From an optimization exercise on the open Yosys and OpenROAD flow, aimed at small area; shortcuts taken in it are not production practice.
RTL that was checked went through simulation tests only; none was proved equivalent to the original.
The series may have gaps, and a smaller design here may also do less where the tests do not look.
No functional check of the RTL was part of run 3.
No driver is modelled on the clock port, so clocking that relies on it looks cheaper here than on a real chip.
Power is estimated from default activity; no workload was simulated.

### Routing congestion map, run 1

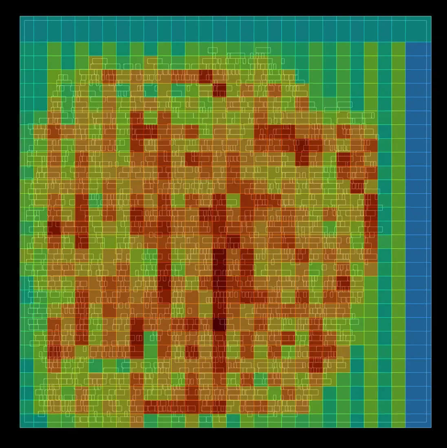
### The clock tree on the layout, run 1

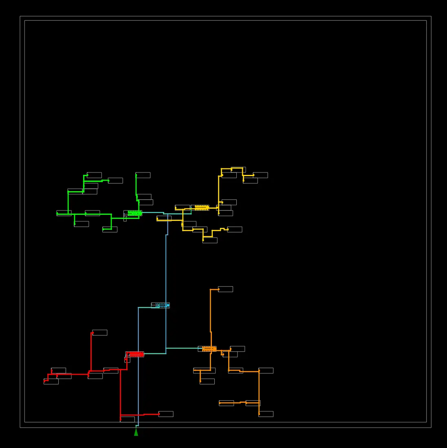
### Local utilization, run 1

Scale bar: 50 um. 21 x 21 tiles, from dark purple (low) to yellow (high), 0 to 100% covered.
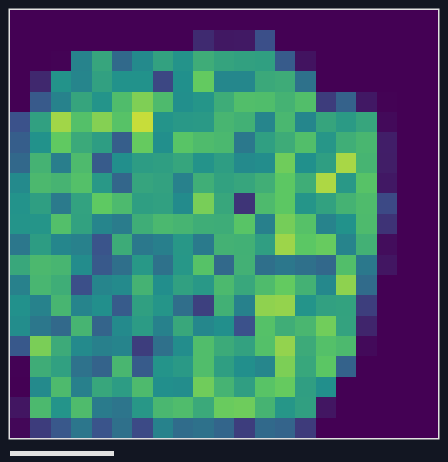
==> design/flow/design.v <==
module calculator(
	input newkey,
	input [4:0] keycode,
	input clk,
	input rst,
	output reg [19:0] x,
	output reg led							 
	);
	localparam PLUS = 1'd0;					 
	localparam TIMES = 1'd1;				 
	localparam CLEAR20 = 20'd0;				 
	localparam CLEAR2 = 2'd0;				 
	localparam CLEAR1 = 1'd0;				 
	reg [19:0] y;
	reg op;
	reg [19:0] nextX;
	reg [19:0] nextY;
	reg nextOp;
	reg nextLED;
	reg [2:0] select;
	wire [19:0] sum;
	wire [19:0] product;
	wire [19:0] result;
	wire [19:0] ovp;						 
	wire ovs;								 
	always @ (posedge clk)
		begin
			if (rst)
				begin
					x <= CLEAR20;
					y <= CLEAR20;
					op <= CLEAR1;
					led <= CLEAR1;
				end
			else
				begin
					x <= nextX;
					y <= nextY;
					op <= nextOp;
					led <= nextLED;
				end
		end
  always @ (select, x, y, op, led, result, ovp, ovs, keycode)
		case(select)
			3'd0:						 
				begin
              		nextX = x;
					nextY = y;
					nextOp = op;
					nextLED = led;
				end
			3'd1:						 
				begin
              		nextX = CLEAR20;
					nextY = x;
					nextOp = PLUS;
					nextLED = CLEAR1;
				end
			3'd2:						 
				begin
              		nextX = CLEAR20;
					nextY = x;
					nextOp = TIMES;
					nextLED = CLEAR1;
				end
			3'd3:						 
				begin
              		nextX = result;
					nextY = y;
					nextOp = op;
					nextLED = op ? (ovp != 0) : ovs;
				end	
			3'd4:						 
				begin
              		nextX = CLEAR20;
					nextY = CLEAR20;
					nextOp = CLEAR1;				 
					nextLED = CLEAR1;
				end
			3'd7:						 
				begin
              		nextX = {x[15:0],keycode[3:0]};	 
					nextY = y;
					nextOp = op;
					nextLED = CLEAR1;
				end
			default:					 
				begin
              		nextX = x;
					nextY = y;
					nextOp = op;
					nextLED = led;
				end
		endcase
	always @ (newkey, keycode)
		begin
			if(!newkey)	select <= 3'd0;				 
			else if(keycode[4]) select <= 3'd7;		 
			else select <= keycode[2:0];			 
		end
	assign result = op ? product : sum;				 
	assign {ovp, product} = x * y;					 
	assign {ovs, sum} = x + y;						 
endmodule	
==> design/flow/run.sh <==
#!/bin/bash
# synth_recipe.tcl (not shown) runs the flow's synth.tcl, then flattens the netlist and writes it again
# the make line also repeats each setting of config.mk as NAME=value (left out here)
make -C /OpenROAD-flow-scripts/flow DESIGN_CONFIG=/design/flow/config.mk WORK_HOME=/design/flow/orfs CLKGATE_MAP_FILE= SYNTH_SCRIPT=/design/flow/synth_recipe.tcl finish
==> design/flow/config.mk <==
export PLATFORM = sky130hd
export DESIGN_NAME = calculator
export DESIGN_NICKNAME = calculator
export VERILOG_FILES = /design/flow/design.v
export SDC_FILE = /design/flow/constraint.sdc
export NUM_CORES = 4
export LEC_CHECK = 0
export CAP_MARGIN = 20
export CORE_MARGIN = 2
export CORE_UTILIZATION = 40
export SLEW_MARGIN = 20
==> design/flow/constraint.sdc <==
create_clock -name core_clock -period 10.0 [get_ports {clk}]
set_input_delay 2.0000 -clock core_clock [delete_from_list [all_inputs] [get_ports {clk}]]
set_output_delay 2.0000 -clock core_clock [all_outputs]
set_load 0.01 [all_outputs]
==> impl_results.md, run 1 <==
* Status: complete, no violations
* DR vias at 13100
* Mapped Cells at 1871
* Final Setup Violations at 0
* Worst slew margin at 23.5%
* Sum of negative setup slack at 0 ns
* Clock slew at reported path FFs at 0.07 ns
* Post-route clock period utilization at 77.3%
* Vert. Die Dim at 206 um
* Unrepaired setup endpoints after global routing: no
* Final global-route overflow total at 0
* Worst path buffer plus inverter count at 4
* Largest net degree at the start of global routing at 34
* Wire length of the first global-routing pass at 79.7 mm
* EDFF count, synth at 0
* Critical path's slowest cell: dfxtp_1
* Net total in the final layout at 2326
* Startpoint of the worst setup timing path: x[9]
* Number of input and output port buffers inserted at 28
* FILL cells at 4102
* Share of synthesized area spent on multiplexers at 0.628%
* Fmax at 129 MHz
* Clock insertion delay at the later pin of the skew report at 0.30 ns
* Largest family of logic cells by synthesized area: adder cells
* First-iteration detailed-routing DRC count at 946
* Worst hold path type: reg -> reg
* Non-filler cells, final at 2360
* Number of warning messages in the yosys log at 1
* Detailed-route DRC error count at 0
* Die Area at 42500 um^2
* Clock Path Buffers at 2
* Hold Buf Count CTS at 0
* Aggregate routed wire length at 49.3 mm
* Hpwl dp at 39.7 mm
* Share of power burned in combinational logic at 54.4%
* Vias in the first global route at 13900
* Number of logic stages on the critical path including buffering at 22
* Detailed-routing iteration count for the pre-antenna-repair pass at 6
* Io pins at 29
* Leading cell types in the layout, fill and taps excluded: inv_1, fa_1, nand2_1, and2_1, ha_1
* Num rows at 74
* Die span in x at 206 um
* Ratio of cells with drive above 1 in the final layout at 4.49%
* List of cells traversed by the critical path: and2_1 > fa_1 > inv_1 > fa_1 > fa_1 > fa_1 > inv_1 > fa_1 > fa_1 > inv_1 > fa_1 > inv_1 > ha_1 > nand3_1 > or4b_1 > and3b_1 > a21oi_1 > mux2i_1 > a211oi_1 > or4_4 > nor4_2 > a21oi_1
* Global-route met2 utilization at 41.1%
* Max Clock Skew at 0.00335 ns
* Crit Path Category: reg -> reg
* Launch point of the worst reg-to-reg path: x[9]
* Worst hold slack after final layout at 0.532 ns
* Clock group total power at 196 uW
* Measured slew at the worst slew-check pin at 1.15 ns
* Prevailing post-synth register cell: dfxtp_1
* Cell types occupying the most area after synthesis: fa_1, ha_1, and2_1
* Busiest grt layer: met2
* Synth Cell Area at 16300 um^2
* Clock power share at 21.0%
* Longest individual stage delay on the worst path at 1.08 ns
* Worst Setup Slack, final at 2.27 ns
* Final-report max-slew violation count at 0
* Internal reg-to-reg setup slack at 2.27 ns
* Num CTS Buffers at 5
* CTS tree: done
* Setup repair bufs after CTS at 0
* Worst setup SP type: register
* Number of nets produced by synthesis at 2370
* Placed cell count at 2352
* Final design area excluding fillers at 17300 um^2
* Synth Area in XOR/XNOR at 2.09%
* End of the worst register-to-register path: led
* Area Overhead vs Synth at 5.63%
* Post-synthesis cell type with the largest combined area: fa_1
* Count of nets left with antenna violations after detail routing at 0
* Core Box Area at 40600 um^2
* Fraction of the mapped netlist area in compound gates at 11.5%
* Routability congestion estimate at 0.914
* Cell family with the largest share of critical-path delay: adder cells
* Sw Share at 47.6%
* Via density at 5.56
* Static leakage at 7.80 nW
* Initial core utilization at 40.3%
* Post-layout power at 934 uW
* Power group with the highest consumption: combinational cells
* Count of different cell masters after synthesis at 81
* Post-synthesis area per instance at 8.74 um^2
* Power per unit of standard cell area at 54.1 nW/um^2
* Internal power of the cells at 490 uW
* Wire length on met2 at 23.5 mm
* Sequential power share at 24.6%
* Sort of element at the end of the critical path: register
* Met1 wire length at 20.9 mm
* Post-synthesis sequential element count at 42
* Worst reg-to-reg path cell count at 22
* Crit path top cell by count: fa_1
* Area fraction of the dominant cell type after synthesis at 39.3%
* Met3 wire length at 3.33 mm
* Number of max-cap violations at 0
* Top layer used by detailed routing: met4
* WP data arrival at 7.92 ns
* # diodes at 0
* Most frequent standard cell in the layout excluding fill and tap cells: inv_1
* GR Util met3 at 3.61%
* Total cell area at the placement stage at 17100 um^2
* Number of resized instances in the post-cts repair step at 0
* Area share of and/or/nand/nor cells after synthesis at 18.1%
* Worst Path Required at 10.19 ns
* Net load switching power at 445 uW
* Share of flip-flops with an asynchronous set or reset at 0%
* Antenna violations before repair at 0
* Largest fanout of any net on the critical path at 24
* Post-synthesis adder-cell area fraction at 52.3%
* Sequential cell area fraction in the yosys report at 5.14%
* Flip-flop and latch power at 230 uW
* Termination of the worst setup path: led
* Placement Setup Slack at 2.36 ns
* Hold Fails Final Rpt at 0
* Peak VDD IR at 0.0000626 V
* Power attributed to combinational cells at 509 uW
* Min cycle time layout at 7.73 ns
Back to the opening pictures, 'Routing congestion map':
Final Util: 42.6%
GR Util All Layers: 24.5%
met1 GRT Util: 32.8%
WL/cell: 20.9 um

Back to the opening pictures, 'The clock tree on the layout':
number of levels in the clock H-tree: 2
cell at the root of the clock tree: clkbuf_16
number of sinks on the clock net: 42

Back to the opening pictures, 'Local utilization':
- fullest tile: 92%
- tiles over 75% full: 5.9%
- mean over tiles: 39%
- emptiest ninth of the die: upper right
- nearly empty tiles: 25%

## run 1: cell usage after synthesis, types with 3 or more instances
| cell | number |
|---|---|
| a2111oi_0 | 3 |
| a211oi_1 | 12 |
| a21o_1 | 20 |
| a21oi_1 | 64 |
| a221o_1 | 3 |
| a221oi_1 | 6 |
| a22oi_1 | 3 |
| a311oi_1 | 4 |
| a31o_2 | 4 |
| a31oi_1 | 12 |
| and2_1 | 216 |
| and3_1 | 8 |
| and4_1 | 3 |
| clkbuf_1 | 107 |
| dfxtp_1 | 42 |
| fa_1 | 321 |
| ha_1 | 170 |
| inv_1 | 326 |
| mux2i_1 | 8 |
| nand2_1 | 224 |
| nand3_1 | 18 |
| nand4_1 | 10 |
| nor2_1 | 49 |
| nor2b_1 | 5 |
| nor3_1 | 25 |
| nor4_1 | 5 |
| o2111ai_1 | 5 |
| o211ai_1 | 10 |
| o21a_1 | 12 |
| o21ai_0 | 41 |
| o21ai_1 | 6 |
| o21bai_1 | 5 |
| o221a_2 | 21 |
| o31ai_1 | 3 |
| or3_1 | 6 |
| xnor2_1 | 23 |
| xor2_1 | 16 |
## run 1: cell type report
| cell class | count | area, um^2 | share of cell area [%] |
|---|---|---|---|
| repair buffers | 61 | 528 | 3.06 |
| clock buffers | 6 | 129 | 0.746 |
| flip-flops and latches | 42 | 841 | 4.87 |
| well taps | 532 | 666 | 3.86 |
| inverters | 326 | 1220 | 7.09 |
| clock inverters | 2 | 37.5 | 0.217 |
| multi-input cells | 1391 | 13800 | 80.2 |
## run 1: worst min-delay path by stage
| stage | from | endpoint | slack [ns] | cells past startpoint |
|---|---|---|---|---|
| 3_5_place_dp | x[1] | y[1] | 0.51 | 1 |
| 4_1_cts | x[1] | y[1] | 0.53 | 1 |
| 2_1_floorplan | y[0] | y[0] | 0.53 | 1 |
| 6_report | x[1] | y[1] | 0.53 | 1 |
| 3_3_place_gp | x[1] | y[1] | 0.51 | 1 |
| 5_1_grt | x[1] | y[1] | 0.56 | 1 |
## run 1: worst reg2reg max path, delay by kind of cell (launching register included)
kind / cells / cell delay, ns
adder cells (fa/ha/maj): 8 / 3.76
AND/OR/NAND/NOR: 6 / 1.77
flip-flops: 1 / 1.08
AO/OA/AOI/OAI: 3 / 0.50
buffers and inverters: 4 / 0.26
multiplexers: 1 / 0.24
## run 1: sequential cells by signal, summed over array words and instances, names as in the netlist
name,count
led,1
op,1
x,20
y,20
--- run 2 (diff from run 1) ---
==> design/flow/design.v (replaced) <==
module calculator(
	input newkey,
	input [4:0] keycode,
	input clk,
	input rst,
	output reg [19:0] x,
	output reg led
	);
	reg [19:0] y;
	reg op;				 
	reg [4:0] cnt;		 
	wire kdig = keycode[4] | (keycode[2:0] == 3'd7);
	wire kop  = ~keycode[4] & ((keycode[2:0] == 3'd1) | (keycode[2:0] == 3'd2));
	wire keq  = ~keycode[4] & (keycode[2:0] == 3'd3);
	wire kca  = ~keycode[4] & (keycode[2:0] == 3'd4);
	wire busy   = ~(cnt[4] & cnt[2]);
	wire eqmode = ~cnt[4] | ~(cnt[3] | cnt[2]);
	wire mul    = eqmode & op;
	wire [19:0] t = {x[18:0], x[19]};
	wire xi = t[0];
	wire en = eqmode & (op ? xi : (cnt == 5'd19));
	wire [20:0] m;
	genvar g;
	generate for (g = 0; g < 20; g = g + 1) begin : gm
		assign m[g] = (cnt >= g);
	end endgenerate
	assign m[20] = 1'b0;
	wire [19:0] yen = y & {20{en}};
	wire [20:0] c;
	wire [19:0] s;
	wire a0 = t[0] & ~mul;
	assign s[0] = a0 ^ yen[0];
	assign c[1] = a0 & yen[0];
	assign c[0] = 1'b0;
	generate for (g = 1; g < 20; g = g + 1) begin : ga
		wire ya = yen[g] & m[g];
		wire ci = c[g] & m[g];
		assign s[g] = t[g] ^ ya ^ ci;
		assign c[g+1] = (t[g] & ya) | (t[g] & ci) | (ya & ci);
	end endgenerate
	wire [20:0] drop = {1'b0, yen} & ~m;
	wire ovf = |(({c[20:1], 1'b0} | drop) & ~m);
	always @(posedge clk) begin
		if (rst) begin
			x <= 20'd0;
			y <= 20'd0;
			op <= 1'b0;
			led <= 1'b0;
			cnt <= 5'd20;
		end else if (newkey) begin
			if (kdig) begin
				x[19:16] <= keycode[3:0];
				led <= 1'b0;
				cnt <= 5'd24;
			end else if (kop) begin
				y <= x;
				x <= 20'd0;
				op <= keycode[1];
				led <= 1'b0;
			end else if (keq) begin
				led <= 1'b0;
				cnt <= 5'd0;
			end else if (kca) begin
				x <= 20'd0;
				y <= 20'd0;
				op <= 1'b0;
				led <= 1'b0;
			end
		end else if (busy) begin
			x <= s;
			led <= led | ovf;
			cnt <= cnt + 5'd1;
		end
	end
endmodule
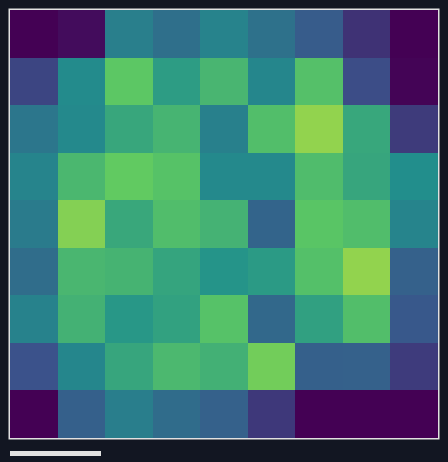
*Local utilization, run 2*
Scale bar: 20 um. 9 x 9 tiles, from dark purple (low) to yellow (high), 0 to 100% covered.
Final Util: 53.6%
Core Box Area: 7770 um^2
initial core utilization: 41.3%

==> run 2 against run 1 <==
Effect of this change:
- the layout now fails its checks (negative setup slack)
- global-route usage decreased by 2.2 points
- clock skew increased by 0.0035 ns
- wire length decreased by 81%
- final area decreased by 76%
- core utilization increased by 11 points
- sequential share of layout area increased by 18 points
- final cell count decreased by 76%
- flip-flop and latch count increased by 5
- synthesized area decreased by 80%
==> impl_results.md, run 2 <==
* Status: failed layout checks
* SO Faults: negative setup slack
* Detailed-route DRC error count at 0
* Number of input and output port buffers inserted at 28
* Hpwl dp at 6.66 mm
* Peak VDD IR at 0.0000504 V
* Static leakage at 1.44 nW
* Number of levels in the clock H-tree at 2
* Crit Path Category: reg -> reg
* Largest net degree at the start of global routing at 48
* Sequential cell area fraction in the yosys report at 29.3%
* Worst Path Required at 10.15 ns
* Routability congestion estimate at 0.929
* Area of combinational cells with multiple inputs at 2200 um^2
* Mapped Cells at 396
* Launch point of the worst reg-to-reg path: cnt[1]
* Hold Fails Final Rpt at 0
* Post-synthesis cell type with the largest combined area: dfxtp_1
* End of the worst register-to-register path: x[19]
* Power per unit of standard cell area at 89.1 nW/um^2
* Cell types occupying the most area after synthesis: dfxtp_1, fa_1, nor2_1
* DR vias at 3145
* Most common cell in the netlist: nor2_1
* Die Area at 8760 um^2
* Final design area excluding fillers at 4170 um^2
* Worst hold slack after final layout at 0.520 ns
* Most frequent standard cell in the layout excluding fill and tap cells: nor2_1
* Longest individual stage delay on the worst path at 0.55 ns
* Net total in the final layout at 494
* First-iteration detailed-routing DRC count at 182
* Worst Setup Slack, final at -1.28 ns
* Startpoint of the lowest-slack hold path: y[11]
* Critical path's slowest cell: fa_2
* Final-report max-slew violation count at 0
* Synth Cell Area at 3210 um^2
* Worst setup SP type: register
* EDFF count, synth at 0
* FILL cells at 775
* Final global-route overflow total at 0
* Worst reg-to-reg path cell count at 46
* Startpoint of the worst setup timing path: cnt[1]
* CTS tree: done
* Area Overhead vs Synth at 29.8%
* Detailed-routing iteration count for the pre-antenna-repair pass at 5
* Unrepaired setup endpoints after global routing: yes
* Vert. Die Dim at 93.6 um
* GR Util All Layers at 22.3%
* Largest fanout of any net on the critical path at 2
* Share of flip-flops with an asynchronous set or reset at 0%
* Hold Buf Count CTS at 0
* Vias in the first global route at 3047
* Most frequent cells after synthesis: nor2_1, dfxtp_1, inv_1
* Cell at the root of the clock tree: clkbuf_8
* Max Clock Skew at 0.00690 ns
* Prevailing post-synth register cell: dfxtp_1
* Sequential cell area at 946 um^2
* Final Setup Violations at 5
* Fmax at 88.7 MHz
* Crit path top cell by count: fa_2
* Aggregate routed wire length at 9.33 mm
* Count of nets left with antenna violations after detail routing at 0
* Placement Setup Slack at -1.31 ns
* WP data arrival at 11.43 ns
* Worst hold path type: reg -> reg
* Num rows at 32
* Post-route clock period utilization at 113%
* Clock slew at reported path FFs at 0.08 ns
* Total cell area at the placement stage at 3940 um^2
* Clock Path Buffers at 2
* Number of warning messages in the yosys log at 1
* Area fraction of the dominant cell type after synthesis at 29.3%
* Io pins at 29
* Post-synthesis area per instance at 8.10 um^2
* Leading cell types in the layout, fill and taps excluded: nor2_1, buf_4, dfxtp_1, clkdlybuf4s50_1, inv_1
* Internal reg-to-reg setup slack at -1.28 ns
* # diodes at 0
* Hold-critical path depth at 2
* Number of max-cap violations at 0
* Ratio of cells with drive above 1 in the final layout at 28.0%
* Count of different cell masters after synthesis at 58
* WL/cell at 16.6 um
* Measured slew at the worst slew-check pin at 1.03 ns
* Clock insertion delay at the later pin of the skew report at 0.30 ns
* Sort of element at the end of the critical path: register
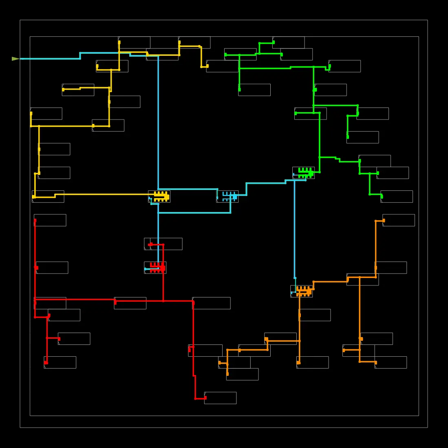
*The clock tree on the layout, run 2*
Num CTS Buffers: 5
number of sinks on the clock net: 47
Seq Cell Count: 47

## run 2: worst min path at each step
stage | endpoint
after CTS | y[11]
after global routing | y[11]
final | y[11]
after global placement | y[11]
after detailed placement | y[11]
after floorplan | y[11]
## run 2: layout make-up
class                   instances  area share (%)
clock buffers                   6            1.74
inverters                      26            2.34
multi-input cells             294            52.7
flip-flops and latches         47            22.7
well taps                     102            3.06
repair buffers                 88            17.4
## run 2: repair_timing
| action | 4_1_cts | 5_1_grt |
|---|---|---|
| pin swaps | 3 | 6 |
| resized for setup | 3 | 4 |
| cloned | 0 | 0 |
| endpoints found under the setup margin | 5 | 6 |
| buffers inserted | 8 | 9 |
## run 2: cell families (layout without fill, tap and decap cells)
logic type                 after synthesis  in the layout  synth area share, %
and+or+nand+nor                        151            151                 21.9
DFF                                     47             47                 29.3
adders and majority gates               24             24                 13.8
buffers and inverters                   55            120                 8.11
xor gates and xnor gates                 3              3                0.819
muxes                                    2              2                0.624
AOI/OAI and AO/OA                      114            114                 25.4
## run 2: worst max-delay path, delay by kind of cell, from the launching register on
family / cells / cell delay [ns]
adders and majority gates: 21 / 6.67
AOI/OAI and AO/OA: 4 / 0.57
muxes: 1 / 0.07
DFF: 1 / 0.36
and+or+nand+nor: 20 / 3.48
## run 2: through the flow
stage / total power [mW] / setup TNS, ns / cells
3_5_place_dp: 0.264 / -4.53 / 540
6_report: 0.371 / -4.40 / 563
4_1_cts: 0.374 / -4.38 / 554
3_3_place_gp: 0.264 / -4.01 / 540
5_1_grt: 0.388 / -6.31 / 563
2_1_floorplan: 0.241 / -3.49 / 396
## run 2: metal layers
metal  vias up  part of all wire, %  routed length (um)  global-route usage (%)
li1       1523                    -                   -                       -
met1      1521                   48                4510                    31.5
met2        84                   46                4300                    36.2
met3        17                  3.5                 322                    2.66
met4         0                  2.0                 184                    5.68
met5         -                    0                   0                       0
## run 2: report_power, final
group / internal (mW) / switching, mW
clock network: 0.0468 / 0.0632
registers: 0.190 / 0.00336
logic: 0.0246 / 0.0428
total: 0.262 / 0.109
--- run 3 (diff from run 2) ---
--- a/design/flow/design.v
+++ b/design/flow/design.v
@@ -19,27 +19,24 @@
 	wire [19:0] t = {x[18:0], x[19]};
 	wire xi = t[0];
 	wire en = eqmode & (op ? xi : (cnt == 5'd19));
-	wire [20:0] m;
+	wire [19:0] m;
 	genvar g;
 	generate for (g = 0; g < 20; g = g + 1) begin : gm
 		assign m[g] = (cnt >= g);
 	end endgenerate
-	assign m[20] = 1'b0;
-	wire [19:0] yen = y & {20{en}};
+	wire [19:0] ta = t & m;
+	wire [19:0] ya = y & m & {20{en}};
 	wire [20:0] c;
 	wire [19:0] s;
 	wire a0 = t[0] & ~mul;
-	assign s[0] = a0 ^ yen[0];
-	assign c[1] = a0 & yen[0];
+	assign s[0] = a0 ^ ya[0];
+	assign c[1] = a0 & ya[0];
 	assign c[0] = 1'b0;
 	generate for (g = 1; g < 20; g = g + 1) begin : ga
-		wire ya = yen[g] & m[g];
-		wire ci = c[g] & m[g];
-		assign s[g] = t[g] ^ ya ^ ci;
-		assign c[g+1] = (t[g] & ya) | (t[g] & ci) | (ya & ci);
+		assign {c[g+1], s[g]} = ta[g] + ya[g] + c[g];
 	end endgenerate
-	wire [20:0] drop = {1'b0, yen} & ~m;
-	wire ovf = |(({c[20:1], 1'b0} | drop) & ~m);
+	wire [19:0] nx = (s & m) | (t & ~m);
+	wire ovf = c[20] | |((c[19:1] | (y[19:1] & {19{en}})) & ~m[19:1]);
 	always @(posedge clk) begin
 		if (rst) begin
 			x <= 20'd0;
@@ -67,7 +64,7 @@
 				led <= 1'b0;
 			end
 		end else if (busy) begin
-			x <= s;
+			x <= nx;
 			led <= led | ovf;
 			cnt <= cnt + 5'd1;
 		end
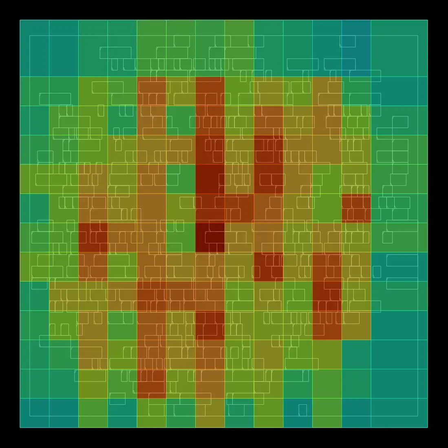
*Routing congestion map, run 3*
global-route met2 utilization: 37.3%
WL/cell: 18.2 um
met1 GRT Util: 31.0%
GR Util All Layers: 22.8%

==> run 3 against run 2 <==
Effect of this change:
- worst setup slack improved by 1.7 ns
- sequential share of layout area rose by 1.7 points
- now clean on timing, DRC and antenna
- clock-buffer cell count did not move
- first-iteration DRC count fell by 14%
- combinational power rose by about 40%
- clock power rose by 11%
- total power rose by 11%
- hold slack got worse by 0.0045 ns
==> impl_results.md, run 3 <==
* Count of nets left with antenna violations after detail routing at 0
* Num CTS Buffers at 5
* Mapped Cells at 411
* Clock insertion delay at the later pin of the skew report at 0.31 ns
* Post-route clock period utilization at 95.7%
* Hold worst-path end: x[5]
* Final-report max-slew violation count at 0
* Routability congestion estimate at 0.904
* Status: complete, no violations
* Sequential cell area at 942 um^2
* Vias in the first global route at 3093
* Detailed-routing iteration count for the pre-antenna-repair pass at 5
* Met3 wire length at 490 um
* Fmax at 104 MHz
* Die Area at 9250 um^2
* Antenna violations before repair at 0
* Final global-route overflow total at 0
* Unrepaired setup endpoints after global routing: no
* Non-filler cells, final at 538
* Num rows at 33
* Worst path buffer plus inverter count at 9
* Sw Share at 32.2%
* Hpwl dp at 7.08 mm
* Most common cell in the netlist: nor2_1
* Largest net degree at the start of global routing at 48
* Measured slew at the worst slew-check pin at 0.981 ns
* Most frequent cells after synthesis: nor2_1, dfxtp_1, a21oi_1
* Sequential power share at 47.8%
* Placement Setup Slack at -0.0383 ns
* First-iteration detailed-routing DRC count at 156
* Worst setup SP type: register
* Clock slew at reported path FFs at 0.09 ns
* Cell family with the largest share of critical-path delay: adder cells
* Hold Fails Final Rpt at 0
* Count of different cell masters after synthesis at 66
* Clock Path Buffers at 2
* Prevailing post-synth register cell: dfxtp_1
* Crit path top cell by count: fa_1
* Core Box Area at 8220 um^2
* Detailed-route DRC error count at 0
* Static leakage at 1.51 nW
* Final Util at 47.1%
* Share of power burned in combinational logic at 22.8%
* Number of sinks on the clock net at 47
* Worst slew margin at 34.3%
* Crit Path Category: reg -> reg
* Hold-critical path depth at 2
* Largest regs: x x20, y x20, cnt x5
* Max Clock Skew at 0.00677 ns
* Share of flip-flops with an asynchronous set or reset at 0%
* Area of combinational cells with multiple inputs at 2200 um^2
* Top layer used by detailed routing: met4
* Number of levels in the clock H-tree at 2
* Placed cell count at 530
* Largest fanout of any net on the critical path at 4
* Number of nets produced by synthesis at 443
* Net load switching power at 133 uW
* Launch point of the worst reg-to-reg path: cnt[1]
* Worst Setup Slack, final at 0.425 ns
* Area Overhead vs Synth at 13.8%
* Final Setup Violations at 0
* EDFF count, synth at 0
* Sequential cell area fraction in the yosys report at 27.7%
* Leading cell types in the layout, fill and taps excluded: nor2_1, dfxtp_1, a21oi_1, nand2_1, clkdlybuf4s50_1
* Number of warning messages in the yosys log at 1
* Worst hold path type: reg -> reg
* Longest individual stage delay on the worst path at 0.48 ns
* Net total in the final layout at 465
* Clock power share at 29.4%
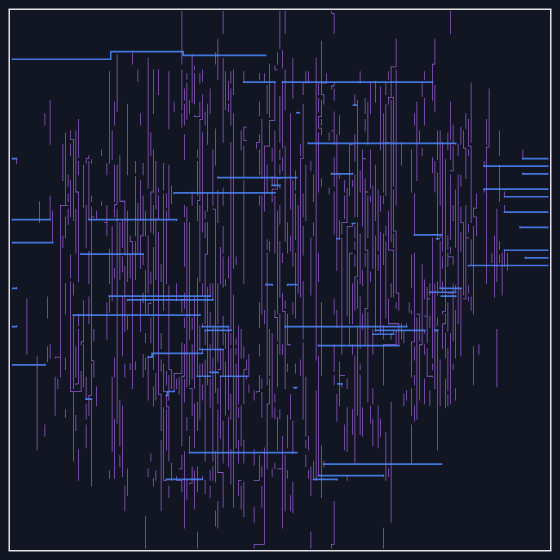
*Metal layers overlaid, run 3*
Only two layers are drawn.
- blue: met3 (wire length 490 um)
- purple: met2 (wire length 4560 um)
aggregate routed wire length: 9.78 mm
DR vias: 3113

run 3: what timing repair did:
| item | CTS | global route |
|---|---|---|
| setup endpoints to repair | 2 | 2 |
| buffers inserted | 0 | 1 |
| hold buffers | 0 | 0 |
| gates resized for setup | 4 | 8 |
| endpoints found under the hold margin | 0 | 0 |
run 3: worst register-to-register path, delay by kind of cell (launching register included):
family,cells,cell delay [ns]
fa+ha+maj,21,7.09
buf+inv,9,0.78
flops,1,0.35
compound gates,3,0.54
simple gates,5,0.65
run 3: cells by family after synthesis:
family | share of synthesized area, %
flops | 27.7
buf+inv | 8.47
mux | 4.13
fa+ha+maj | 13.3
simple gates | 22.4
xor+xnor | 0.737
compound gates | 23.3
run 3: worst max path at each step:
| stage | from | endpoint | slack, ns | cells past startpoint |
|---|---|---|---|---|
| after floorplan | cnt[1] | led | 0.21 | 39 |
| after global placement | cnt[1] | led | 0.14 | 38 |
| after detailed placement | cnt[1] | led | -0.04 | 38 |
| after CTS | cnt[1] | led | 0.04 | 38 |
| after global routing | cnt[0] | led | 0.004 | 38 |
| final | cnt[1] | led | 0.43 | 38 |
run 3: cell type report:
cell class | instances | share of cell area [%]
Multi-Input combinational cell | 309 | 56.8
Sequential cell | 47 | 24.4
Timing Repair Buffer | 48 | 11.0
Tap cell | 105 | 3.40
Clock buffer | 6 | 2.14
Inverter | 22 | 2.14
Clock inverter | 1 | 0.129
run 3: per-layer routing:
layer,up-vias,global-route usage (%)
met5,-,0
met4,0,7.26
met3,16,2.90
met2,90,37.3
met1,1522,31.0
li1,1485,-
run 3: power by group through the flow:
stage | combinational (mW) | sequential, mW | clock (mW)
3_3_place_gp | 0.0931 | 0.202 | 0
2_1_floorplan | 0.0693 | 0.201 | 0
5_1_grt | 0.103 | 0.199 | 0.133
4_1_cts | 0.0940 | 0.198 | 0.126
3_5_place_dp | 0.0936 | 0.202 | 0
6_report | 0.0944 | 0.198 | 0.122
run 3: through the flow:
stage | total power, mW | cell area, um^2 | TNS, ns
finish | 0.414 | 3870 | 0
global route | 0.435 | 3870 | 0
CTS | 0.418 | 3840 | 0
detailed placement | 0.296 | 3740 | -0.0383
global placement | 0.295 | 3740 | 0
floorplan | 0.270 | 3400 | 0
--- run 4 (diff from run 3) ---
--- a/design/flow/design.v
+++ b/design/flow/design.v
@@ -24,8 +24,7 @@
 	generate for (g = 0; g < 20; g = g + 1) begin : gm
 		assign m[g] = (cnt >= g);
 	end endgenerate
-	wire [19:0] ta = t & m;
-	wire [19:0] ya = y & m & {20{en}};
+	wire [19:0] ya = y & {20{en}};
 	wire [20:0] c;
 	wire [19:0] s;
 	wire a0 = t[0] & ~mul;
@@ -33,10 +32,10 @@
 	assign c[1] = a0 & ya[0];
 	assign c[0] = 1'b0;
 	generate for (g = 1; g < 20; g = g + 1) begin : ga
-		assign {c[g+1], s[g]} = ta[g] + ya[g] + c[g];
+		assign {c[g+1], s[g]} = t[g] + ya[g] + c[g];
 	end endgenerate
 	wire [19:0] nx = (s & m) | (t & ~m);
-	wire ovf = c[20] | |((c[19:1] | (y[19:1] & {19{en}})) & ~m[19:1]);
+	wire ovf = c[20] | |((c[19:1] | ya[19:1]) & ~m[19:1]);
 	always @(posedge clk) begin
 		if (rst) begin
 			x <= 20'd0;
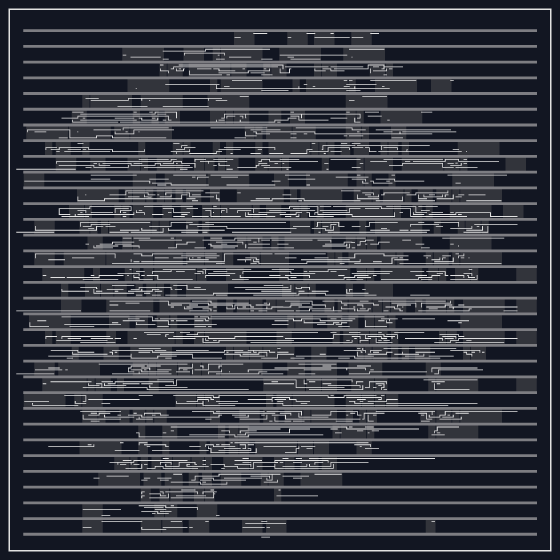
*M1 wires, run 4*
Supply wires on this layer in gray. Cells faint in the background.
- longest straight run: 30.4 um
- nets with wire on the layer: 416
- main direction: horizontal
- share of all routed wire: 48%
- wire length on this layer: 4280 um
DR vias: 2972
met1 GRT Util: 30.9%
aggregate routed wire length: 9.01 mm

==> run 4 against run 3 <==
Effect of this change:
- still clean
- clock power shrank 7%
- synthesized cell count decreased by 3.2%
- clock skew rose by 0.0076 ns
- worst setup slack improved by 0.12 ns
- first-iteration DRC count up 33%
==> impl_results.md, run 4 <==
* Sw Share at 31.5%
* Unrepaired setup endpoints after global routing: no
* Final Util at 47.0%
* Sort of element at the end of the critical path: register
* Post-synthesis adder-cell area fraction at 13.9%
* Worst hold path type: reg -> reg
* Share of synthesized area spent on multiplexers at 2.90%
* Worst Path Required at 10.21 ns
* Sequential cell area fraction in the yosys report at 29.5%
* Internal power of the cells at 269 uW
* Routability congestion estimate at 0.948
* Sequential cell area at 942 um^2
* Area Overhead vs Synth at 13.8%
* Area fraction of the dominant cell type after synthesis at 29.5%
* Vert. Die Dim at 93.3 um
* Most frequent standard cell in the layout excluding fill and tap cells: nor2_1
* Net load switching power at 124 uW
* Largest net degree at the start of global routing at 48
* Largest family of logic cells by synthesized area: compound AO/OA/AOI/OAI gates
* Largest fanout of any net on the critical path at 3
* Number of levels in the clock H-tree at 2
* Clock slew at reported path FFs at 0.09 ns
* Worst setup SP type: register
* Synth Area in XOR/XNOR at 0.549%
* Clock insertion delay at the later pin of the skew report at 0.30 ns
* Longest individual stage delay on the worst path at 0.46 ns
* Final Setup Violations at 0
* Hpwl dp at 6.39 mm
* Post-synthesis cell type with the largest combined area: dfxtp_1
* Worst Setup Slack, final at 0.549 ns
* Mapped Cells at 398
* GR Util All Layers at 22.1%
* Count of nets left with antenna violations after detail routing at 0
* Total cell area at the placement stage at 3530 um^2
* Post-layout power at 393 uW
* Clock power share at 28.8%
* Final global-route overflow total at 0
* Num CTS Buffers at 5
* Count of different cell masters after synthesis at 54
* Share of flip-flops with an asynchronous set or reset at 0%
* EDFF count, synth at 0
* Fmax at 106 MHz
* FILL cells at 750
* Net total in the final layout at 447
* Non-filler cells, final at 518
* Number of nets produced by synthesis at 430
* Cell types occupying the most area after synthesis: dfxtp_1, fa_1, a22oi_1
* Final-report max-slew violation count at 0
* Max Clock Skew at 0.0144 ns
* Ratio of cells with drive above 1 in the final layout at 9.62%
* Power per unit of standard cell area at 108 nW/um^2
* Leading cell types in the layout, fill and taps excluded: nor2_1, nand2_1, dfxtp_1, a22oi_1, inv_1
* Die span in x at 93.3 um
* Share of power burned in combinational logic at 21.2%
* Most common cell in the netlist: nor2_1
* Sum of negative setup slack at 0 ns
* Detailed-route DRC error count at 0
* Cell at the root of the clock tree: clkbuf_8
* Clock Path Buffers at 2
* # diodes at 0
* First-iteration detailed-routing DRC count at 207
* Detailed-routing iteration count for the pre-antenna-repair pass at 5
* Number of sinks on the clock net at 47
* Largest regs: x x20, y x20, cnt x5
* Min cycle time layout at 9.45 ns
* Number of input and output port buffers inserted at 28
* Post-route clock period utilization at 94.5%
* Status: complete, no violations
* Number of warning messages in the yosys log at 1
* Crit path top cell by count: fa_1
* Via density at 5.74
* CTS tree: done
* Die Area at 8710 um^2
* Io pins at 29
* Peak VDD IR at 0.0000700 V
* WL/cell at 17.4 um
* Area of combinational cells with multiple inputs at 2020 um^2
* Hold Fails Final Rpt at 0
* Static leakage at 1.24 nW
* Num rows at 32
* Fraction of the mapped netlist area in compound gates at 26.3%
* Critical path's slowest cell: fa_1
* Placement Setup Slack at 0.130 ns
* Wire length of the first global-routing pass at 15.3 mm
* Antenna violations before repair at 0
* Number of max-cap violations at 0
* Area share of and/or/nand/nor cells after synthesis at 19.1%
* Sequential power share at 50.0%
* Vias in the first global route at 2972
* WP data arrival at 9.66 ns
* Worst slew margin at 33.7%
* Final design area excluding fillers at 3630 um^2
* Post-synthesis area per instance at 8.02 um^2
* Post-synthesis sequential element count at 47
* Synth Cell Area at 3190 um^2
* Crit Path Category: reg -> reg
* Placed cell count at 510
* Most frequent cells after synthesis: nor2_1, dfxtp_1, nand2_1
* Measured slew at the worst slew-check pin at 0.995 ns
* Prevailing post-synth register cell: dfxtp_1
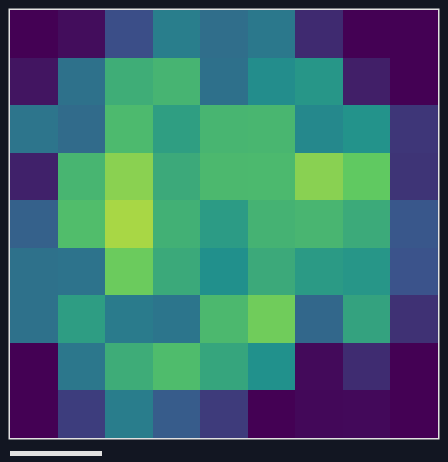
*Local utilization, run 4*
Scale bar: 20 um. 9 x 9 tiles, from dark purple (low) to yellow (high), 0 to 100% covered.
- mean over tiles: 40%
- fullest tile: 87%
- emptiest ninth of the die: lower right
Core Box Area: 7730 um^2
initial core utilization: 41.3%

-- run 4: cell count changes in the layout (fill, tap and decap cells not counted), sizes merged, moves of 10 or more --
cell	before	now
o21ai	9	25
buf	21	11
a22oi	24	34
nand2	28	47
-- run 4: cell type report --
cell class,count,area share [%]
clock inverter,1,0.138
timing repair buffer,38,9.65
multi-input combinational,295,55.8
sequential,47,25.9
clock buffer,7,2.10
inverter,28,2.89
tap,102,3.51
-- run 4: final timing paths --
check | start | endpoint | slack [ns] | depth (start not counted)
max reg2reg | cnt[0] | led | 0.55 | 35
max | cnt[0] | led | 0.55 | 35
min | x[6] | x[6] | 0.51 | 2
min reg2reg | x[6] | x[6] | 0.51 | 2
-- run 4: worst max-delay path: cells and delay by family (launching register included) --
| family | cells | cell delay, ns |
|---|---|---|
| buffers and inverters | 5 | 0.39 |
| flip-flops | 1 | 0.34 |
| adder cells (fa/ha/maj) | 21 | 7.31 |
| AO/OA/AOI/OAI | 6 | 0.86 |
| AND/OR/NAND/NOR | 3 | 0.44 |
-- run 4: logic make-up after synthesis --
family / count (synthesis)
XOR/XNOR: 2
flip-flops: 47
multiplexers: 9
AND/OR/NAND/NOR: 137
AO/OA/AOI/OAI: 123
buffers and inverters: 56
adder cells (fa/ha/maj): 24
-- run 4: layer usage --
metal  track usage, %  up-vias  share of wire (%)
met4             5.51        0                1.5
met2             35.7      102                 46
met3             3.63       17                4.8
met1             30.9     1435                 48
li1                 -     1418                  -
met5                0        -                  0
-- run 4: what timing repair did --
action                                  4_1_cts  5_1_grt
hold buffers                                  0        0
resized for setup                             0       11
endpoints found under the setup margin        0        2
buffers inserted                              0        0
-- run 4: power by group through the flow --
stage	clock network [mW]	registers (mW)	logic, mW
global placement	0	0.201	0.0828
detailed placement	0	0.201	0.0819
global route	0.124	0.197	0.0918
floorplan	0	0.201	0.0567
CTS	0.115	0.197	0.0824
finish	0.113	0.197	0.0834
==> run 5: a larger rewrite; changed files in full <==
removed: design/flow/run.sh
==> design/flow/flow/run.sh <==
#!/bin/bash
# Own flow: the standard synthesis, then the combinational logic between the
# registers is re-mapped for area (ABC deepsyn + area-oriented mapping); the
# registers stay exactly as the standard synthesis made them. The rest of the
# layout is the standard flow. Each tool's output goes to a log here.
set -euo pipefail
W=$PWD
F=$W/flow
R=$W/orfs/results/$FLOW_PLATFORM/calculator/base
LIB=$FLOW_HOME/platforms/sky130hd/lib/sky130_fd_sc_hd__tt_025C_1v80.lib
YOSYS=${YOSYS_EXE:-$(command -v yosys || echo $FLOW_HOME/../tools/install/yosys/bin/yosys)}

bash standard.sh synth > $W/log_1_standard_synth.log 2>&1

cp $R/1_2_yosys.v $W/std_1_2_yosys.v
python3 $F/genmodels.py $LIB $W/cellmodels.v > $W/log_2_models.log 2>&1
printf 'set_driving_cell sky130_fd_sc_hd__buf_1\nset_load 5\n' > $W/abc.constr
DU=$(sed 's/^/-dont_use /' $F/dont_use.txt | tr '\n' ' ')
cat > $W/remap.ys <<EOS
read_liberty -lib $LIB
read_verilog $W/std_1_2_yosys.v
hierarchy -top $FLOW_TOP
techmap -map $W/cellmodels.v
simplemap
opt -purge
abc -liberty $LIB $DU -script $F/area.abc -constr $W/abc.constr
opt_clean -purge
hilomap -singleton -hicell sky130_fd_sc_hd__conb_1 HI -locell sky130_fd_sc_hd__conb_1 LO
splitnets
opt_clean -purge
write_verilog -noattr -noexpr -nohex -nodec $W/remap_1_2_yosys.v
tee -o $W/remap_stat.txt stat -liberty $LIB
EOS
if $YOSYS -s $W/remap.ys > $W/log_3_remap.log 2>&1 \
   && python3 $F/samereg.py $W/std_1_2_yosys.v $W/remap_1_2_yosys.v > $W/log_4_samereg.log 2>&1; then
  cp $W/remap_1_2_yosys.v $R/1_2_yosys.v
  rm -f $R/1_synth.odb $R/1_synth.sdc
  echo "using the re-mapped netlist" > $W/log_5_choice.log
else
  echo "re-map failed; keeping the standard netlist" > $W/log_5_choice.log
fi

bash standard.sh finish > $W/log_6_standard_finish.log 2>&1
==> design/flow/flow/area.abc <==
strash; &get -n; &deepsyn -T 60 -S 1; &put; dch -f; &get -n; &nf -a; &put; topo; stime -c
==> design/flow/flow/dont_use.txt <==
sky130_fd_sc_hd__probe_p_8
sky130_fd_sc_hd__probec_p_8
sky130_fd_sc_hd__lpflow_bleeder_1
sky130_fd_sc_hd__lpflow_clkbufkapwr_1
sky130_fd_sc_hd__lpflow_clkbufkapwr_16
sky130_fd_sc_hd__lpflow_clkbufkapwr_2
sky130_fd_sc_hd__lpflow_clkbufkapwr_4
sky130_fd_sc_hd__lpflow_clkbufkapwr_8
sky130_fd_sc_hd__lpflow_clkinvkapwr_1
sky130_fd_sc_hd__lpflow_clkinvkapwr_16
sky130_fd_sc_hd__lpflow_clkinvkapwr_2
sky130_fd_sc_hd__lpflow_clkinvkapwr_4
sky130_fd_sc_hd__lpflow_clkinvkapwr_8
sky130_fd_sc_hd__lpflow_decapkapwr_12
sky130_fd_sc_hd__lpflow_decapkapwr_3
sky130_fd_sc_hd__lpflow_decapkapwr_4
sky130_fd_sc_hd__lpflow_decapkapwr_6
sky130_fd_sc_hd__lpflow_decapkapwr_8
sky130_fd_sc_hd__lpflow_inputiso0n_1
sky130_fd_sc_hd__lpflow_inputiso0p_1
sky130_fd_sc_hd__lpflow_inputiso1n_1
sky130_fd_sc_hd__lpflow_inputiso1p_1
sky130_fd_sc_hd__lpflow_inputisolatch_1
sky130_fd_sc_hd__lpflow_isobufsrc_1
sky130_fd_sc_hd__lpflow_isobufsrc_16
sky130_fd_sc_hd__lpflow_isobufsrc_2
sky130_fd_sc_hd__lpflow_isobufsrc_4
sky130_fd_sc_hd__lpflow_isobufsrc_8
sky130_fd_sc_hd__lpflow_isobufsrckapwr_16
sky130_fd_sc_hd__lpflow_lsbuf_lh_hl_isowell_tap_1
sky130_fd_sc_hd__lpflow_lsbuf_lh_hl_isowell_tap_2
sky130_fd_sc_hd__lpflow_lsbuf_lh_hl_isowell_tap_4
sky130_fd_sc_hd__lpflow_lsbuf_lh_isowell_4
sky130_fd_sc_hd__lpflow_lsbuf_lh_isowell_tap_1
sky130_fd_sc_hd__lpflow_lsbuf_lh_isowell_tap_2
sky130_fd_sc_hd__lpflow_lsbuf_lh_isowell_tap_4
==> design/flow/flow/genmodels.py <==
# Writes a Verilog model (assign statements) for every combinational cell of a liberty file.
# usage: genmodels.py LIB OUT.v
import re,sys
t=open(sys.argv[1]).read()
cells=re.split(r'\n\s*cell\s*\(',t)[1:]
out=[]
for c in cells:
    name=re.match(r'\s*"?(\w+)"?',c).group(1)
    if re.search(r'\b(ff|latch|statetable)\s*\(',c): continue
    pins=re.findall(r'\n\s*pin\s*\(\s*"?(\w+)"?\s*\)\s*\{(.*?)\n\s{8}\}',c,re.S)
    if not pins: continue
    ins=[];outs=[]
    for p,body in pins:
        d=re.search(r'direction\s*:\s*"?(\w+)',body)
        if not d: continue
        if d.group(1)=='input': ins.append(p)
        elif d.group(1)=='output':
            f=re.search(r'function\s*:\s*"([^"]*)"',body)
            if not f: break
            outs.append((p,f.group(1)))
    else:
        if not outs: continue
        if 'lpflow' in name or 'probe' in name: continue
        expr=lambda f: f.replace('!','~').replace('+','|').replace('*','&')
        ports=ins+[o for o,_ in outs]
        s=f"module {name}({', '.join(ports)});\n"
        for i in ins: s+=f"  input {i};\n"
        for o,f in outs: s+=f"  output {o};\n  assign {o} = {expr(f)};\n"
        s+="endmodule\n"
        out.append(s)
open(sys.argv[2],'w').write('\n'.join(out))
print(len(out), 'cell models')
==> design/flow/flow/samereg.py <==
# Checks that two netlists have the same sequential cells: same instance names,
# same cell types, same clock. usage: samereg.py std.v new.v
import re, sys
def regs(path):
    t = open(path).read()
    out = {}
    for m in re.finditer(r'(sky130_fd_sc_hd__(?:df|ed|sdf|dl)\w*)\s+(\S+)\s*\((.*?)\);', t, re.S):
        conns = dict(re.findall(r'\.(\w+)\(([^()]*)\)', m.group(3)))
        out[m.group(2)] = (m.group(1), conns.get('CLK','').strip())
    return out
a, b = regs(sys.argv[1]), regs(sys.argv[2])
print(len(a), 'registers in the standard netlist,', len(b), 'in the re-mapped one')
bad = [k for k in set(a) | set(b) if a.get(k) != b.get(k)]
for k in bad[:20]:
    print('differs:', k, a.get(k), b.get(k))
sys.exit(1 if bad or not a else 0)
==> design/flow/standard.sh <==
#!/bin/bash
# synth_recipe.tcl (not shown) runs the flow's synth.tcl, then flattens the netlist and writes it again
# the make line also repeats each setting of config.mk as NAME=value (left out here)
make -C /OpenROAD-flow-scripts/flow DESIGN_CONFIG=/design/flow/config.mk WORK_HOME=/design/flow/orfs CLKGATE_MAP_FILE= SYNTH_SCRIPT=/design/flow/synth_recipe.tcl "${@:-finish}"
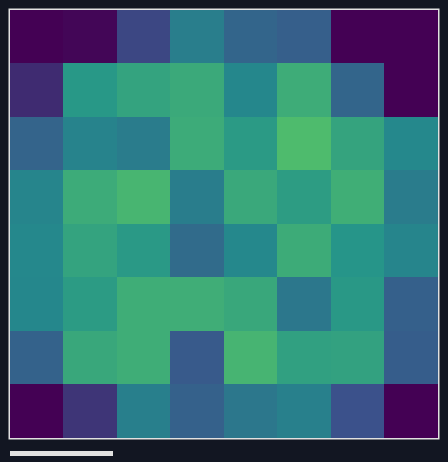
*Local utilization, run 5*
Scale bar: 20 um. 8 x 8 tiles, from dark purple (low) to yellow (high), 0 to 100% covered.
- nearly empty tiles: 11%
- fullest tile: 69%
- mean over tiles: 42%
initial core utilization: 42.0%
Core Box Area: 6030 um^2
Final Util: 50.2%

==> run 5 against run 4 <==
Effect of this change:
- wire length shrank 24%
- total power decreased by 11%
- clock power up 12%
- clock-buffer cell count increased by 1
- worst setup slack better by 0.62 ns
- final area is 17% lower
- highest routed layer unchanged
==> impl_results.md, run 5 <==
* Static leakage at 1.12 nW
* DR vias at 2467
* Number of input and output port buffers inserted at 28
* Peak VDD IR at 0.0000791 V
* Vias in the first global route at 2303
* Die span in x at 83.5 um
* Post-route clock period utilization at 88.3%
* Antenna violations before repair at 0
* Worst hold path type: reg -> reg
* Unrepaired setup endpoints after global routing: no
* Synth Cell Area at 2530 um^2
* Post-synthesis area per instance at 8.35 um^2
* Max Clock Skew at 0.0114 ns
* Io pins at 29
* Total cell area at the placement stage at 2920 um^2
* Number of nets produced by synthesis at 311
* Area Overhead vs Synth at 19.6%
* Hold Buf Count CTS at 0
* CTS tree: done
* Wire length on met2 at 3.07 mm
* Number of resized instances in the post-cts repair step at 0
* First-iteration detailed-routing DRC count at 170
* Ratio of cells with drive above 1 in the final layout at 3.23%
* Via density at 5.93
* Met1 wire length at 3.38 mm
* Number of warning messages in the yosys log at 1
* Hold Fails Final Rpt at 0
* Leading cell types in the layout, fill and taps excluded: dfxtp_1, a21oi_1, o21ai_0, clkdlybuf4s50_1, nand2_1
* Mapped Cells at 303
* Final Setup Violations at 0
* Detailed-routing iteration count for the pre-antenna-repair pass at 4
* Number of max-cap violations at 0
* Vert. Die Dim at 83.5 um
* Largest fanout of any net on the critical path at 6
* Aggregate routed wire length at 6.81 mm
* Crit Path Category: reg -> reg
* Sum of negative setup slack at 0 ns
* Final-report max-slew violation count at 0
* Largest regs: x x20, y x20, cnt x5
* Setup repair bufs after CTS at 0
* Net total in the final layout at 348
* Measured slew at the worst slew-check pin at 0.898 ns
* Sort of element at the end of the critical path: register
* Final design area excluding fillers at 3030 um^2
* Clock insertion delay at the later pin of the skew report at 0.30 ns
* Fmax at 113 MHz
* Met3 wire length at 283 um
* Most frequent standard cell in the layout excluding fill and tap cells: dfxtp_1
* FILL cells at 628
* Die Area at 6970 um^2
* Largest net degree at the start of global routing at 23
* Worst setup SP type: register
* Clock slew at reported path FFs at 0.09 ns
* Worst Path Required at 10.22 ns
* Cell at the root of the clock tree: clkbuf_8
* Wire length of the first global-routing pass at 11.7 mm
* Num rows at 28
* Routability congestion estimate at 0.838
* Status: complete, no violations
* Hpwl dp at 4.76 mm
* Number of levels in the clock H-tree at 2
* Final global-route overflow total at 0
* Count of nets left with antenna violations after detail routing at 0
* Min cycle time layout at 8.83 ns
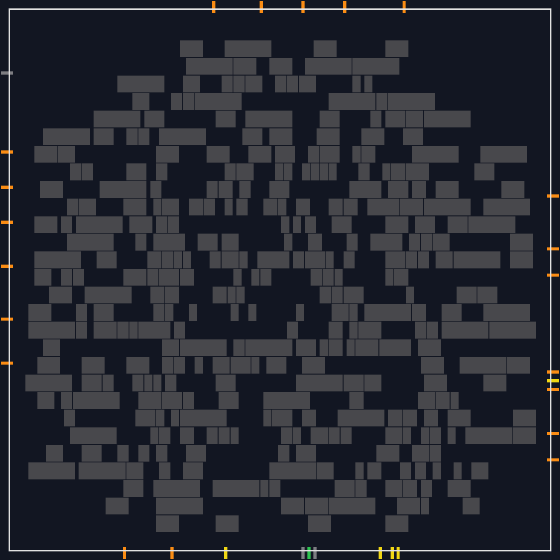
*Ports around the boundary, run 5*
Pins as bars across the die edge, other pins in gray.
- green: rst (pins 1; direction input; edge bottom)
- yellow: keycode (pins 5; direction input; edge 4 bottom, 1 right)
- orange: x (pins 20; direction output; edge 7 right, 6 left, 5 top, 2 bottom)

[run 5: cell types whose count changed in the layout (fill, tap and decap cells not counted), moves of 9 or more]
cell / previous run / this run
fa_1: 10 / 0
nor2_1: 52 / 23
maj3_1: 0 / 18
a21o_1: 1 / 14
fa_2: 9 / 0
a22oi_1: 34 / 1
nand2_1: 47 / 27
a21oi_1: 23 / 36
inv_1: 28 / 0
a22o_1: 0 / 22
[run 5: through the flow]
| stage | hold slack, ns | std cells | util [%] | total power, mW | setup slack [ns] |
|---|---|---|---|---|---|
| final | 0.503 | 416 | 50.2 | 0.351 | 1.17 |
| after floorplan | 0.488 | 303 | - | 0.213 | 1.60 |
| after CTS | 0.504 | 416 | 50.2 | 0.354 | 1.17 |
| after global placement | 0.496 | 408 | 48.5 | 0.228 | 1.40 |
| after global routing | 0.549 | 416 | 50.2 | 0.367 | 0.784 |
| after detailed placement | 0.493 | 408 | 48.5 | 0.228 | 1.21 |
[run 5: cell type report]
type	instances	area [um^2]	area share, %
tap	75	93.8	3.10
clock buffer	8	100	3.31
timing repair buffer	30	295	9.76
inverter	5	18.8	0.620
sequential	47	941	31.1
multi-input combinational	251	1580	52.1
[run 5: path summary, 6_finish.rpt]
kind / from / slack [ns] / to / depth (start not counted)
hold / removal: x[12] / 0.50 / x[12] / 2
hold reg to reg: x[12] / 0.50 / x[12] / 2
setup / recovery: x[19] / 1.17 / x[19] / 22
setup reg to reg: x[19] / 1.17 / x[19] / 22
[run 5: power breakdown]
group          internal (mW)  leakage, nW  total, mW  switching, mW
sequential             0.190        0.380      0.196        0.00640
clock                 0.0632       0.0515      0.127         0.0641
combinational         0.0112        0.685     0.0277         0.0165
[run 5: worst max-delay path: stages, from the launching register on]
cell and delay (ns):
dfxtp_1 0.38, and3b_1 0.22, maj3_1 0.40, maj3_1 0.42, maj3_1 0.41, maj3_1 0.43, maj3_1 0.43, maj3_1 0.42
maj3_1 0.42, maj3_1 0.42, maj3_1 0.42, maj3_1 0.40, maj3_1 0.42, maj3_1 0.40, maj3_1 0.40, maj3_1 0.40
maj3_1 0.41, maj3_1 0.44, maj3_1 0.42, maj3_1 0.40, or2_0 0.24, and4_1 0.20, o31ai_1 0.23
[run 5: routing by layer]
metal	GRT usage (%)	up-vias
met3	4.75	8
met5	0	-
met1	28.6	1152
li1	-	1248
met4	5.13	0
met2	31.9	59
--- run 6 (diff from run 5) ---
--- a/design/flow/design.v
+++ b/design/flow/design.v
@@ -25,6 +25,7 @@
 		assign m[g] = (cnt >= g);
 	end endgenerate
 	wire [19:0] ya = y & {20{en}};
+	wire [19:0] ta = t | ~m;
 	wire [20:0] c;
 	wire [19:0] s;
 	wire a0 = t[0] & ~mul;
@@ -32,10 +33,10 @@
 	assign c[1] = a0 & ya[0];
 	assign c[0] = 1'b0;
 	generate for (g = 1; g < 20; g = g + 1) begin : ga
-		assign {c[g+1], s[g]} = t[g] + ya[g] + c[g];
+		assign {c[g+1], s[g]} = ta[g] + ya[g] + c[g];
 	end endgenerate
 	wire [19:0] nx = (s & m) | (t & ~m);
-	wire ovf = c[20] | |((c[19:1] | ya[19:1]) & ~m[19:1]);
+	wire ovf = c[20];
 	always @(posedge clk) begin
 		if (rst) begin
 			x <= 20'd0;
--- a/design/flow/flow/run.sh
+++ b/design/flow/flow/run.sh
@@ -40,4 +40,8 @@
   echo "re-map failed; keeping the standard netlist" > $W/log_5_choice.log
 fi
 
-bash standard.sh finish > $W/log_6_standard_finish.log 2>&1
+# Port buffers: the smallest buffer; clock tree: small clock buffers, no dummy loads.
+bash standard.sh \
+  "BUFFER_PORTS_ARGS=-buffer_cell sky130_fd_sc_hd__buf_1" \
+  "CTS_ARGS=-sink_clustering_enable -repair_clock_nets -dont_use_dummy_load -buf_list sky130_fd_sc_hd__clkbuf_8 -root_buf sky130_fd_sc_hd__clkbuf_8" \
+  finish > $W/log_6_standard_finish.log 2>&1
--- a/design/flow/config.mk
+++ b/design/flow/config.mk
@@ -8,4 +8,5 @@
 export CAP_MARGIN = 20
 export CORE_MARGIN = 2
 export CORE_UTILIZATION = 40
+export GPL_TIMING_DRIVEN = 0
 export SLEW_MARGIN = 20
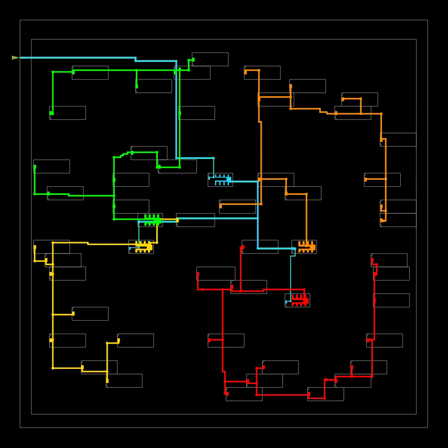
*The clock tree on the layout, run 6*
cell at the root of the clock tree: clkbuf_8

==> run 6 against run 5 <==
Effect of this change:
- largest cell class unchanged
- fmax shrank 2.5%
- hold slack worse by 0.018 ns
- still clean on timing, DRC and antenna
- clock-buffer cell count fell by 3
- critical path type unchanged
==> impl_results.md, run 6 <==
* Worst hold slack after final layout at 0.485 ns
* Worst slew margin at 51.9%
* GR Util All Layers at 19.5%
* Post-layout power at 334 uW
* Area Overhead vs Synth at 14.4%
* WP data arrival at 9.19 ns
* Placed cell count at 413
* Clock Path Buffers at 2
* Largest net degree at the start of global routing at 29
* CTS tree: done
* Clock slew at reported path FFs at 0.09 ns
* Number of max-cap violations at 0
* Ratio of cells with drive above 1 in the final layout at 5.25%
* Num rows at 28
* Static leakage at 1.04 nW
* Status: complete, no violations
* Number of levels in the clock H-tree at 2
* Min cycle time layout at 9.06 ns
* Die span in x at 82.8 um
* Hold Buf Count CTS at 0
* Aggregate routed wire length at 6.24 mm
* Non-filler cells, final at 418
* Vert. Die Dim at 82.8 um
* Unrepaired setup endpoints after global routing: no
* # diodes at 0
* Final Setup Violations at 0
* Num CTS Buffers at 5
* Fmax at 110 MHz
* Worst Path Required at 10.13 ns
* Via density at 5.82
* Hpwl dp at 4.38 mm
* Vias in the first global route at 2160
* Io pins at 29
* Mapped Cells at 305
* Die Area at 6860 um^2
* Sort of element at the end of the critical path: register
* Post-route clock period utilization at 90.6%
* Hold Fails Final Rpt at 0
* Measured slew at the worst slew-check pin at 0.721 ns
* Detailed-route DRC error count at 0
* Post-synthesis area per instance at 8.14 um^2
* Setup repair bufs after CTS at 0
* Number of sinks on the clock net at 47
* Synth Cell Area at 2480 um^2
* Count of nets left with antenna violations after detail routing at 0
* Initial core utilization at 41.7%
* Number of warning messages in the yosys log at 1
* Largest regs: x x20, y x20, cnt x5
* Antenna violations before repair at 0
* Crit Path Category: reg -> reg
* First-iteration detailed-routing DRC count at 140
* WL/cell at 14.9 um
* Max Clock Skew at 0.0246 ns
* Worst hold path type: reg -> reg
* Detailed-routing iteration count for the pre-antenna-repair pass at 4
* Wire length of the first global-routing pass at 10.3 mm
* Peak VDD IR at 0.0000595 V
* Longest individual stage delay on the worst path at 0.49 ns
* Leading cell types in the layout, fill and taps excluded: nand2_1, dfxtp_1, buf_1, o21ai_0, a22o_1
* Net total in the final layout at 353
* Largest fanout of any net on the critical path at 28
* Critical path's slowest cell: dfxtp_2
* Worst setup SP type: register
* Final global-route overflow total at 0
* Routability congestion estimate at 0.853
* Most frequent standard cell in the layout excluding fill and tap cells: nand2_1
* Power per unit of standard cell area at 117 nW/um^2
* Number of input and output port buffers inserted at 28
* Core Box Area at 5960 um^2
* DR vias at 2431
* Number of nets produced by synthesis at 313
* Final-report max-slew violation count at 0
* Clock insertion delay at the later pin of the skew report at 0.30 ns
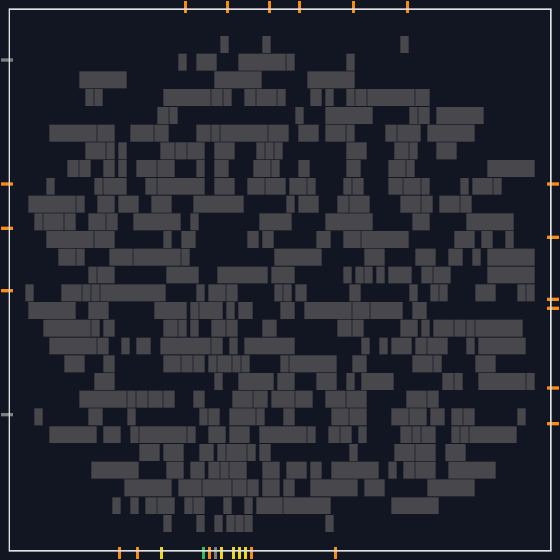
*Ports around the boundary, run 6*
Pins as bars across the die edge, other pins in gray.
- orange: x (pins 20; direction output; edge 6 right, 6 top, 5 bottom, 3 left)
- yellow: keycode (pins 5; direction input; edge bottom)
- green: rst (pins 1; direction input; edge bottom)
- all pins by edge: 12 bottom, 6 right, 6 top, 5 left

[run 6: report_power, final]
| group | switching (mW) | internal [mW] |
|---|---|---|
| Combinational | 0.0225 | 0.0108 |
| Sequential | 0.00604 | 0.190 |
| Clock | 0.0589 | 0.0452 |
[run 6: through the flow]
stage / setup WS [ns] / utilization [%] / TNS, ns / cell area [um^2]
global route: 0.00193 / 47.7 / 0 / 2840
finish: 0.943 / 47.7 / 0 / 2840
CTS: 0.149 / 47.1 / 0 / 2800
global placement: 0.0413 / 45.0 / 0 / 2680
detailed placement: -0.320 / 45.9 / -0.478 / 2730
floorplan: 1.39 / - / 0 / 2480
[run 6: metal layers]
metal / vias to the layer above / track usage [%] / routed length, um
met5: - / 0 / 0
li1: 1229 / - / -
met4: 0 / 4.59 / 33
met3: 5 / 3.25 / 231
met1: 1153 / 26.1 / 3060
met2: 44 / 32.9 / 2910
[run 6: layout make-up]
class                           count  area, um^2
Multi-Input combinational cell    248        1550
Fill cell                         605        3120
Inverter                           10        37.5
Sequential cell                    47         945
Tap cell                           75        93.8
Clock buffer                        5        68.8
Timing Repair Buffer               33         143
[run 6: path summary, 6_finish.rpt]
path	from	to	slack [ns]	cells past startpoint
hold / removal	y[19]	y[19]	0.49	1
hold reg to reg	y[19]	y[19]	0.49	1
setup / recovery	cnt[4]	x[19]	0.94	34
setup reg to reg	cnt[4]	x[19]	0.94	34
[run 6: worst max-delay path, delay by kind of cell, from the launching register on]
kind	cells	cell delay [ns]
compound gates	22	6.20
simple gates	10	1.88
flops	1	0.49
xor+xnor	1	0.16
buf+inv	1	0.12
[run 6: repair_timing]
item / CTS / global route
setup endpoints to repair: 3 / 3
cloned: 0 / 0
resized for setup: 2 / 9
hold endpoints to repair: 0 / 0
pin swaps: 0 / 0
--- run 7 (diff from run 6) ---
--- a/design/flow/config.mk
+++ b/design/flow/config.mk
@@ -8,5 +8,4 @@
 export CAP_MARGIN = 20
 export CORE_MARGIN = 2
 export CORE_UTILIZATION = 40
-export GPL_TIMING_DRIVEN = 0
 export SLEW_MARGIN = 20
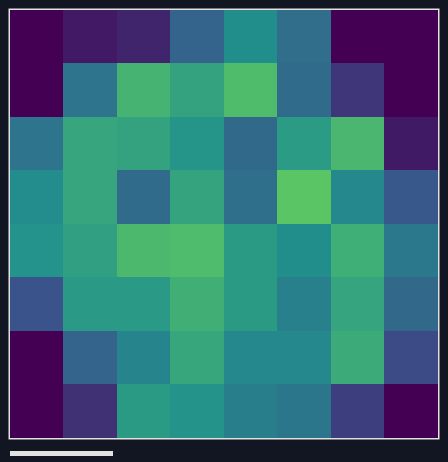
*Local utilization, run 7*
Scale bar: 20 um. 8 x 8 tiles, from dark purple (low) to yellow (high), 0 to 100% covered.
Final Util: 47.2%
initial core utilization: 41.7%
Core Box Area: 5960 um^2

==> run 7 against run 6 <==
Effect of this change:
- final area down 1.0%
- clock skew down 0.0044 ns
- non-clock buffer count up 1
- register-to-register slack better by 0.09 ns
- flip-flop and latch count unchanged
- still clean
==> impl_results.md, run 7 <==
* Wire length of the first global-routing pass at 10.2 mm
* End of the worst register-to-register path: x[19]
* Area Overhead vs Synth at 13.2%
* Fmax at 111 MHz
* Clock insertion delay at the later pin of the skew report at 0.30 ns
* Number of warning messages in the yosys log at 1
* Startpoint of the lowest-slack hold path: y[1]
* Worst hold path type: reg -> reg
* Hold Fails Final Rpt at 0
* Post-synthesis area per instance at 8.14 um^2
* Num CTS Buffers at 5
* Worst reg-to-reg path cell count at 35
* GR Util All Layers at 19.1%
* Total cell area at the placement stage at 2720 um^2
* Io pins at 29
* Worst path buffer plus inverter count at 2
* Num rows at 28
* Static leakage at 1.05 nW
* Number of max-cap violations at 0
* Launch point of the worst reg-to-reg path: cnt[2]
* Hold-critical path depth at 1
* Sequential cell area at 942 um^2
* Measured slew at the worst slew-check pin at 0.676 ns
* Hpwl dp at 4.17 mm
* Net total in the final layout at 354
* Worst setup SP type: register
* Largest net degree at the start of global routing at 23
* Aggregate routed wire length at 6.10 mm
* Detailed-route DRC error count at 0
* Worst Path Required at 10.15 ns
* Cell at the root of the clock tree: clkbuf_8
* Detailed-routing iteration count for the pre-antenna-repair pass at 5
* Number of levels in the clock H-tree at 2
* Post-route clock period utilization at 89.7%
* Status: complete, no violations
* Placed cell count at 412
* Internal reg-to-reg setup slack at 1.03 ns
* Die span in x at 82.8 um
* FILL cells at 597
* Leading cell types in the layout, fill and taps excluded: nand2_1, dfxtp_1, buf_1, o21ai_0, a22o_1
* Cell family with the largest share of critical-path delay: compound AO/OA/AOI/OAI gates
* Clock Path Buffers at 2
* Worst slew margin at 54.8%
* Non-filler cells, final at 419
* Routability congestion estimate at 0.841
* Peak VDD IR at 0.0000745 V
* DR vias at 2381
* Hold worst-path end: y[1]
* Area of combinational cells with multiple inputs at 1520 um^2
* Final Setup Violations at 0
* Vias in the first global route at 2129
* Largest regs: x x20, y x20, cnt x5
* Mapped Cells at 305
* Count of nets left with antenna violations after detail routing at 0
* CTS tree: done
* First-iteration detailed-routing DRC count at 100
* Final design area excluding fillers at 2810 um^2
* Worst hold slack after final layout at 0.504 ns
* Number of nets produced by synthesis at 313
* Vert. Die Dim at 82.8 um
* Die Area at 6860 um^2
* Crit Path Category: reg -> reg
* Power per unit of standard cell area at 118 nW/um^2
* Ratio of cells with drive above 1 in the final layout at 4.36%
* Most frequent standard cell in the layout excluding fill and tap cells: nand2_1
* WP data arrival at 9.12 ns
* Sum of negative setup slack at 0 ns
* Critical path's slowest cell: dfxtp_1
* Largest fanout of any net on the critical path at 12
* Longest individual stage delay on the worst path at 0.57 ns
* Synth Cell Area at 2480 um^2
* Via density at 5.68
* Sort of element at the end of the critical path: register
* Max Clock Skew at 0.0203 ns
* Antenna violations before repair at 0
* Clock slew at reported path FFs at 0.07 ns
* Number of sinks on the clock net at 47
* Final global-route overflow total at 0
* Final-report max-slew violation count at 0
* # diodes at 0
* Min cycle time layout at 8.97 ns
* Number of input and output port buffers inserted at 28
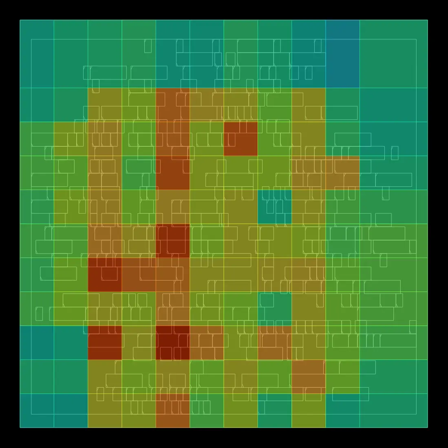
*Routing congestion map, run 7*
WL/cell: 14.5 um
busiest grt layer: met2
GR Util met3: 3.57%
met1 GRT Util: 27.0%

## run 7: what timing repair did
| action | CTS | global route |
|---|---|---|
| setup endpoints to repair | 0 | 3 |
| buffers inserted | 0 | 2 |
| resized for setup | 0 | 3 |
| hold buffers | 0 | 0 |
## run 7: worst max path at each step
stage,slack (ns),from,cells after the start,end
CTS,0.49,cnt[4],35,x[19]
floorplan,1.39,cnt[4],34,x[19]
global placement,0.75,cnt[4],35,x[19]
finish,1.03,cnt[2],35,x[19]
detailed placement,0.59,cnt[4],35,x[19]
global route,-0.05,cnt[2],35,x[19]
## run 7: area by class of cell
type | instances | share of cell area (%)
repair buffers | 34 | 5.34
multi-input cells | 248 | 54.0
clock buffers | 5 | 2.45
inverters | 10 | 1.34
well taps | 75 | 3.34
flip-flops and latches | 47 | 33.5
## run 7: where the power goes
| part | internal [mW] | switching [mW] | leakage [nW] |
|---|---|---|---|
| clock network | 0.0452 | 0.0594 | 0.0359 |
| logic | 0.00994 | 0.0213 | 0.635 |
| registers | 0.190 | 0.00598 | 0.379 |
## run 7: routing by layer
metal,vias up,wire (um),GRT usage (%)
li1,1239,-,-
met1,1100,3090,27.0
met2,38,2730,29.6
met3,4,225,3.57
met4,0,49,5.25
met5,-,0,0
## run 7: stage by stage
step	total power [mW]	worst slack (ns)
floorplan	0.218	1.39
global placement	0.231	0.747
detailed placement	0.231	0.593
CTS	0.336	0.493
global route	0.346	-0.0535
finish	0.332	1.03
--- run 8 (diff from run 7) ---
--- a/design/flow/flow/run.sh
+++ b/design/flow/flow/run.sh
@@ -43,5 +43,5 @@
 # Port buffers: the smallest buffer; clock tree: small clock buffers, no dummy loads.
 bash standard.sh \
   "BUFFER_PORTS_ARGS=-buffer_cell sky130_fd_sc_hd__buf_1" \
-  "CTS_ARGS=-sink_clustering_enable -repair_clock_nets -dont_use_dummy_load -buf_list sky130_fd_sc_hd__clkbuf_8 -root_buf sky130_fd_sc_hd__clkbuf_8" \
+  "CTS_ARGS=-sink_clustering_enable -repair_clock_nets -dont_use_dummy_load -buf_list sky130_fd_sc_hd__clkbuf_16 -root_buf sky130_fd_sc_hd__clkbuf_16" \
   finish > $W/log_6_standard_finish.log 2>&1
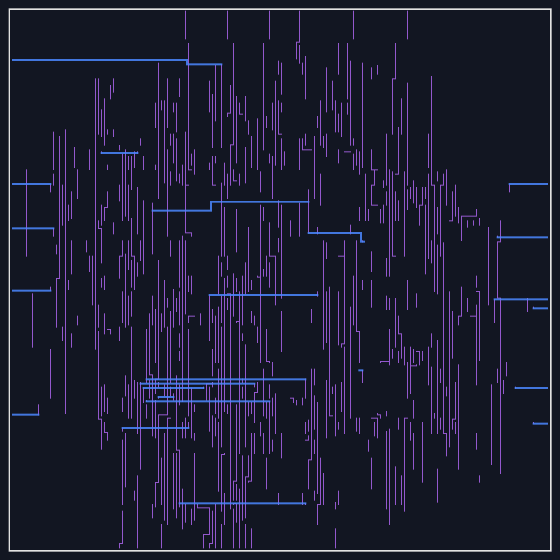
*Metal layers overlaid, run 8*
Only two layers are drawn.
- blue: met3 (wire length 244 um)
- purple: met2 (wire length 2750 um)
aggregate routed wire length: 6.08 mm
DR vias: 2386

==> run 8 against run 7 <==
Effect of this change:
- total power is 14% higher
- core utilization is 0.95 points higher
- clock-buffer cell count stayed put
- largest power group unchanged
- largest cell class unchanged
- critical endpoint unchanged
- highest routed layer unchanged
- clock skew is 0.0058 ns lower
==> impl_results.md, run 8 <==
* Status: complete, no violations
* Net total in the final layout at 354
* Vias in the first global route at 2138
* Internal power of the cells at 289 uW
* Sw Share at 23.9%
* CTS tree: done
* Power per unit of standard cell area at 132 nW/um^2
* Fmax at 112 MHz
* Final Setup Violations at 0
* Sum of negative setup slack at 0 ns
* Num rows at 28
* Measured slew at the worst slew-check pin at 0.670 ns
* Num CTS Buffers at 5
* Cell at the root of the clock tree: clkbuf_16
* Antenna violations before repair at 0
* Longest individual stage delay on the worst path at 0.56 ns
* Hpwl dp at 4.17 mm
* Core Box Area at 5960 um^2
* Initial core utilization at 41.7%
* Crit path top cell by count: o21ai_0
* Routability congestion estimate at 0.841
* WL/cell at 14.5 um
* Vert. Die Dim at 82.8 um
* Mapped Cells at 305
* Static leakage at 1.08 nW
* Synth Cell Area at 2480 um^2
* Number of max-cap violations at 0
* Io pins at 29
* Die Area at 6860 um^2
* Peak VDD IR at 0.0000805 V
* Number of levels in the clock H-tree at 2
* GR Util All Layers at 19.0%
* Final-report max-slew violation count at 0
* Worst Path Required at 10.13 ns
* Crit Path Category: reg -> reg
* Net load switching power at 90.6 uW
* Min cycle time layout at 8.91 ns
* Max Clock Skew at 0.0144 ns
* Critical path's slowest cell: dfxtp_1
* Hold Fails Final Rpt at 0
* Via density at 5.69
* Largest regs: x x20, y x20, cnt x5
* Sequential power share at 51.8%
* Number of input and output port buffers inserted at 28
* Final global-route overflow total at 0
* # diodes at 0
* Area Overhead vs Synth at 15.5%
* Clock insertion delay at the later pin of the skew report at 0.28 ns
* Hold-critical path depth at 2
* Clock Path Buffers at 2
* Sort of element at the end of the critical path: register
* Hold Buf Count CTS at 0
* Post-synthesis area per instance at 8.14 um^2
* Most frequent standard cell in the layout excluding fill and tap cells: nand2_1
* GR Util met3 at 3.25%
* Share of power burned in combinational logic at 8.2%
* Count of nets left with antenna violations after detail routing at 0
* Largest net degree at the start of global routing at 23
* Detailed-routing iteration count for the pre-antenna-repair pass at 4
* Number of sinks on the clock net at 47
* Unrepaired setup endpoints after global routing: no
* Worst hold path type: reg -> reg
* Post-route clock period utilization at 89.1%
* Detailed-route DRC error count at 0
* First-iteration detailed-routing DRC count at 91
* Number of warning messages in the yosys log at 1
* Number of nets produced by synthesis at 313
* Leading cell types in the layout, fill and taps excluded: nand2_1, dfxtp_1, buf_1, o21ai_0, a22o_1
* Largest fanout of any net on the critical path at 12
* Worst setup SP type: register
* Worst hold slack after final layout at 0.498 ns
* Wire length of the first global-routing pass at 10.2 mm
* Ratio of cells with drive above 1 in the final layout at 4.36%
* Global-route met2 utilization at 30.2%
* Clock power share at 40.0%
* Die span in x at 82.8 um
* WP data arrival at 9.05 ns
* Clock slew at reported path FFs at 0.07 ns
* Worst slew margin at 55.3%
* Worst reg-to-reg path cell count at 34
* Busiest grt layer: met2
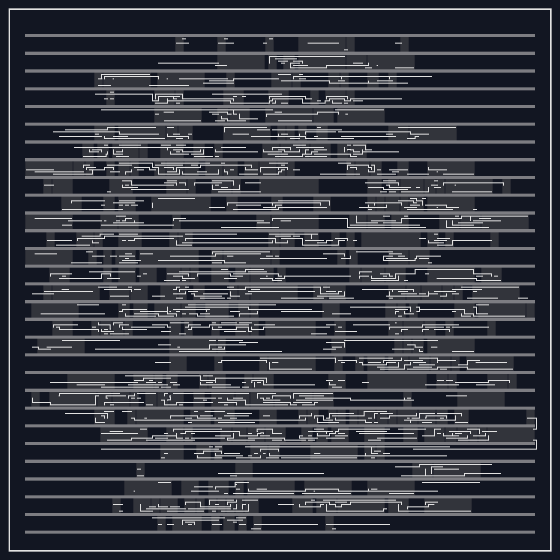
*M1 wires, run 8*
Supply wires on this layer in gray. Cells faint in the background.
- longest straight run: 31.3 um
- share of all routed wire: 50%
met1 GRT Util: 27.2%

## run 8: layout make-up
class,instances,area [um^2]
fill,593,3090
multi-input combinational,248,1520
sequential,47,942
timing repair buffer,34,150
clock buffer,5,125
tap,75,93.8
inverter,10,37.5
## run 8: per-layer routing
metal,wire [um],up-vias
met4,19,0
met1,3060,1110
met3,243,2
met5,0,-
li1,-,1237
met2,2750,37
## run 8: worst paths after layout
check,slack [ns],endpoint,start
worst max register to register,1.09,x[19],cnt[2]
worst max-delay path,1.09,x[19],cnt[2]
worst min register to register,0.50,x[12],x[12]
worst min-delay path,0.50,x[12],x[12]
## run 8: power by group through the flow
stage	Combinational, mW	Clock (mW)	Sequential (mW)
3_3_place_gp	0.0311	0	0.200
6_report	0.0312	0.152	0.196
2_1_floorplan	0.0195	0	0.199
5_1_grt	0.0356	0.163	0.197
3_5_place_dp	0.0311	0	0.200
4_1_cts	0.0313	0.157	0.196
## run 8: timing repair
item	4_1_cts	5_1_grt
gates resized for setup	0	3
endpoints found under the setup margin	0	3
buffers inserted	0	2
hold endpoints to repair	0	0
## run 8: critical path, delay by kind of cell (launching register included)
kind,cells,cell delay (ns)
AO/OA/AOI/OAI,22,6.15
XOR/XNOR,1,0.15
buffers and inverters,1,0.11
flip-flops,1,0.56
AND/OR/NAND/NOR,10,1.81
## run 8: per-stage QoR
stage / util [%] / instance area, um^2 / worst slack, ns / total power, mW / cells
floorplan: - / 2480 / 1.39 / 0.218 / 305
global placement: 45.7 / 2720 / 0.747 / 0.231 / 412
detailed placement: 45.7 / 2720 / 0.593 / 0.231 / 412
CTS: 47.8 / 2850 / 0.495 / 0.384 / 417
global route: 48.2 / 2870 / 0.131 / 0.395 / 419
finish: 48.2 / 2870 / 1.09 / 0.379 / 419
--- run 9 (diff from run 8) ---
==> design/flow/flow/run.sh (replaced) <==
#!/bin/bash
# Own flow: the standard synthesis, then the combinational logic between the
# registers is re-mapped for area (ABC deepsyn + area-oriented mapping); the
# registers stay exactly as the standard synthesis made them. The rest of the
# layout is the standard flow. Each tool's output goes to a log here.
set -euo pipefail
W=$PWD
F=$W/flow
R=$W/orfs/results/$FLOW_PLATFORM/calculator/base
LIB=$FLOW_HOME/platforms/sky130hd/lib/sky130_fd_sc_hd__tt_025C_1v80.lib
YOSYS=${YOSYS_EXE:-$(command -v yosys || echo $FLOW_HOME/../tools/install/yosys/bin/yosys)}

bash standard.sh synth > $W/log_1_standard_synth.log 2>&1

cp $R/1_2_yosys.v $W/std_1_2_yosys.v
python3 $F/genmodels.py $LIB $W/cellmodels.v > $W/log_2_models.log 2>&1
printf 'set_driving_cell sky130_fd_sc_hd__buf_1\nset_load 5\n' > $W/abc.constr
DU=$(sed 's/^/-dont_use /' $F/dont_use.txt | tr '\n' ' ')
remap() {
  local k=$1
  echo "strash; &get -n; &deepsyn -T 150 -S $k; &put; dch -f; &get -n; &nf -a; &put; topo; stime -c" > $W/area_$k.abc
  cat > $W/remap_$k.ys <<EOS
read_liberty -lib $LIB
read_verilog $W/std_1_2_yosys.v
hierarchy -top $FLOW_TOP
techmap -map $W/cellmodels.v
simplemap
opt -purge
abc -liberty $LIB $DU -script $W/area_$k.abc -constr $W/abc.constr
opt_clean -purge
hilomap -singleton -hicell sky130_fd_sc_hd__conb_1 HI -locell sky130_fd_sc_hd__conb_1 LO
splitnets
opt_clean -purge
write_verilog -noattr -noexpr -nohex -nodec $W/remap_$k.v
tee -o $W/remap_stat_$k.txt stat -liberty $LIB
EOS
  $YOSYS -s $W/remap_$k.ys > $W/log_3_remap_$k.log 2>&1 \
    && python3 $F/samereg.py $W/std_1_2_yosys.v $W/remap_$k.v > $W/log_4_samereg_$k.log 2>&1 \
    && awk '/Chip area/ {print $NF}' $W/remap_stat_$k.txt > $W/remap_area_$k.txt
}
for k in 1 2 3 4; do remap $k & done
wait || true
best=""
for k in 1 2 3 4; do
  if [[ -s $W/remap_area_$k.txt ]]; then echo "$(cat $W/remap_area_$k.txt) $k"; fi
done > $W/remap_areas.txt
if [[ -s $W/remap_areas.txt ]]; then best=$(sort -n $W/remap_areas.txt | head -1 | cut -d' ' -f2); fi
if [[ -n "$best" ]]; then
  cp $W/remap_$best.v $R/1_2_yosys.v
  rm -f $R/1_synth.odb $R/1_synth.sdc
  echo "using the re-mapped netlist $best" > $W/log_5_choice.log
else
  echo "re-map failed; keeping the standard netlist" > $W/log_5_choice.log
fi

# Port buffers: the smallest buffer; clock tree: small clock buffers, no dummy loads.
bash standard.sh \
  "BUFFER_PORTS_ARGS=-buffer_cell sky130_fd_sc_hd__buf_1" \
  "CTS_ARGS=-sink_clustering_enable -repair_clock_nets -dont_use_dummy_load -buf_list sky130_fd_sc_hd__clkbuf_8 -root_buf sky130_fd_sc_hd__clkbuf_8" \
  finish > $W/log_6_standard_finish.log 2>&1
--- a/design/flow/config.mk
+++ b/design/flow/config.mk
@@ -7,5 +7,5 @@
 export LEC_CHECK = 0
 export CAP_MARGIN = 20
 export CORE_MARGIN = 2
-export CORE_UTILIZATION = 40
+export CORE_UTILIZATION = 65
 export SLEW_MARGIN = 20
removed: design/flow/flow/area.abc
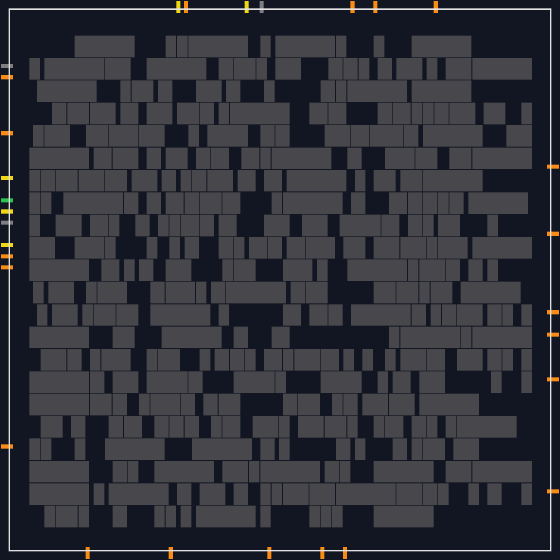
*Ports around the boundary, run 9*
Pins as bars across the die edge, other pins in gray.
- green: rst (pins 1; direction input; edge left)
- yellow: keycode (pins 5; direction input; edge 3 left, 2 top)
- orange: x (pins 20; direction output; edge 6 right, 5 bottom, 5 left, 4 top)
- all pins by edge: 11 left, 7 top, 6 right, 5 bottom
number of input and output port buffers inserted: 28
Vert. Die Dim: 65.6 um

==> run 9 against run 8 <==
Effect of this change:
- via count grew 0.67%
- critical path depth shrank 1
- register-to-register slack lost 0.33 ns
- still clean on timing, DRC and antenna
- combinational power shrank 26%
- clock power shrank 33%
- synthesized area shrank 0.60%
==> impl_results.md, run 9 <==
* Critical path's slowest cell: dfxtp_1
* Met3 wire length at 304 um
* FILL cells at 308
* Largest net degree at the start of global routing at 22
* Largest fanout of any net on the critical path at 18
* Num CTS Buffers at 5
* Post-route clock period utilization at 92.5%
* Setup repair bufs after CTS at 0
* Clock slew at reported path FFs at 0.08 ns
* Net load switching power at 76.9 uW
* Io pins at 29
* Final global-route overflow total at 0
* Met1 wire length at 2.64 mm
* Clock power share at 32.0%
* Number of resized instances in the post-cts repair step at 0
* Status: complete, no violations
* Vias in the first global route at 2146
* Wire length of the first global-routing pass at 9.73 mm
* Via density at 6.19
* Net total in the final layout at 350
* Largest regs: x x20, y x20, cnt x5
* Number of warning messages in the yosys log at 1
* Number of sinks on the clock net at 47
* Cell at the root of the clock tree: clkbuf_8
* Number of levels in the clock H-tree at 2
* Num rows at 22
* Synth Cell Area at 2470 um^2
* Area Overhead vs Synth at 10.4%
* Longest individual stage delay on the worst path at 0.65 ns
* Max Clock Skew at 0.0138 ns
* Mapped Cells at 304
* Number of nets produced by synthesis at 312
* Share of power burned in combinational logic at 7.2%
* Peak VDD IR at 0.000105 V
* Die Area at 4310 um^2
* Leading cell types in the layout, fill and taps excluded: dfxtp_1, nand2_1, o21ai_0, buf_1, a21oi_1
* Hold Fails Final Rpt at 0
* Sum of negative setup slack at 0 ns
* Sequential power share at 60.8%
* Total cell area at the placement stage at 2660 um^2
* # diodes at 0
* WP data arrival at 9.40 ns
* Initial core utilization at 67.4%
* Hpwl dp at 4.02 mm
* Sort of element at the end of the critical path: register
* Clock insertion delay at the later pin of the skew report at 0.29 ns
* First-iteration detailed-routing DRC count at 181
* Sw Share at 24.1%
* Aggregate routed wire length at 5.80 mm
* Worst Path Required at 10.15 ns
* Die span in x at 65.6 um
* Internal power of the cells at 242 uW
* Fmax at 108 MHz
* Final Util at 74.4%
* DR vias at 2402
* Top layer used by detailed routing: met4
* Detailed-routing iteration count for the pre-antenna-repair pass at 4
* Unrepaired setup endpoints after global routing: no
* WL/cell at 15.0 um
* Placed cell count at 383
* Post-layout power at 319 uW
* Post-synthesis area per instance at 8.12 um^2
* Detailed-route DRC error count at 0
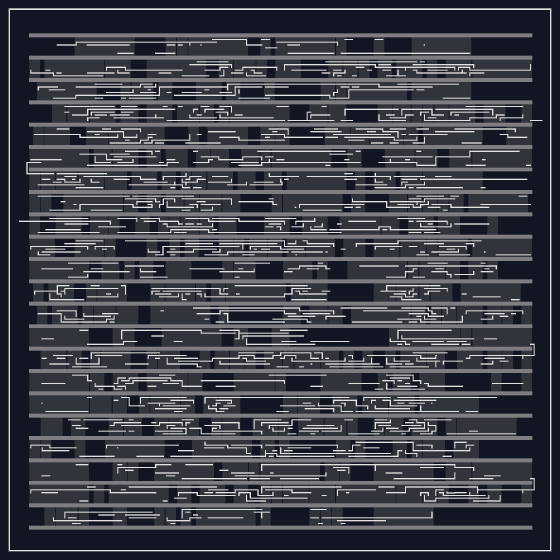
*M1 wires, run 9*
Supply wires on this layer in gray. Cells faint in the background.
- longest straight run: 23.5 um
- nets with wire on the layer: 319
- main direction: horizontal

-- run 9: layout make-up --
type                            count  area, um^2  area share (%)
Multi-Input combinational cell    243        1480            54.1
Sequential cell                    47         941            34.5
Timing Repair Buffer               31         128            4.68
Clock buffer                        5        68.8            2.53
Tap cell                           48        60.1            2.20
Inverter                           14        52.6            1.93
-- run 9: routing by layer --
metal  global-route usage, %  up-vias
met4                    12.8        0
li1                        -     1202
met2                    48.0       75
met5                       0        -
met1                    38.3     1118
met3                    4.28        7
-- run 9: worst paths after layout --
kind,startpoint,to,depth (start not counted),slack (ns)
worst max-delay path,cnt[4],x[19],33,0.75
worst min-delay path,x[13],x[13],2,0.47
worst max register to register,cnt[4],x[19],33,0.75
worst min register to register,x[13],x[13],2,0.47
-- run 9: metrics by stage --
stage               setup WS (ns)  hold slack, ns
finish                      0.754           0.471
global route               0.0548           0.495
CTS                         0.881           0.481
detailed placement           1.06           0.466
global placement             1.48           0.443
floorplan                    2.11           0.433
-- run 9: power groups by stage --
stage                     sequential [mW]  combinational [mW]  clock, mW
after global placement              0.198              0.0225          0
after floorplan                     0.197              0.0134          0
after CTS                           0.194              0.0229      0.104
after global routing                0.194              0.0257      0.111
final                               0.194              0.0230      0.102
after detailed placement            0.198              0.0228          0
-- run 9: critical path, delay by kind of cell, from the launching register on --
| kind | cells | cell delay (ns) |
|---|---|---|
| compound gates | 23 | 5.91 |
| xor+xnor | 1 | 0.12 |
| fa+ha+maj | 3 | 1.16 |
| flops | 1 | 0.65 |
| mux | 1 | 0.40 |
| simple gates | 5 | 0.84 |
--- run 10 (diff from run 9) ---
--- a/design/flow/config.mk
+++ b/design/flow/config.mk
@@ -7,5 +7,5 @@
 export LEC_CHECK = 0
 export CAP_MARGIN = 20
 export CORE_MARGIN = 2
-export CORE_UTILIZATION = 65
+export CORE_UTILIZATION = 40
 export SLEW_MARGIN = 20
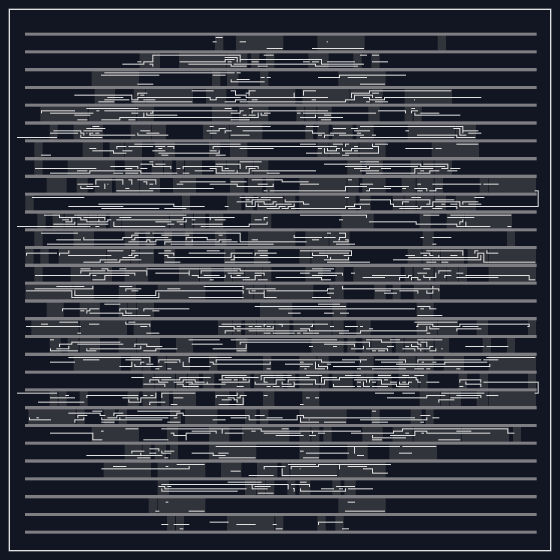
*M1 wires, run 10*
Supply wires on this layer in gray. Cells faint in the background.
- main direction: horizontal
- nets with wire on the layer: 323
- share of all routed wire: 51%
aggregate routed wire length: 6.15 mm
DR vias: 2375
met1 GRT Util: 27.4%

==> run 10 against run 9 <==
Effect of this change:
- critical path depth did not move
- non-clock buffer count stayed put
- core utilization shrank 28 points
- sequential power about the same
- wire length is 6.0% higher
- die area up 58%
==> impl_results.md, run 10 <==
* Initial core utilization at 41.4%
* Measured slew at the worst slew-check pin at 0.747 ns
* Worst hold slack after final layout at 0.464 ns
* Placement Setup Slack at 1.11 ns
* Sequential power share at 59.9%
* Hold Buf Count CTS at 0
* Hold worst-path end: y[9]
* Share of power burned in combinational logic at 7.3%
* Most frequent standard cell in the layout excluding fill and tap cells: dfxtp_1
* GR Util All Layers at 19.7%
* Number of max-cap violations at 0
* First-iteration detailed-routing DRC count at 121
* Detailed-routing iteration count for the pre-antenna-repair pass at 4
* Net load switching power at 82.0 uW
* Post-route clock period utilization at 89.8%
* Cell at the root of the clock tree: clkbuf_8
* Sort of element at the end of the critical path: register
* Ratio of cells with drive above 1 in the final layout at 2.65%
* Worst slew margin at 50.1%
* Number of nets produced by synthesis at 312
* Internal reg-to-reg setup slack at 1.02 ns
* Largest fanout of any net on the critical path at 18
* CTS tree: done
* Worst Setup Slack, final at 1.02 ns
* Startpoint of the lowest-slack hold path: y[9]
* Number of warning messages in the yosys log at 1
* Num rows at 28
* Worst hold path type: reg -> reg
* Final Setup Violations at 0
* Final global-route overflow total at 0
* Post-layout power at 324 uW
* Status: complete, no violations
* Via density at 5.72
* Hpwl dp at 4.27 mm
* Number of resized instances in the post-cts repair step at 0
* Fmax at 111 MHz
* Power per unit of standard cell area at 117 nW/um^2
* Worst path buffer plus inverter count at 0
* WL/cell at 14.8 um
* Routability congestion estimate at 0.820
* Largest regs: x x20, y x20, cnt x5
* Worst reg-to-reg path cell count at 33
* Peak VDD IR at 0.0000579 V
* Final-report max-slew violation count at 0
* Hold-critical path depth at 2
* Clock slew at reported path FFs at 0.08 ns
* Hold Fails Final Rpt at 0
* Unrepaired setup endpoints after global routing: no
* Internal power of the cells at 242 uW
* Static leakage at 0.976 nW
* Post-synthesis area per instance at 8.12 um^2
* Worst Path Required at 10.16 ns
* Area Overhead vs Synth at 12.0%
* Longest individual stage delay on the worst path at 0.64 ns
* Vias in the first global route at 2113
* Number of levels in the clock H-tree at 2
* Num CTS Buffers at 5
* Mapped Cells at 304
* Die span in x at 82.6 um
* Wire length of the first global-routing pass at 10.2 mm
* Number of sinks on the clock net at 47
* Number of input and output port buffers inserted at 28
* Sum of negative setup slack at 0 ns
* Clock power share at 32.8%
* Largest net degree at the start of global routing at 22
* Antenna violations before repair at 0
* Worst setup SP type: register
* Clock insertion delay at the later pin of the skew report at 0.30 ns
* # diodes at 0
* Max Clock Skew at 0.00901 ns
* Vert. Die Dim at 82.6 um
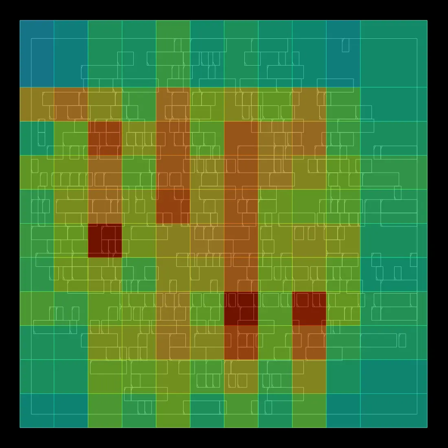
*Routing congestion map, run 10*
GR Util met3: 3.59%
Final Util: 46.4%

## run 10: final cells by class
| cell class | instances | area, um^2 |
|---|---|---|
| Fill cell | 621 | 3190 |
| Multi-Input combinational cell | 243 | 1480 |
| Sequential cell | 47 | 941 |
| Timing Repair Buffer | 31 | 128 |
| Tap cell | 75 | 93.8 |
| Clock buffer | 5 | 68.8 |
| Inverter | 14 | 52.6 |
## run 10: worst max-delay path by stage
stage          startpoint  endpoint  slack, ns  cells past startpoint
2_1_floorplan      cnt[4]     x[19]       2.11                     33
3_3_place_gp       cnt[4]     x[19]       1.40                     33
3_5_place_dp       cnt[4]     x[19]       1.11                     33
4_1_cts            cnt[4]     x[19]       1.06                     33
5_1_grt            cnt[4]     x[19]       0.05                     33
6_report           cnt[4]     x[19]       1.02                     33
## run 10: power by group through the flow
stage	clock network, mW	registers (mW)	logic, mW
3_3_place_gp	0	0.198	0.0236
4_1_cts	0.109	0.194	0.0238
5_1_grt	0.117	0.195	0.0266
6_report	0.106	0.194	0.0236
3_5_place_dp	0	0.198	0.0236
2_1_floorplan	0	0.197	0.0134
## run 10: worst min-delay path, cell delays in order, from the launching register on
cell,delay [ns]
dfxtp_1,0.34
nand2_1,0.05
o21ai_0,0.05
## run 10: layer usage
metal	track usage [%]	up-vias	part of all wire [%]
li1	-	1217	-
met1	27.4	1096	51
met2	31.1	52	44
met3	3.59	10	3.5
met5	0	-	0
met4	5.90	0	1.6
## run 10: per-stage QoR
step	instance area (um^2)	std cells
finish	2760	415
global route	2760	415
global placement	2700	410
floorplan	2470	304
detailed placement	2700	410
CTS	2760	415
--- run 11 (diff from run 10) ---
--- a/design/flow/flow/run.sh
+++ b/design/flow/flow/run.sh
@@ -9,6 +9,7 @@
 R=$W/orfs/results/$FLOW_PLATFORM/calculator/base
 LIB=$FLOW_HOME/platforms/sky130hd/lib/sky130_fd_sc_hd__tt_025C_1v80.lib
 YOSYS=${YOSYS_EXE:-$(command -v yosys || echo $FLOW_HOME/../tools/install/yosys/bin/yosys)}
+OPENROAD=${OPENROAD_EXE:-$(command -v openroad || echo $FLOW_HOME/../tools/install/OpenROAD/bin/openroad)}
 
 bash standard.sh synth > $W/log_1_standard_synth.log 2>&1
 
@@ -53,8 +54,19 @@
   echo "re-map failed; keeping the standard netlist" > $W/log_5_choice.log
 fi
 
-# Port buffers: the smallest buffer; clock tree: small clock buffers, no dummy loads.
-bash standard.sh \
-  "BUFFER_PORTS_ARGS=-buffer_cell sky130_fd_sc_hd__buf_1" \
-  "CTS_ARGS=-sink_clustering_enable -repair_clock_nets -dont_use_dummy_load -buf_list sky130_fd_sc_hd__clkbuf_8 -root_buf sky130_fd_sc_hd__clkbuf_8" \
-  finish > $W/log_6_standard_finish.log 2>&1
+# Port buffers: the smallest buffer; clock tree: no dummy loads.
+ARGS=("BUFFER_PORTS_ARGS=-buffer_cell sky130_fd_sc_hd__buf_1"
+      "CTS_ARGS=-sink_clustering_enable -repair_clock_nets -dont_use_dummy_load -buf_list sky130_fd_sc_hd__clkbuf_8 -root_buf sky130_fd_sc_hd__clkbuf_8")
+bash standard.sh "${ARGS[@]}" cts > $W/log_6_standard_cts.log 2>&1
+
+# The clock tree's root buffer drives only the leaf buffers: make it small.
+cp $R/4_cts.odb $W/cts_before_root.odb
+if ODB=$R/4_cts.odb CLK_PORT=clk ROOT_CELL=sky130_fd_sc_hd__clkbuf_2 \
+   $OPENROAD -no_init -exit $F/rootbuf.tcl > $W/log_7_rootbuf.log 2>&1; then
+  touch $R/4_cts.sdc
+else
+  cp $W/cts_before_root.odb $R/4_cts.odb
+  touch $R/4_cts.sdc
+fi
+
+bash standard.sh "${ARGS[@]}" finish > $W/log_8_standard_finish.log 2>&1
==> design/flow/flow/rootbuf.tcl (new file) <==
# After CTS: the clock tree's root buffer only drives the few leaf buffers, so
# it is resized to a small clock buffer. Environment: ODB (read and written),
# CLK_PORT, ROOT_CELL.
read_db $::env(ODB)
set block [ord::get_db_block]
set its [[$block findNet $::env(CLK_PORT)] getITerms]
if {[llength $its] != 1} { error "clock port does not drive exactly one cell" }
set root [[lindex $its 0] getInst]
if {![string match "sky130_fd_sc_hd__clkbuf_*" [[$root getMaster] getName]]} { error "clock root is not a clock buffer" }
set n 0
foreach it [[[$root findITerm X] getNet] getITerms] {
  set m [[[$it getInst] getMaster] getName]
  if {[$it getInst] != $root && ![string match "sky130_fd_sc_hd__clkbuf_*" $m]} { error "clock root drives $m" }
  incr n
}
puts "root [$root getName] ([[$root getMaster] getName]) drives [expr {$n - 1}] buffers"
$root swapMaster [[ord::get_db] findMaster $::env(ROOT_CELL)]
detailed_placement
check_placement -verbose
write_db $::env(ODB)
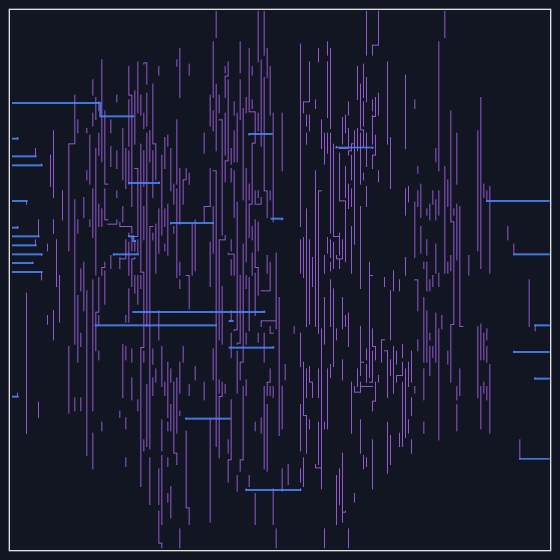
*Metal layers overlaid, run 11*
Only two layers are drawn.
- purple: met2 (wire length 2760 um)
- blue: met3 (wire length 167 um)
aggregate routed wire length: 6.19 mm
DR vias: 2357
WL/cell: 14.9 um
GR Util All Layers: 19.7%

==> run 11 against run 10 <==
Effect of this change:
- core utilization shrank 0.15 points
- largest cell class unchanged
- highest routed layer unchanged
- synthesized cell count stayed put
- critical endpoint unchanged
- non-clock buffer count did not move
- die area unchanged
- worst setup slack worse by 0.062 ns
- final area shrank 0.32%
- still clean
==> impl_results.md, run 11 <==
* Status: complete, no violations
* Measured slew at the worst slew-check pin at 0.771 ns
* First-iteration detailed-routing DRC count at 125
* Share of power burned in combinational logic at 7.5%
* GR Util met3 at 3.59%
* Die Area at 6820 um^2
* Critical path's slowest cell: a32oi_1
* Number of resized instances in the post-cts repair step at 0
* Antenna violations before repair at 0
* Peak VDD IR at 0.0000576 V
* Crit Path Category: reg -> reg
* Hold Buf Count CTS at 0
* Initial core utilization at 41.4%
* Met1 GRT Util at 27.4%
* CTS tree: done
* Non-filler cells, final at 415
* Via density at 5.68
* Worst hold slack after final layout at 0.464 ns
* Power per unit of standard cell area at 114 nW/um^2
* Detailed-routing iteration count for the pre-antenna-repair pass at 4
* Placement Setup Slack at 1.11 ns
* Longest individual stage delay on the worst path at 0.66 ns
* Fmax at 111 MHz
* Net load switching power at 79.8 uW
* Wire length of the first global-routing pass at 10.2 mm
* Leading cell types in the layout, fill and taps excluded: dfxtp_1, nand2_1, o21ai_0, buf_1, a21oi_1
* Number of sinks on the clock net at 47
* Setup repair bufs after CTS at 0
* Num CTS Buffers at 5
* Sum of negative setup slack at 0 ns
* Number of levels in the clock H-tree at 2
* Hpwl dp at 4.27 mm
* Ratio of cells with drive above 1 in the final layout at 2.65%
* Busiest grt layer: met2
* Crit path top cell by count: o21ai_0
* Number of input and output port buffers inserted at 28
* Final design area excluding fillers at 2760 um^2
* Net total in the final layout at 350
* Sw Share at 25.4%
* Sequential power share at 61.6%
* Num rows at 28
* Count of nets left with antenna violations after detail routing at 0
* Worst hold path type: reg -> reg
* Max Clock Skew at 0.00533 ns
* Final-report max-slew violation count at 0
* Worst Path Required at 10.24 ns
* Global-route met2 utilization at 31.1%
* Final Util at 46.3%
* Static leakage at 0.973 nW
* Number of max-cap violations at 0
* Total cell area at the placement stage at 2700 um^2
* Placed cell count at 410
* Min cycle time layout at 9.04 ns
* Largest net degree at the start of global routing at 22
* Final Setup Violations at 0
* Vert. Die Dim at 82.6 um
* Area Overhead vs Synth at 11.6%
* Final global-route overflow total at 0
* FILL cells at 621
* Post-route clock period utilization at 90.4%
* Clock power share at 30.9%
* Sort of element at the end of the critical path: register
* Clock insertion delay at the later pin of the skew report at 0.38 ns
* Clock slew at reported path FFs at 0.08 ns
* Cell at the root of the clock tree: clkbuf_8
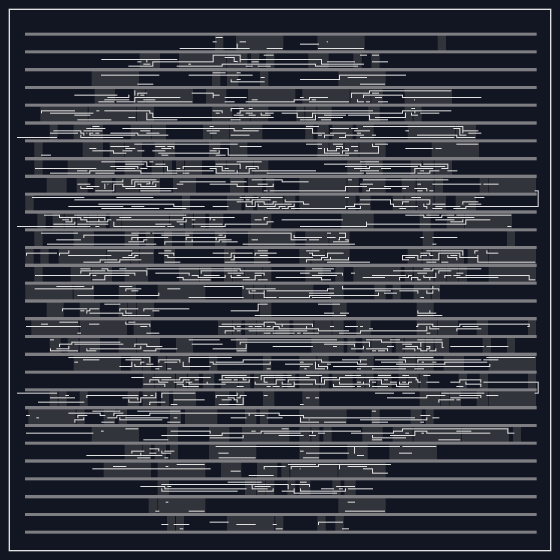
*M1 wires, run 11*
Supply wires on this layer in gray. Cells faint in the background.
- main direction: horizontal
- longest straight run: 28.1 um
- wire length on this layer: 3190 um
- nets with wire on the layer: 322
- share of all routed wire: 51%

run 11: changes by cell type in the layout (fill, tap and decap cells not counted):
cell and change:
clkbuf_8 -1, clkbuf_2 +1
run 11: final timing paths:
check	from	end	slack, ns	depth (start not counted)
setup / recovery	cnt[4]	x[19]	0.96	33
setup reg to reg	cnt[4]	x[19]	0.96	33
hold / removal	y[9]	y[9]	0.46	2
hold reg to reg	y[9]	y[9]	0.46	2
run 11: routing by layer:
metal,vias up,wire length (um)
li1,1214,-
met1,1097,3190
met2,38,2760
met3,8,167
met4,0,77
met5,-,0
run 11: critical path: cells and delay by family, from the launching register on:
family	cells	cell delay (ns)
compound gates	23	5.75
fa+ha+maj	3	1.14
simple gates	5	0.83
flops	1	0.64
mux	1	0.40
xor+xnor	1	0.13
run 11: cell type report:
cell class	count	area, um^2	share of cell area [%]
clock buffer	5	60.1	2.18
inverter	14	52.6	1.91
multi-input combinational	243	1480	53.7
sequential	47	941	34.2
tap	75	93.8	3.41
timing repair buffer	31	128	4.63
run 11: power by group through the flow:
stage | logic, mW | clock network (mW) | registers (mW)
after floorplan | 0.0134 | 0 | 0.197
final | 0.0236 | 0.0971 | 0.194
after CTS | 0.0238 | 0.109 | 0.194
after detailed placement | 0.0236 | 0 | 0.198
after global routing | 0.0266 | 0.110 | 0.195
after global placement | 0.0236 | 0 | 0.198
--- run 12 (diff from run 11) ---
--- a/design/flow/design.v
+++ b/design/flow/design.v
@@ -13,16 +13,16 @@
 	wire kop  = ~keycode[4] & ((keycode[2:0] == 3'd1) | (keycode[2:0] == 3'd2));
 	wire keq  = ~keycode[4] & (keycode[2:0] == 3'd3);
 	wire kca  = ~keycode[4] & (keycode[2:0] == 3'd4);
-	wire busy   = ~(cnt[4] & cnt[2]);
-	wire eqmode = ~cnt[4] | ~(cnt[3] | cnt[2]);
+	wire eqmode = (cnt >= 5'd12);
+	wire busy   = eqmode | (cnt[4:2] == 3'b001);
 	wire mul    = eqmode & op;
 	wire [19:0] t = {x[18:0], x[19]};
 	wire xi = t[0];
-	wire en = eqmode & (op ? xi : (cnt == 5'd19));
+	wire en = eqmode & (op ? xi : (cnt == 5'd31));
 	wire [19:0] m;
 	genvar g;
 	generate for (g = 0; g < 20; g = g + 1) begin : gm
-		assign m[g] = (cnt >= g);
+		assign m[g] = ~eqmode | (cnt >= g + 12);
 	end endgenerate
 	wire [19:0] ya = y & {20{en}};
 	wire [19:0] ta = t | ~m;
@@ -43,12 +43,16 @@
 			y <= 20'd0;
 			op <= 1'b0;
 			led <= 1'b0;
-			cnt <= 5'd20;
+			cnt <= 5'd0;
+		end else if (busy) begin
+			x <= nx;
+			led <= led | ovf;
+			cnt <= cnt + 5'd1;
 		end else if (newkey) begin
 			if (kdig) begin
 				x[19:16] <= keycode[3:0];
 				led <= 1'b0;
-				cnt <= 5'd24;
+				cnt <= 5'd4;
 			end else if (kop) begin
 				y <= x;
 				x <= 20'd0;
@@ -56,17 +60,13 @@
 				led <= 1'b0;
 			end else if (keq) begin
 				led <= 1'b0;
-				cnt <= 5'd0;
+				cnt <= 5'd12;
 			end else if (kca) begin
 				x <= 20'd0;
 				y <= 20'd0;
 				op <= 1'b0;
 				led <= 1'b0;
 			end
-		end else if (busy) begin
-			x <= nx;
-			led <= led | ovf;
-			cnt <= cnt + 5'd1;
 		end
 	end
 endmodule
--- a/design/flow/flow/run.sh
+++ b/design/flow/flow/run.sh
@@ -19,7 +19,7 @@
 DU=$(sed 's/^/-dont_use /' $F/dont_use.txt | tr '\n' ' ')
 remap() {
   local k=$1
-  echo "strash; &get -n; &deepsyn -T 150 -S $k; &put; dch -f; &get -n; &nf -a; &put; topo; stime -c" > $W/area_$k.abc
+  echo "strash; &get -n; &deepsyn -T 100 -S $k; &put; dch -f; &get -n; &nf -a; &put; topo; stime -c" > $W/area_$k.abc
   cat > $W/remap_$k.ys <<EOS
 read_liberty -lib $LIB
 read_verilog $W/std_1_2_yosys.v
@@ -41,8 +41,12 @@
 }
 for k in 1 2 3 4; do remap $k & done
 wait || true
+for k in 5 6 7 8; do remap $k & done
+wait || true
+for k in 9 10 11 12; do remap $k & done
+wait || true
 best=""
-for k in 1 2 3 4; do
+for k in 1 2 3 4 5 6 7 8 9 10 11 12; do
   if [[ -s $W/remap_area_$k.txt ]]; then echo "$(cat $W/remap_area_$k.txt) $k"; fi
 done > $W/remap_areas.txt
 if [[ -s $W/remap_areas.txt ]]; then best=$(sort -n $W/remap_areas.txt | head -1 | cut -d' ' -f2); fi
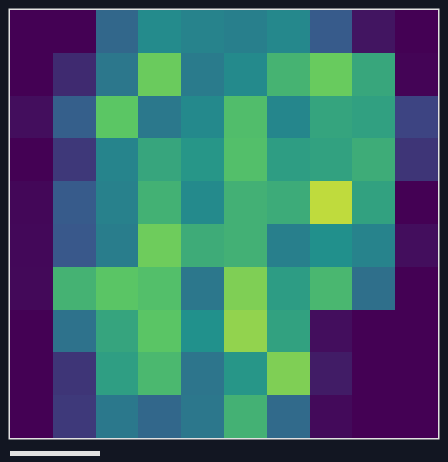
*Local utilization, run 12*
Scale bar: 20 um. 10 x 10 tiles, from dark purple (low) to yellow (high), 0 to 100% covered.
- nearly empty tiles: 17%
- tiles over 75% full: 7.0%
- emptiest ninth of the die: lower right
- fullest tile: 90%
- mean over tiles: 38%

==> run 12 against run 11 <==
Effect of this change:
- non-clock buffer count grew 13
- sequential share of layout area fell by 8.0 points
- critical path type unchanged
- wire length increased by 45%
- flip-flop and latch count unchanged
- sequential power about the same
- highest routed layer unchanged
==> impl_results.md, run 12 <==
* Antenna violations before repair at 0
* Wire length of the first global-routing pass at 14.7 mm
* Synth Cell Area at 3330 um^2
* Number of warning messages in the yosys log at 1
* Fmax at 104 MHz
* Crit path top cell by count: fa_2
* # diodes at 0
* Via density at 5.89
* Area Overhead vs Synth at 8.15%
* Placement Setup Slack at 0.0338 ns
* Detailed-route DRC error count at 0
* Largest fanout of any net on the critical path at 2
* Post-synthesis adder-cell area fraction at 13.7%
* Die span in x at 95.3 um
* Post-synthesis sequential element count at 47
* Final Util at 44.3%
* Number of levels in the clock H-tree at 2
* Worst hold slack after final layout at 0.496 ns
* Largest family of logic cells by synthesized area: compound AO/OA/AOI/OAI gates
* Most frequent standard cell in the layout excluding fill and tap cells: dfxtp_1
* Final global-route overflow total at 0
* Aggregate routed wire length at 8.96 mm
* Num rows at 33
* Fraction of the mapped netlist area in compound gates at 25.1%
* Vert. Die Dim at 95.3 um
* Post-route clock period utilization at 95.7%
* Post-synthesis area per instance at 8.96 um^2
* Share of flip-flops with an asynchronous set or reset at 0%
* Setup repair bufs after CTS at 0
* Sort of element at the end of the critical path: register
* Post-synthesis cell type with the largest combined area: dfxtp_1
* Worst Path Required at 10.21 ns
* Sequential cell area fraction in the yosys report at 28.2%
* Final Setup Violations at 0
* Post-layout power at 359 uW
* Cell at the root of the clock tree: clkbuf_8
* Detailed-routing iteration count for the pre-antenna-repair pass at 5
* Area fraction of the dominant cell type after synthesis at 28.2%
* Min cycle time layout at 9.57 ns
* WL/cell at 18.2 um
* Routability congestion estimate at 0.825
* Mapped Cells at 372
* Core Box Area at 8130 um^2
* Worst path buffer plus inverter count at 4
* Ratio of cells with drive above 1 in the final layout at 12.9%
* Number of input and output port buffers inserted at 28
* Leading cell types in the layout, fill and taps excluded: dfxtp_1, nor2_1, buf_1, nand2_1, a22oi_1
* Critical path's slowest cell: fa_1
* Area share of and/or/nand/nor cells after synthesis at 20.6%
* DR vias at 2902
* Count of nets left with antenna violations after detail routing at 0
* Hold Fails Final Rpt at 0
* EDFF count, synth at 0
* Synth Area in XOR/XNOR at 1.73%
* Die Area at 9080 um^2
* Longest individual stage delay on the worst path at 0.46 ns
* Worst hold path type: reg -> reg
* Number of nets produced by synthesis at 405
* Crit Path Category: reg -> reg
* Sum of negative setup slack at 0 ns
* Clock Path Buffers at 2
* Num CTS Buffers at 5
* Measured slew at the worst slew-check pin at 0.934 ns
* Hpwl dp at 6.05 mm
* Largest net degree at the start of global routing at 41
* WP data arrival at 9.78 ns
* Number of sinks on the clock net at 47
* Count of different cell masters after synthesis at 71
* Most frequent cells after synthesis: dfxtp_1, nor2_1, nand2_1
* Cell types occupying the most area after synthesis: dfxtp_1, fa_1, a22oi_1
* Largest regs: x x20, y x20, cnt x5
* Max Clock Skew at 0.0107 ns
* CTS tree: done
* Prevailing post-synth register cell: dfxtp_1
* Status: complete, no violations
* Number of max-cap violations at 0
* Worst setup SP type: register
* Most common cell in the netlist: dfxtp_1
* Power per unit of standard cell area at 99.6 nW/um^2
* Share of synthesized area spent on multiplexers at 3.45%
* Initial core utilization at 41.0%
* Worst Setup Slack, final at 0.428 ns
* GR Util All Layers at 21.1%
* Final-report max-slew violation count at 0
* Unrepaired setup endpoints after global routing: no
* Clock slew at reported path FFs at 0.08 ns
* Net total in the final layout at 423
* Static leakage at 1.41 nW
* Worst slew margin at 37.8%
* Vias in the first global route at 2873
* Peak VDD IR at 0.0000463 V
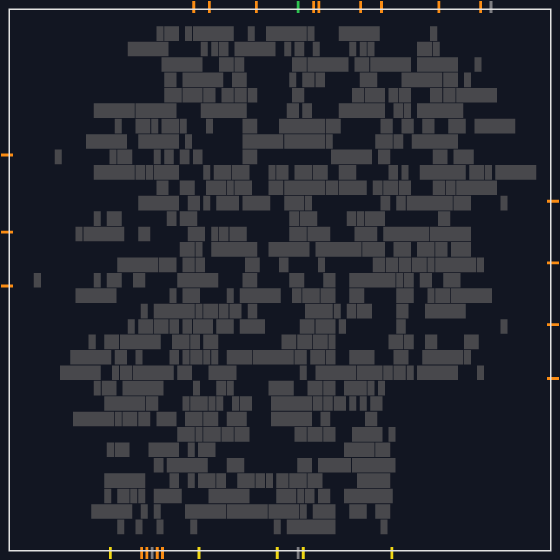
*Ports around the boundary, run 12*
Pins as bars across the die edge, other pins in gray.
- green: rst (pins 1; direction input; edge top)
- yellow: keycode (pins 5; direction input; edge bottom)
- orange: x (pins 20; direction output; edge 9 top, 4 right, 4 bottom, 3 left)
- all pins by edge: 11 top, 11 bottom, 4 right, 3 left

[run 12: cell count changes in the layout (fill, tap and decap cells not counted), moves of 14 or more]
cell      before  now
a22oi_1        4   22
and2_1         0   18
clkinv_1      14    0
nand2_1       43   24
nor2_1        15   34
o21ai_0       41   10
[run 12: layer usage]
metal / vias to the layer above / track usage (%) / wire [um]
met5: - / 0 / 0
met4: 0 / 5.19 / 93
met3: 10 / 3.00 / 366
met2: 79 / 35.4 / 4350
met1: 1443 / 28.5 / 4150
li1: 1370 / - / -
[run 12: worst reg2reg max path: cells and delay by family (launching register included)]
family	cells	cell delay (ns)
adders and majority gates	22	7.85
and+or+nand+nor	4	0.60
DFF	1	0.32
muxes	2	0.28
buffers and inverters	4	0.26
AOI/OAI and AO/OA	1	0.11
[run 12: cells by family (layout without fill, tap and decap cells)]
group           Yosys count  count (layout)
compound gates          109             109
xor+xnor                  4               4
fa+ha+maj                25              25
buf+inv                  45              61
flops                    47              47
mux                      11              11
simple gates            131             131
[run 12: path summary, 6_finish.rpt]
check / to / depth (start not counted) / from / slack (ns)
max reg2reg: x[19] / 33 / cnt[0] / 0.43
max: x[19] / 33 / cnt[0] / 0.43
min: y[14] / 2 / y[14] / 0.50
min reg2reg: y[14] / 2 / y[14] / 0.50
[run 12: area by class of cell]
cell class / count / area, um^2
fillers: 799 / 4530
multi-input cells: 280 / 2190
flip-flops and latches: 47 / 941
repair buffers: 44 / 234
well taps: 105 / 131
clock buffers: 5 / 60.1
inverters: 12 / 45.0
[run 12: what timing repair did]
| action | in CTS | in global routing |
|---|---|---|
| endpoints found under the setup margin | 0 | 3 |
| gates resized for setup | 0 | 6 |
| endpoints found under the hold margin | 0 | 0 |
[run 12: through the flow]
| stage | instances | cell area (um^2) |
|---|---|---|
| floorplan | 372 | 3350 |
| global placement | 487 | 3510 |
| detailed placement | 488 | 3530 |
| CTS | 493 | 3600 |
| global route | 493 | 3600 |
| finish | 493 | 3600 |
[run 12: power breakdown]
group          internal, mW  switching (mW)  total [mW]  leakage [nW]
Clock                0.0384          0.0603      0.0988        0.0329
Combinational        0.0228          0.0425      0.0652          1.00
Sequential            0.191         0.00453       0.195         0.380
Total                 0.252           0.107       0.359          1.41
--- run 13 (diff from run 12) ---
--- a/design/flow/design.v
+++ b/design/flow/design.v
@@ -44,10 +44,6 @@
 			op <= 1'b0;
 			led <= 1'b0;
 			cnt <= 5'd0;
-		end else if (busy) begin
-			x <= nx;
-			led <= led | ovf;
-			cnt <= cnt + 5'd1;
 		end else if (newkey) begin
 			if (kdig) begin
 				x[19:16] <= keycode[3:0];
@@ -67,6 +63,10 @@
 				op <= 1'b0;
 				led <= 1'b0;
 			end
+		end else if (busy) begin
+			x <= nx;
+			led <= led | ovf;
+			cnt <= cnt + 5'd1;
 		end
 	end
 endmodule
--- a/design/flow/flow/run.sh
+++ b/design/flow/flow/run.sh
@@ -43,10 +43,8 @@
 wait || true
 for k in 5 6 7 8; do remap $k & done
 wait || true
-for k in 9 10 11 12; do remap $k & done
-wait || true
 best=""
-for k in 1 2 3 4 5 6 7 8 9 10 11 12; do
+for k in 1 2 3 4 5 6 7 8; do
   if [[ -s $W/remap_area_$k.txt ]]; then echo "$(cat $W/remap_area_$k.txt) $k"; fi
 done > $W/remap_areas.txt
 if [[ -s $W/remap_areas.txt ]]; then best=$(sort -n $W/remap_areas.txt | head -1 | cut -d' ' -f2); fi
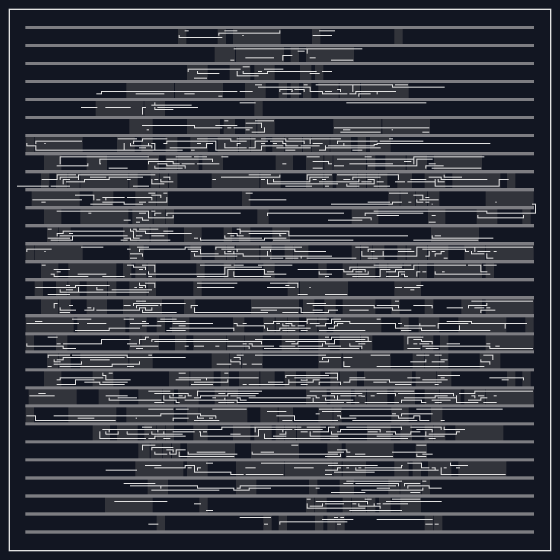
*M1 wires, run 13*
Supply wires on this layer in gray. Cells faint in the background.
- longest straight run: 23.5 um
- wire length on this layer: 2980 um
- share of all routed wire: 51%
- nets with wire on the layer: 301
- main direction: horizontal
DR vias: 2254
aggregate routed wire length: 5.88 mm
met1 GRT Util: 26.9%

==> run 13 against run 12 <==
Effect of this change:
- wire length fell by 34%
- sequential power about the same
- final area fell by 25%
- critical path depth shrank 1
- worst setup slack gained 0.82 ns
- largest power group unchanged
==> impl_results.md, run 13 <==
* Via density at 5.69
* Largest fanout of any net on the critical path at 16
* Worst hold path type: reg -> reg
* Fmax at 114 MHz
* Worst slew margin at 41.2%
* Hpwl dp at 4.27 mm
* Power per unit of standard cell area at 118 nW/um^2
* Clock slew at reported path FFs at 0.10 ns
* Final global-route overflow total at 0
* Ratio of cells with drive above 1 in the final layout at 3.74%
* Status: complete, no violations
* Static leakage at 0.988 nW
* Clock insertion delay at the later pin of the skew report at 0.39 ns
* Vert. Die Dim at 81.5 um
* # diodes at 0
* Worst Setup Slack, final at 1.24 ns
* Hold Buf Count CTS at 0
* Number of levels in the clock H-tree at 2
* Clock Path Buffers at 2
* WP data arrival at 9.04 ns
* Number of sinks on the clock net at 47
* Peak VDD IR at 0.0000519 V
* Count of nets left with antenna violations after detail routing at 0
* Crit Path Category: reg -> reg
* Number of max-cap violations at 0
* Vias in the first global route at 2138
* Critical path's slowest cell: a2111oi_0
* Post-layout power at 318 uW
* Sum of negative setup slack at 0 ns
* First-iteration detailed-routing DRC count at 145
* Core Box Area at 5850 um^2
* Num CTS Buffers at 5
* Number of warning messages in the yosys log at 1
* Mapped Cells at 284
* Num rows at 28
* Leading cell types in the layout, fill and taps excluded: dfxtp_1, buf_1, a22o_1, a21oi_1, nor2_1
* Post-synthesis area per instance at 8.46 um^2
* CTS tree: done
* Hold Fails Final Rpt at 0
* Sort of element at the end of the critical path: register
* Detailed-routing iteration count for the pre-antenna-repair pass at 4
* Initial core utilization at 41.1%
* Cell at the root of the clock tree: clkbuf_8
* Placement Setup Slack at 1.30 ns
* Wire length of the first global-routing pass at 10.2 mm
* Net total in the final layout at 331
* Die span in x at 81.5 um
* Post-route clock period utilization at 87.6%
* Routability congestion estimate at 0.853
* Worst hold slack after final layout at 0.460 ns
* Longest individual stage delay on the worst path at 0.64 ns
* Detailed-route DRC error count at 0
* Number of nets produced by synthesis at 292
* Most frequent standard cell in the layout excluding fill and tap cells: dfxtp_1
* Number of input and output port buffers inserted at 28
* Number of resized instances in the post-cts repair step at 0
* Area Overhead vs Synth at 12.6%
* Setup repair bufs after CTS at 0
* Final Setup Violations at 0
* Synth Cell Area at 2400 um^2
* Unrepaired setup endpoints after global routing: no
* GR Util All Layers at 19.5%
* Internal reg-to-reg setup slack at 1.24 ns
* Total cell area at the placement stage at 2650 um^2
* Final design area excluding fillers at 2710 um^2
* Die Area at 6640 um^2
* Largest net degree at the start of global routing at 22
* Measured slew at the worst slew-check pin at 0.879 ns
* Worst Path Required at 10.29 ns
* Final-report max-slew violation count at 0
* Antenna violations before repair at 0
* Min cycle time layout at 8.76 ns
* Max Clock Skew at 0.0270 ns
* Worst setup SP type: register
* Io pins at 29
* Largest regs: x x20, y x20, cnt x5
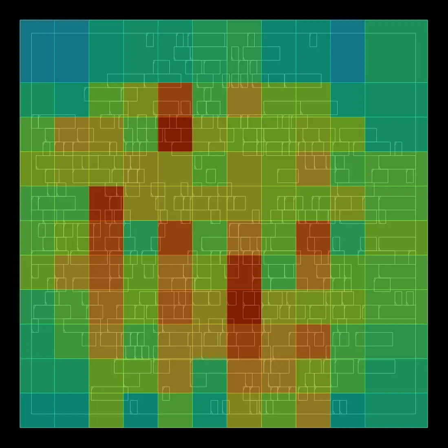
*Routing congestion map, run 13*
WL/cell: 14.8 um
Final Util: 46.3%

-- run 13: power breakdown --
group | switching, mW | internal [mW]
logic | 0.0182 | 0.00884
clock network | 0.0590 | 0.0383
registers | 0.00457 | 0.189
total | 0.0818 | 0.237
-- run 13: metrics by stage --
stage	utilization (%)	std cells
floorplan	-	284
global placement	45.3	391
detailed placement	45.3	391
CTS	46.4	396
global route	46.3	396
finish	46.3	396
-- run 13: final cells by class --
class / instances / area, um^2
Sequential cell: 47 / 941
Timing Repair Buffer: 32 / 135
Inverter: 10 / 37.5
Fill cell: 601 / 3140
Multi-Input combinational cell: 227 / 1440
Tap cell: 75 / 93.8
Clock buffer: 5 / 60.1
-- run 13: per-layer routing --
metal,routed length (um),global-route usage (%),up-vias
li1,-,-,1175
met1,2980,26.9,1027
met3,207,2.97,9
met2,2600,31.1,43
met4,92,6.78,0
met5,0,0,-
-- run 13: path summary, 6_finish.rpt --
check	cells after the start	end	start
worst max-delay path	32	x[19]	cnt[4]
worst min-delay path	2	led	led
worst max register to register	32	x[19]	cnt[4]
worst min register to register	2	led	led
-- run 13: critical path, delay by kind of cell, from the launching register on --
family	cells	cell delay (ns)
xor gates and xnor gates	1	0.17
DFF	1	0.48
adders and majority gates	3	1.22
AOI/OAI and AO/OA	15	4.42
and+or+nand+nor	13	2.36

==> gallery <==
The clock tree on the layout.
panel A
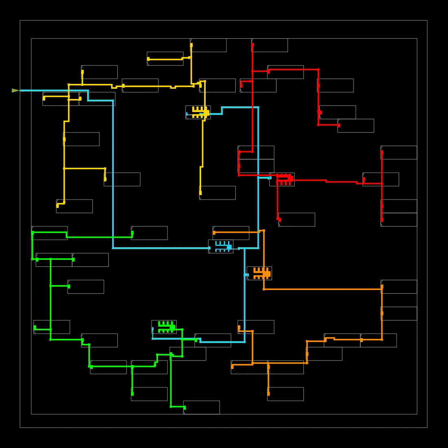
panel B
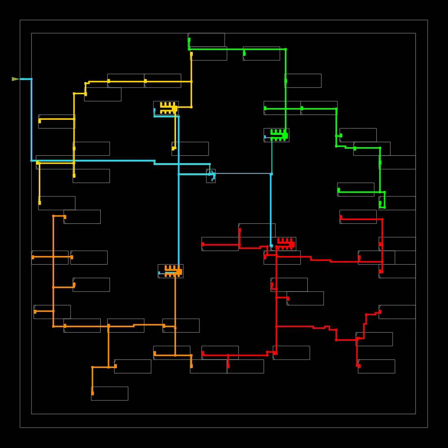
panel C
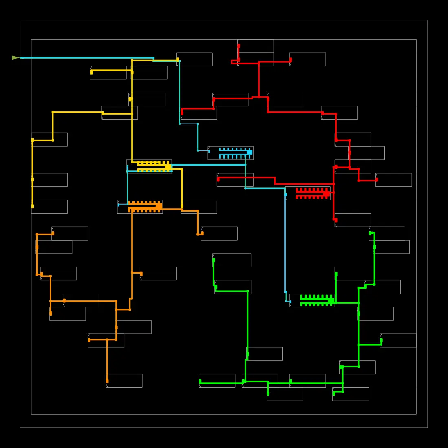
panel D
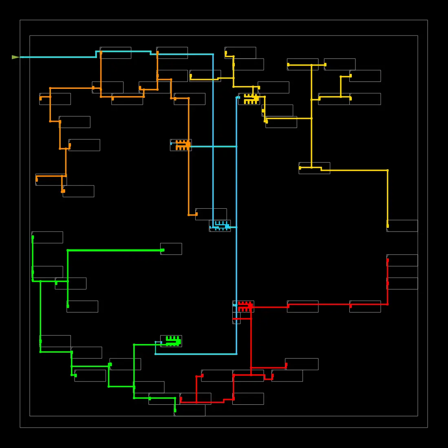
panel E
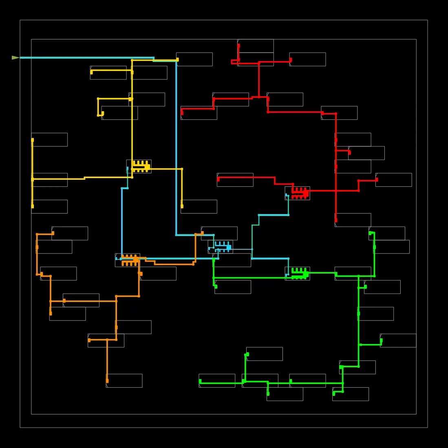
panel F
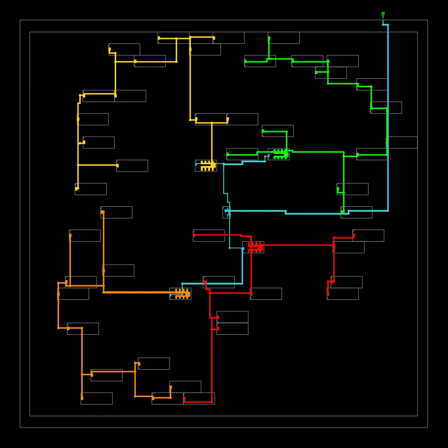
- run 13 = panel B
- run 8 = panel C
- run 10 = panel A
- run 7 = panel E
- run 3 = panel D
- run 12 = panel F


## Gallery

Ports around the boundary.
Pins as bars across the die edge, other pins in gray.
picture 1
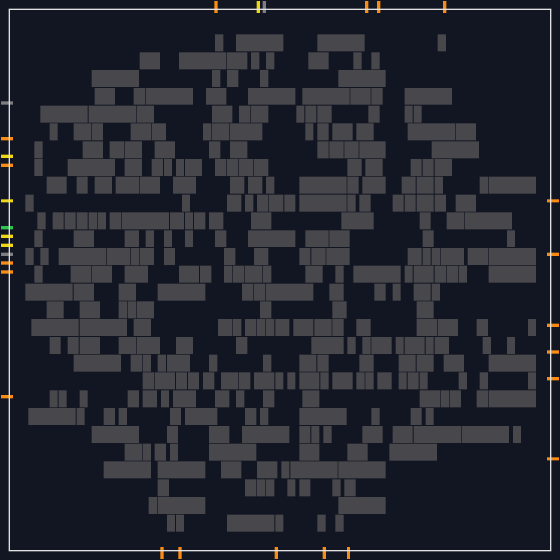
picture 2
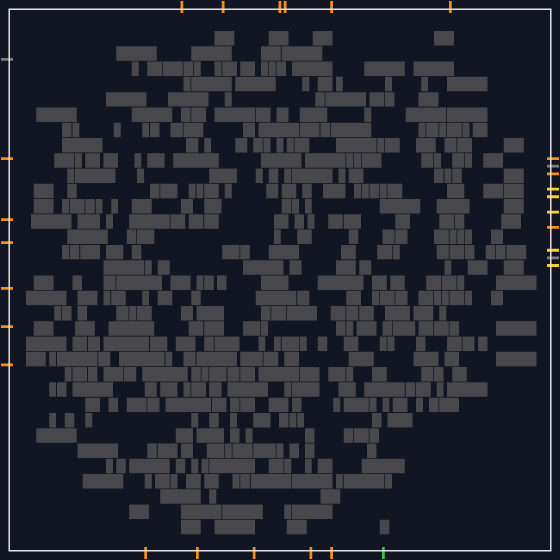
picture 3
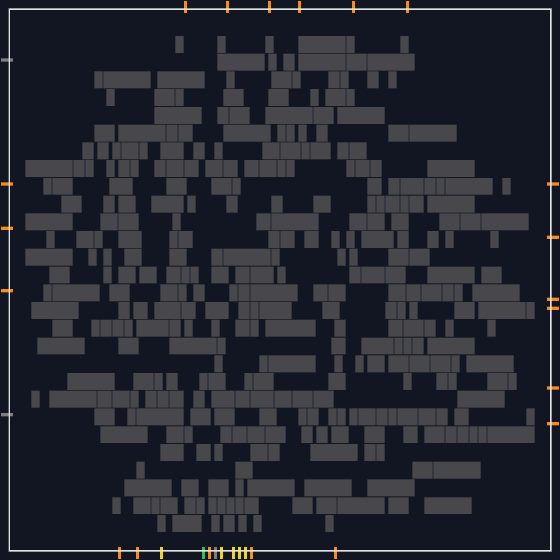
picture 4
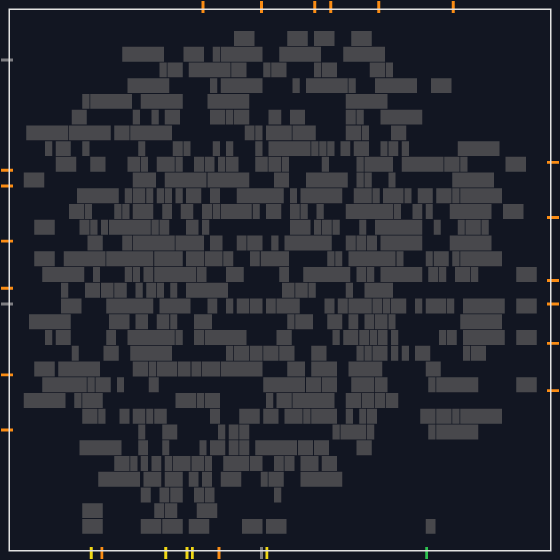
picture 5
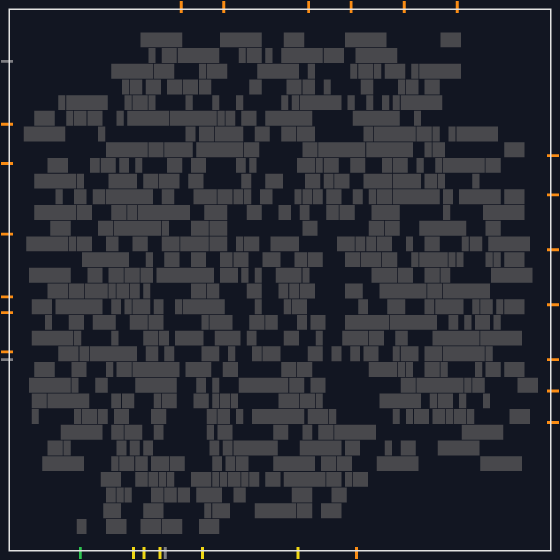
picture 6
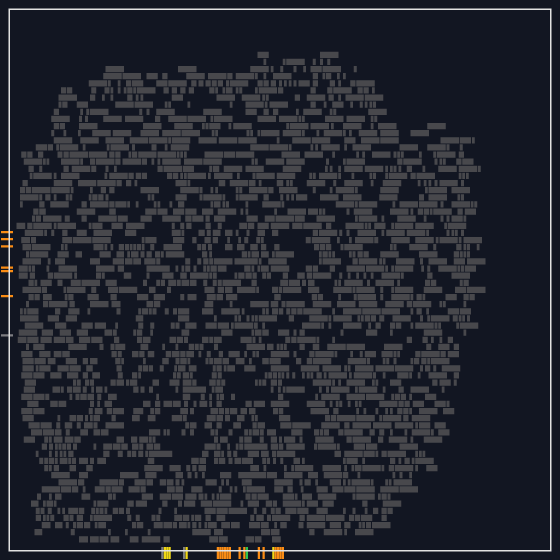
- picture 5 = run 2
- picture 6 = run 1
- picture 3 = run 7
- picture 4 = run 4
- picture 1 = run 11
- picture 2 = run 3

Key to picture 4:
- orange: x (pins 20; direction output; edge 6 top, 6 left, 6 right, 2 bottom)
- yellow: keycode (pins 5; direction input; edge bottom)
- green: rst (pins 1; direction input; edge bottom)

-- port drivers added, routing unchanged --
How much do the figures lean on ideal ports? The routed layouts below were timed once more, with nothing changed but the port constraints. Step 1, drivers: a clkbuf_16 drives clk and a buf_2 each remaining input, both assumed. Step 2 times the ports against the registers' clock, not the clock port: input delays grow and output delays shrink by t, the midpoint of the rising clock arrivals with the driver on. Slacks: no drivers / after step 1 / after step 2; pairs: no drivers / after step 1.
run	shift t [ns]	setup WS [ns]	worst data-port slew with drivers (ns)	pins driven straight from the clock port
run 1	0.334	2.269 / 2.269 / 2.269	0.06	1
run 2	0.333	-1.277 / -1.277 / -1.277	0.03	1
run 3	0.340	0.425 / 0.425 / 0.425	0.03	1
run 4	0.327	0.549 / 0.549 / 0.549	0.03	1
run 5	0.325	1.165 / 1.165 / 1.165	0.03	1
run 6	0.315	0.943 / 0.943 / 0.943	0.03	1
run 7	0.322	1.029 / 1.029 / 1.029	0.03	1
run 8	0.306	1.089 / 1.089 / 1.089	0.03	1
run 9	0.319	0.754 / 0.754 / 0.754	0.03	1
run 10	0.329	1.020 / 1.020 / 1.020	0.04	1
run 11	0.404	0.959 / 0.959 / 0.959	0.04	1
run 12	0.392	0.428 / 0.428 / 0.428	0.03	1
run 13	0.396	1.243 / 1.243 / 1.243	0.03	1
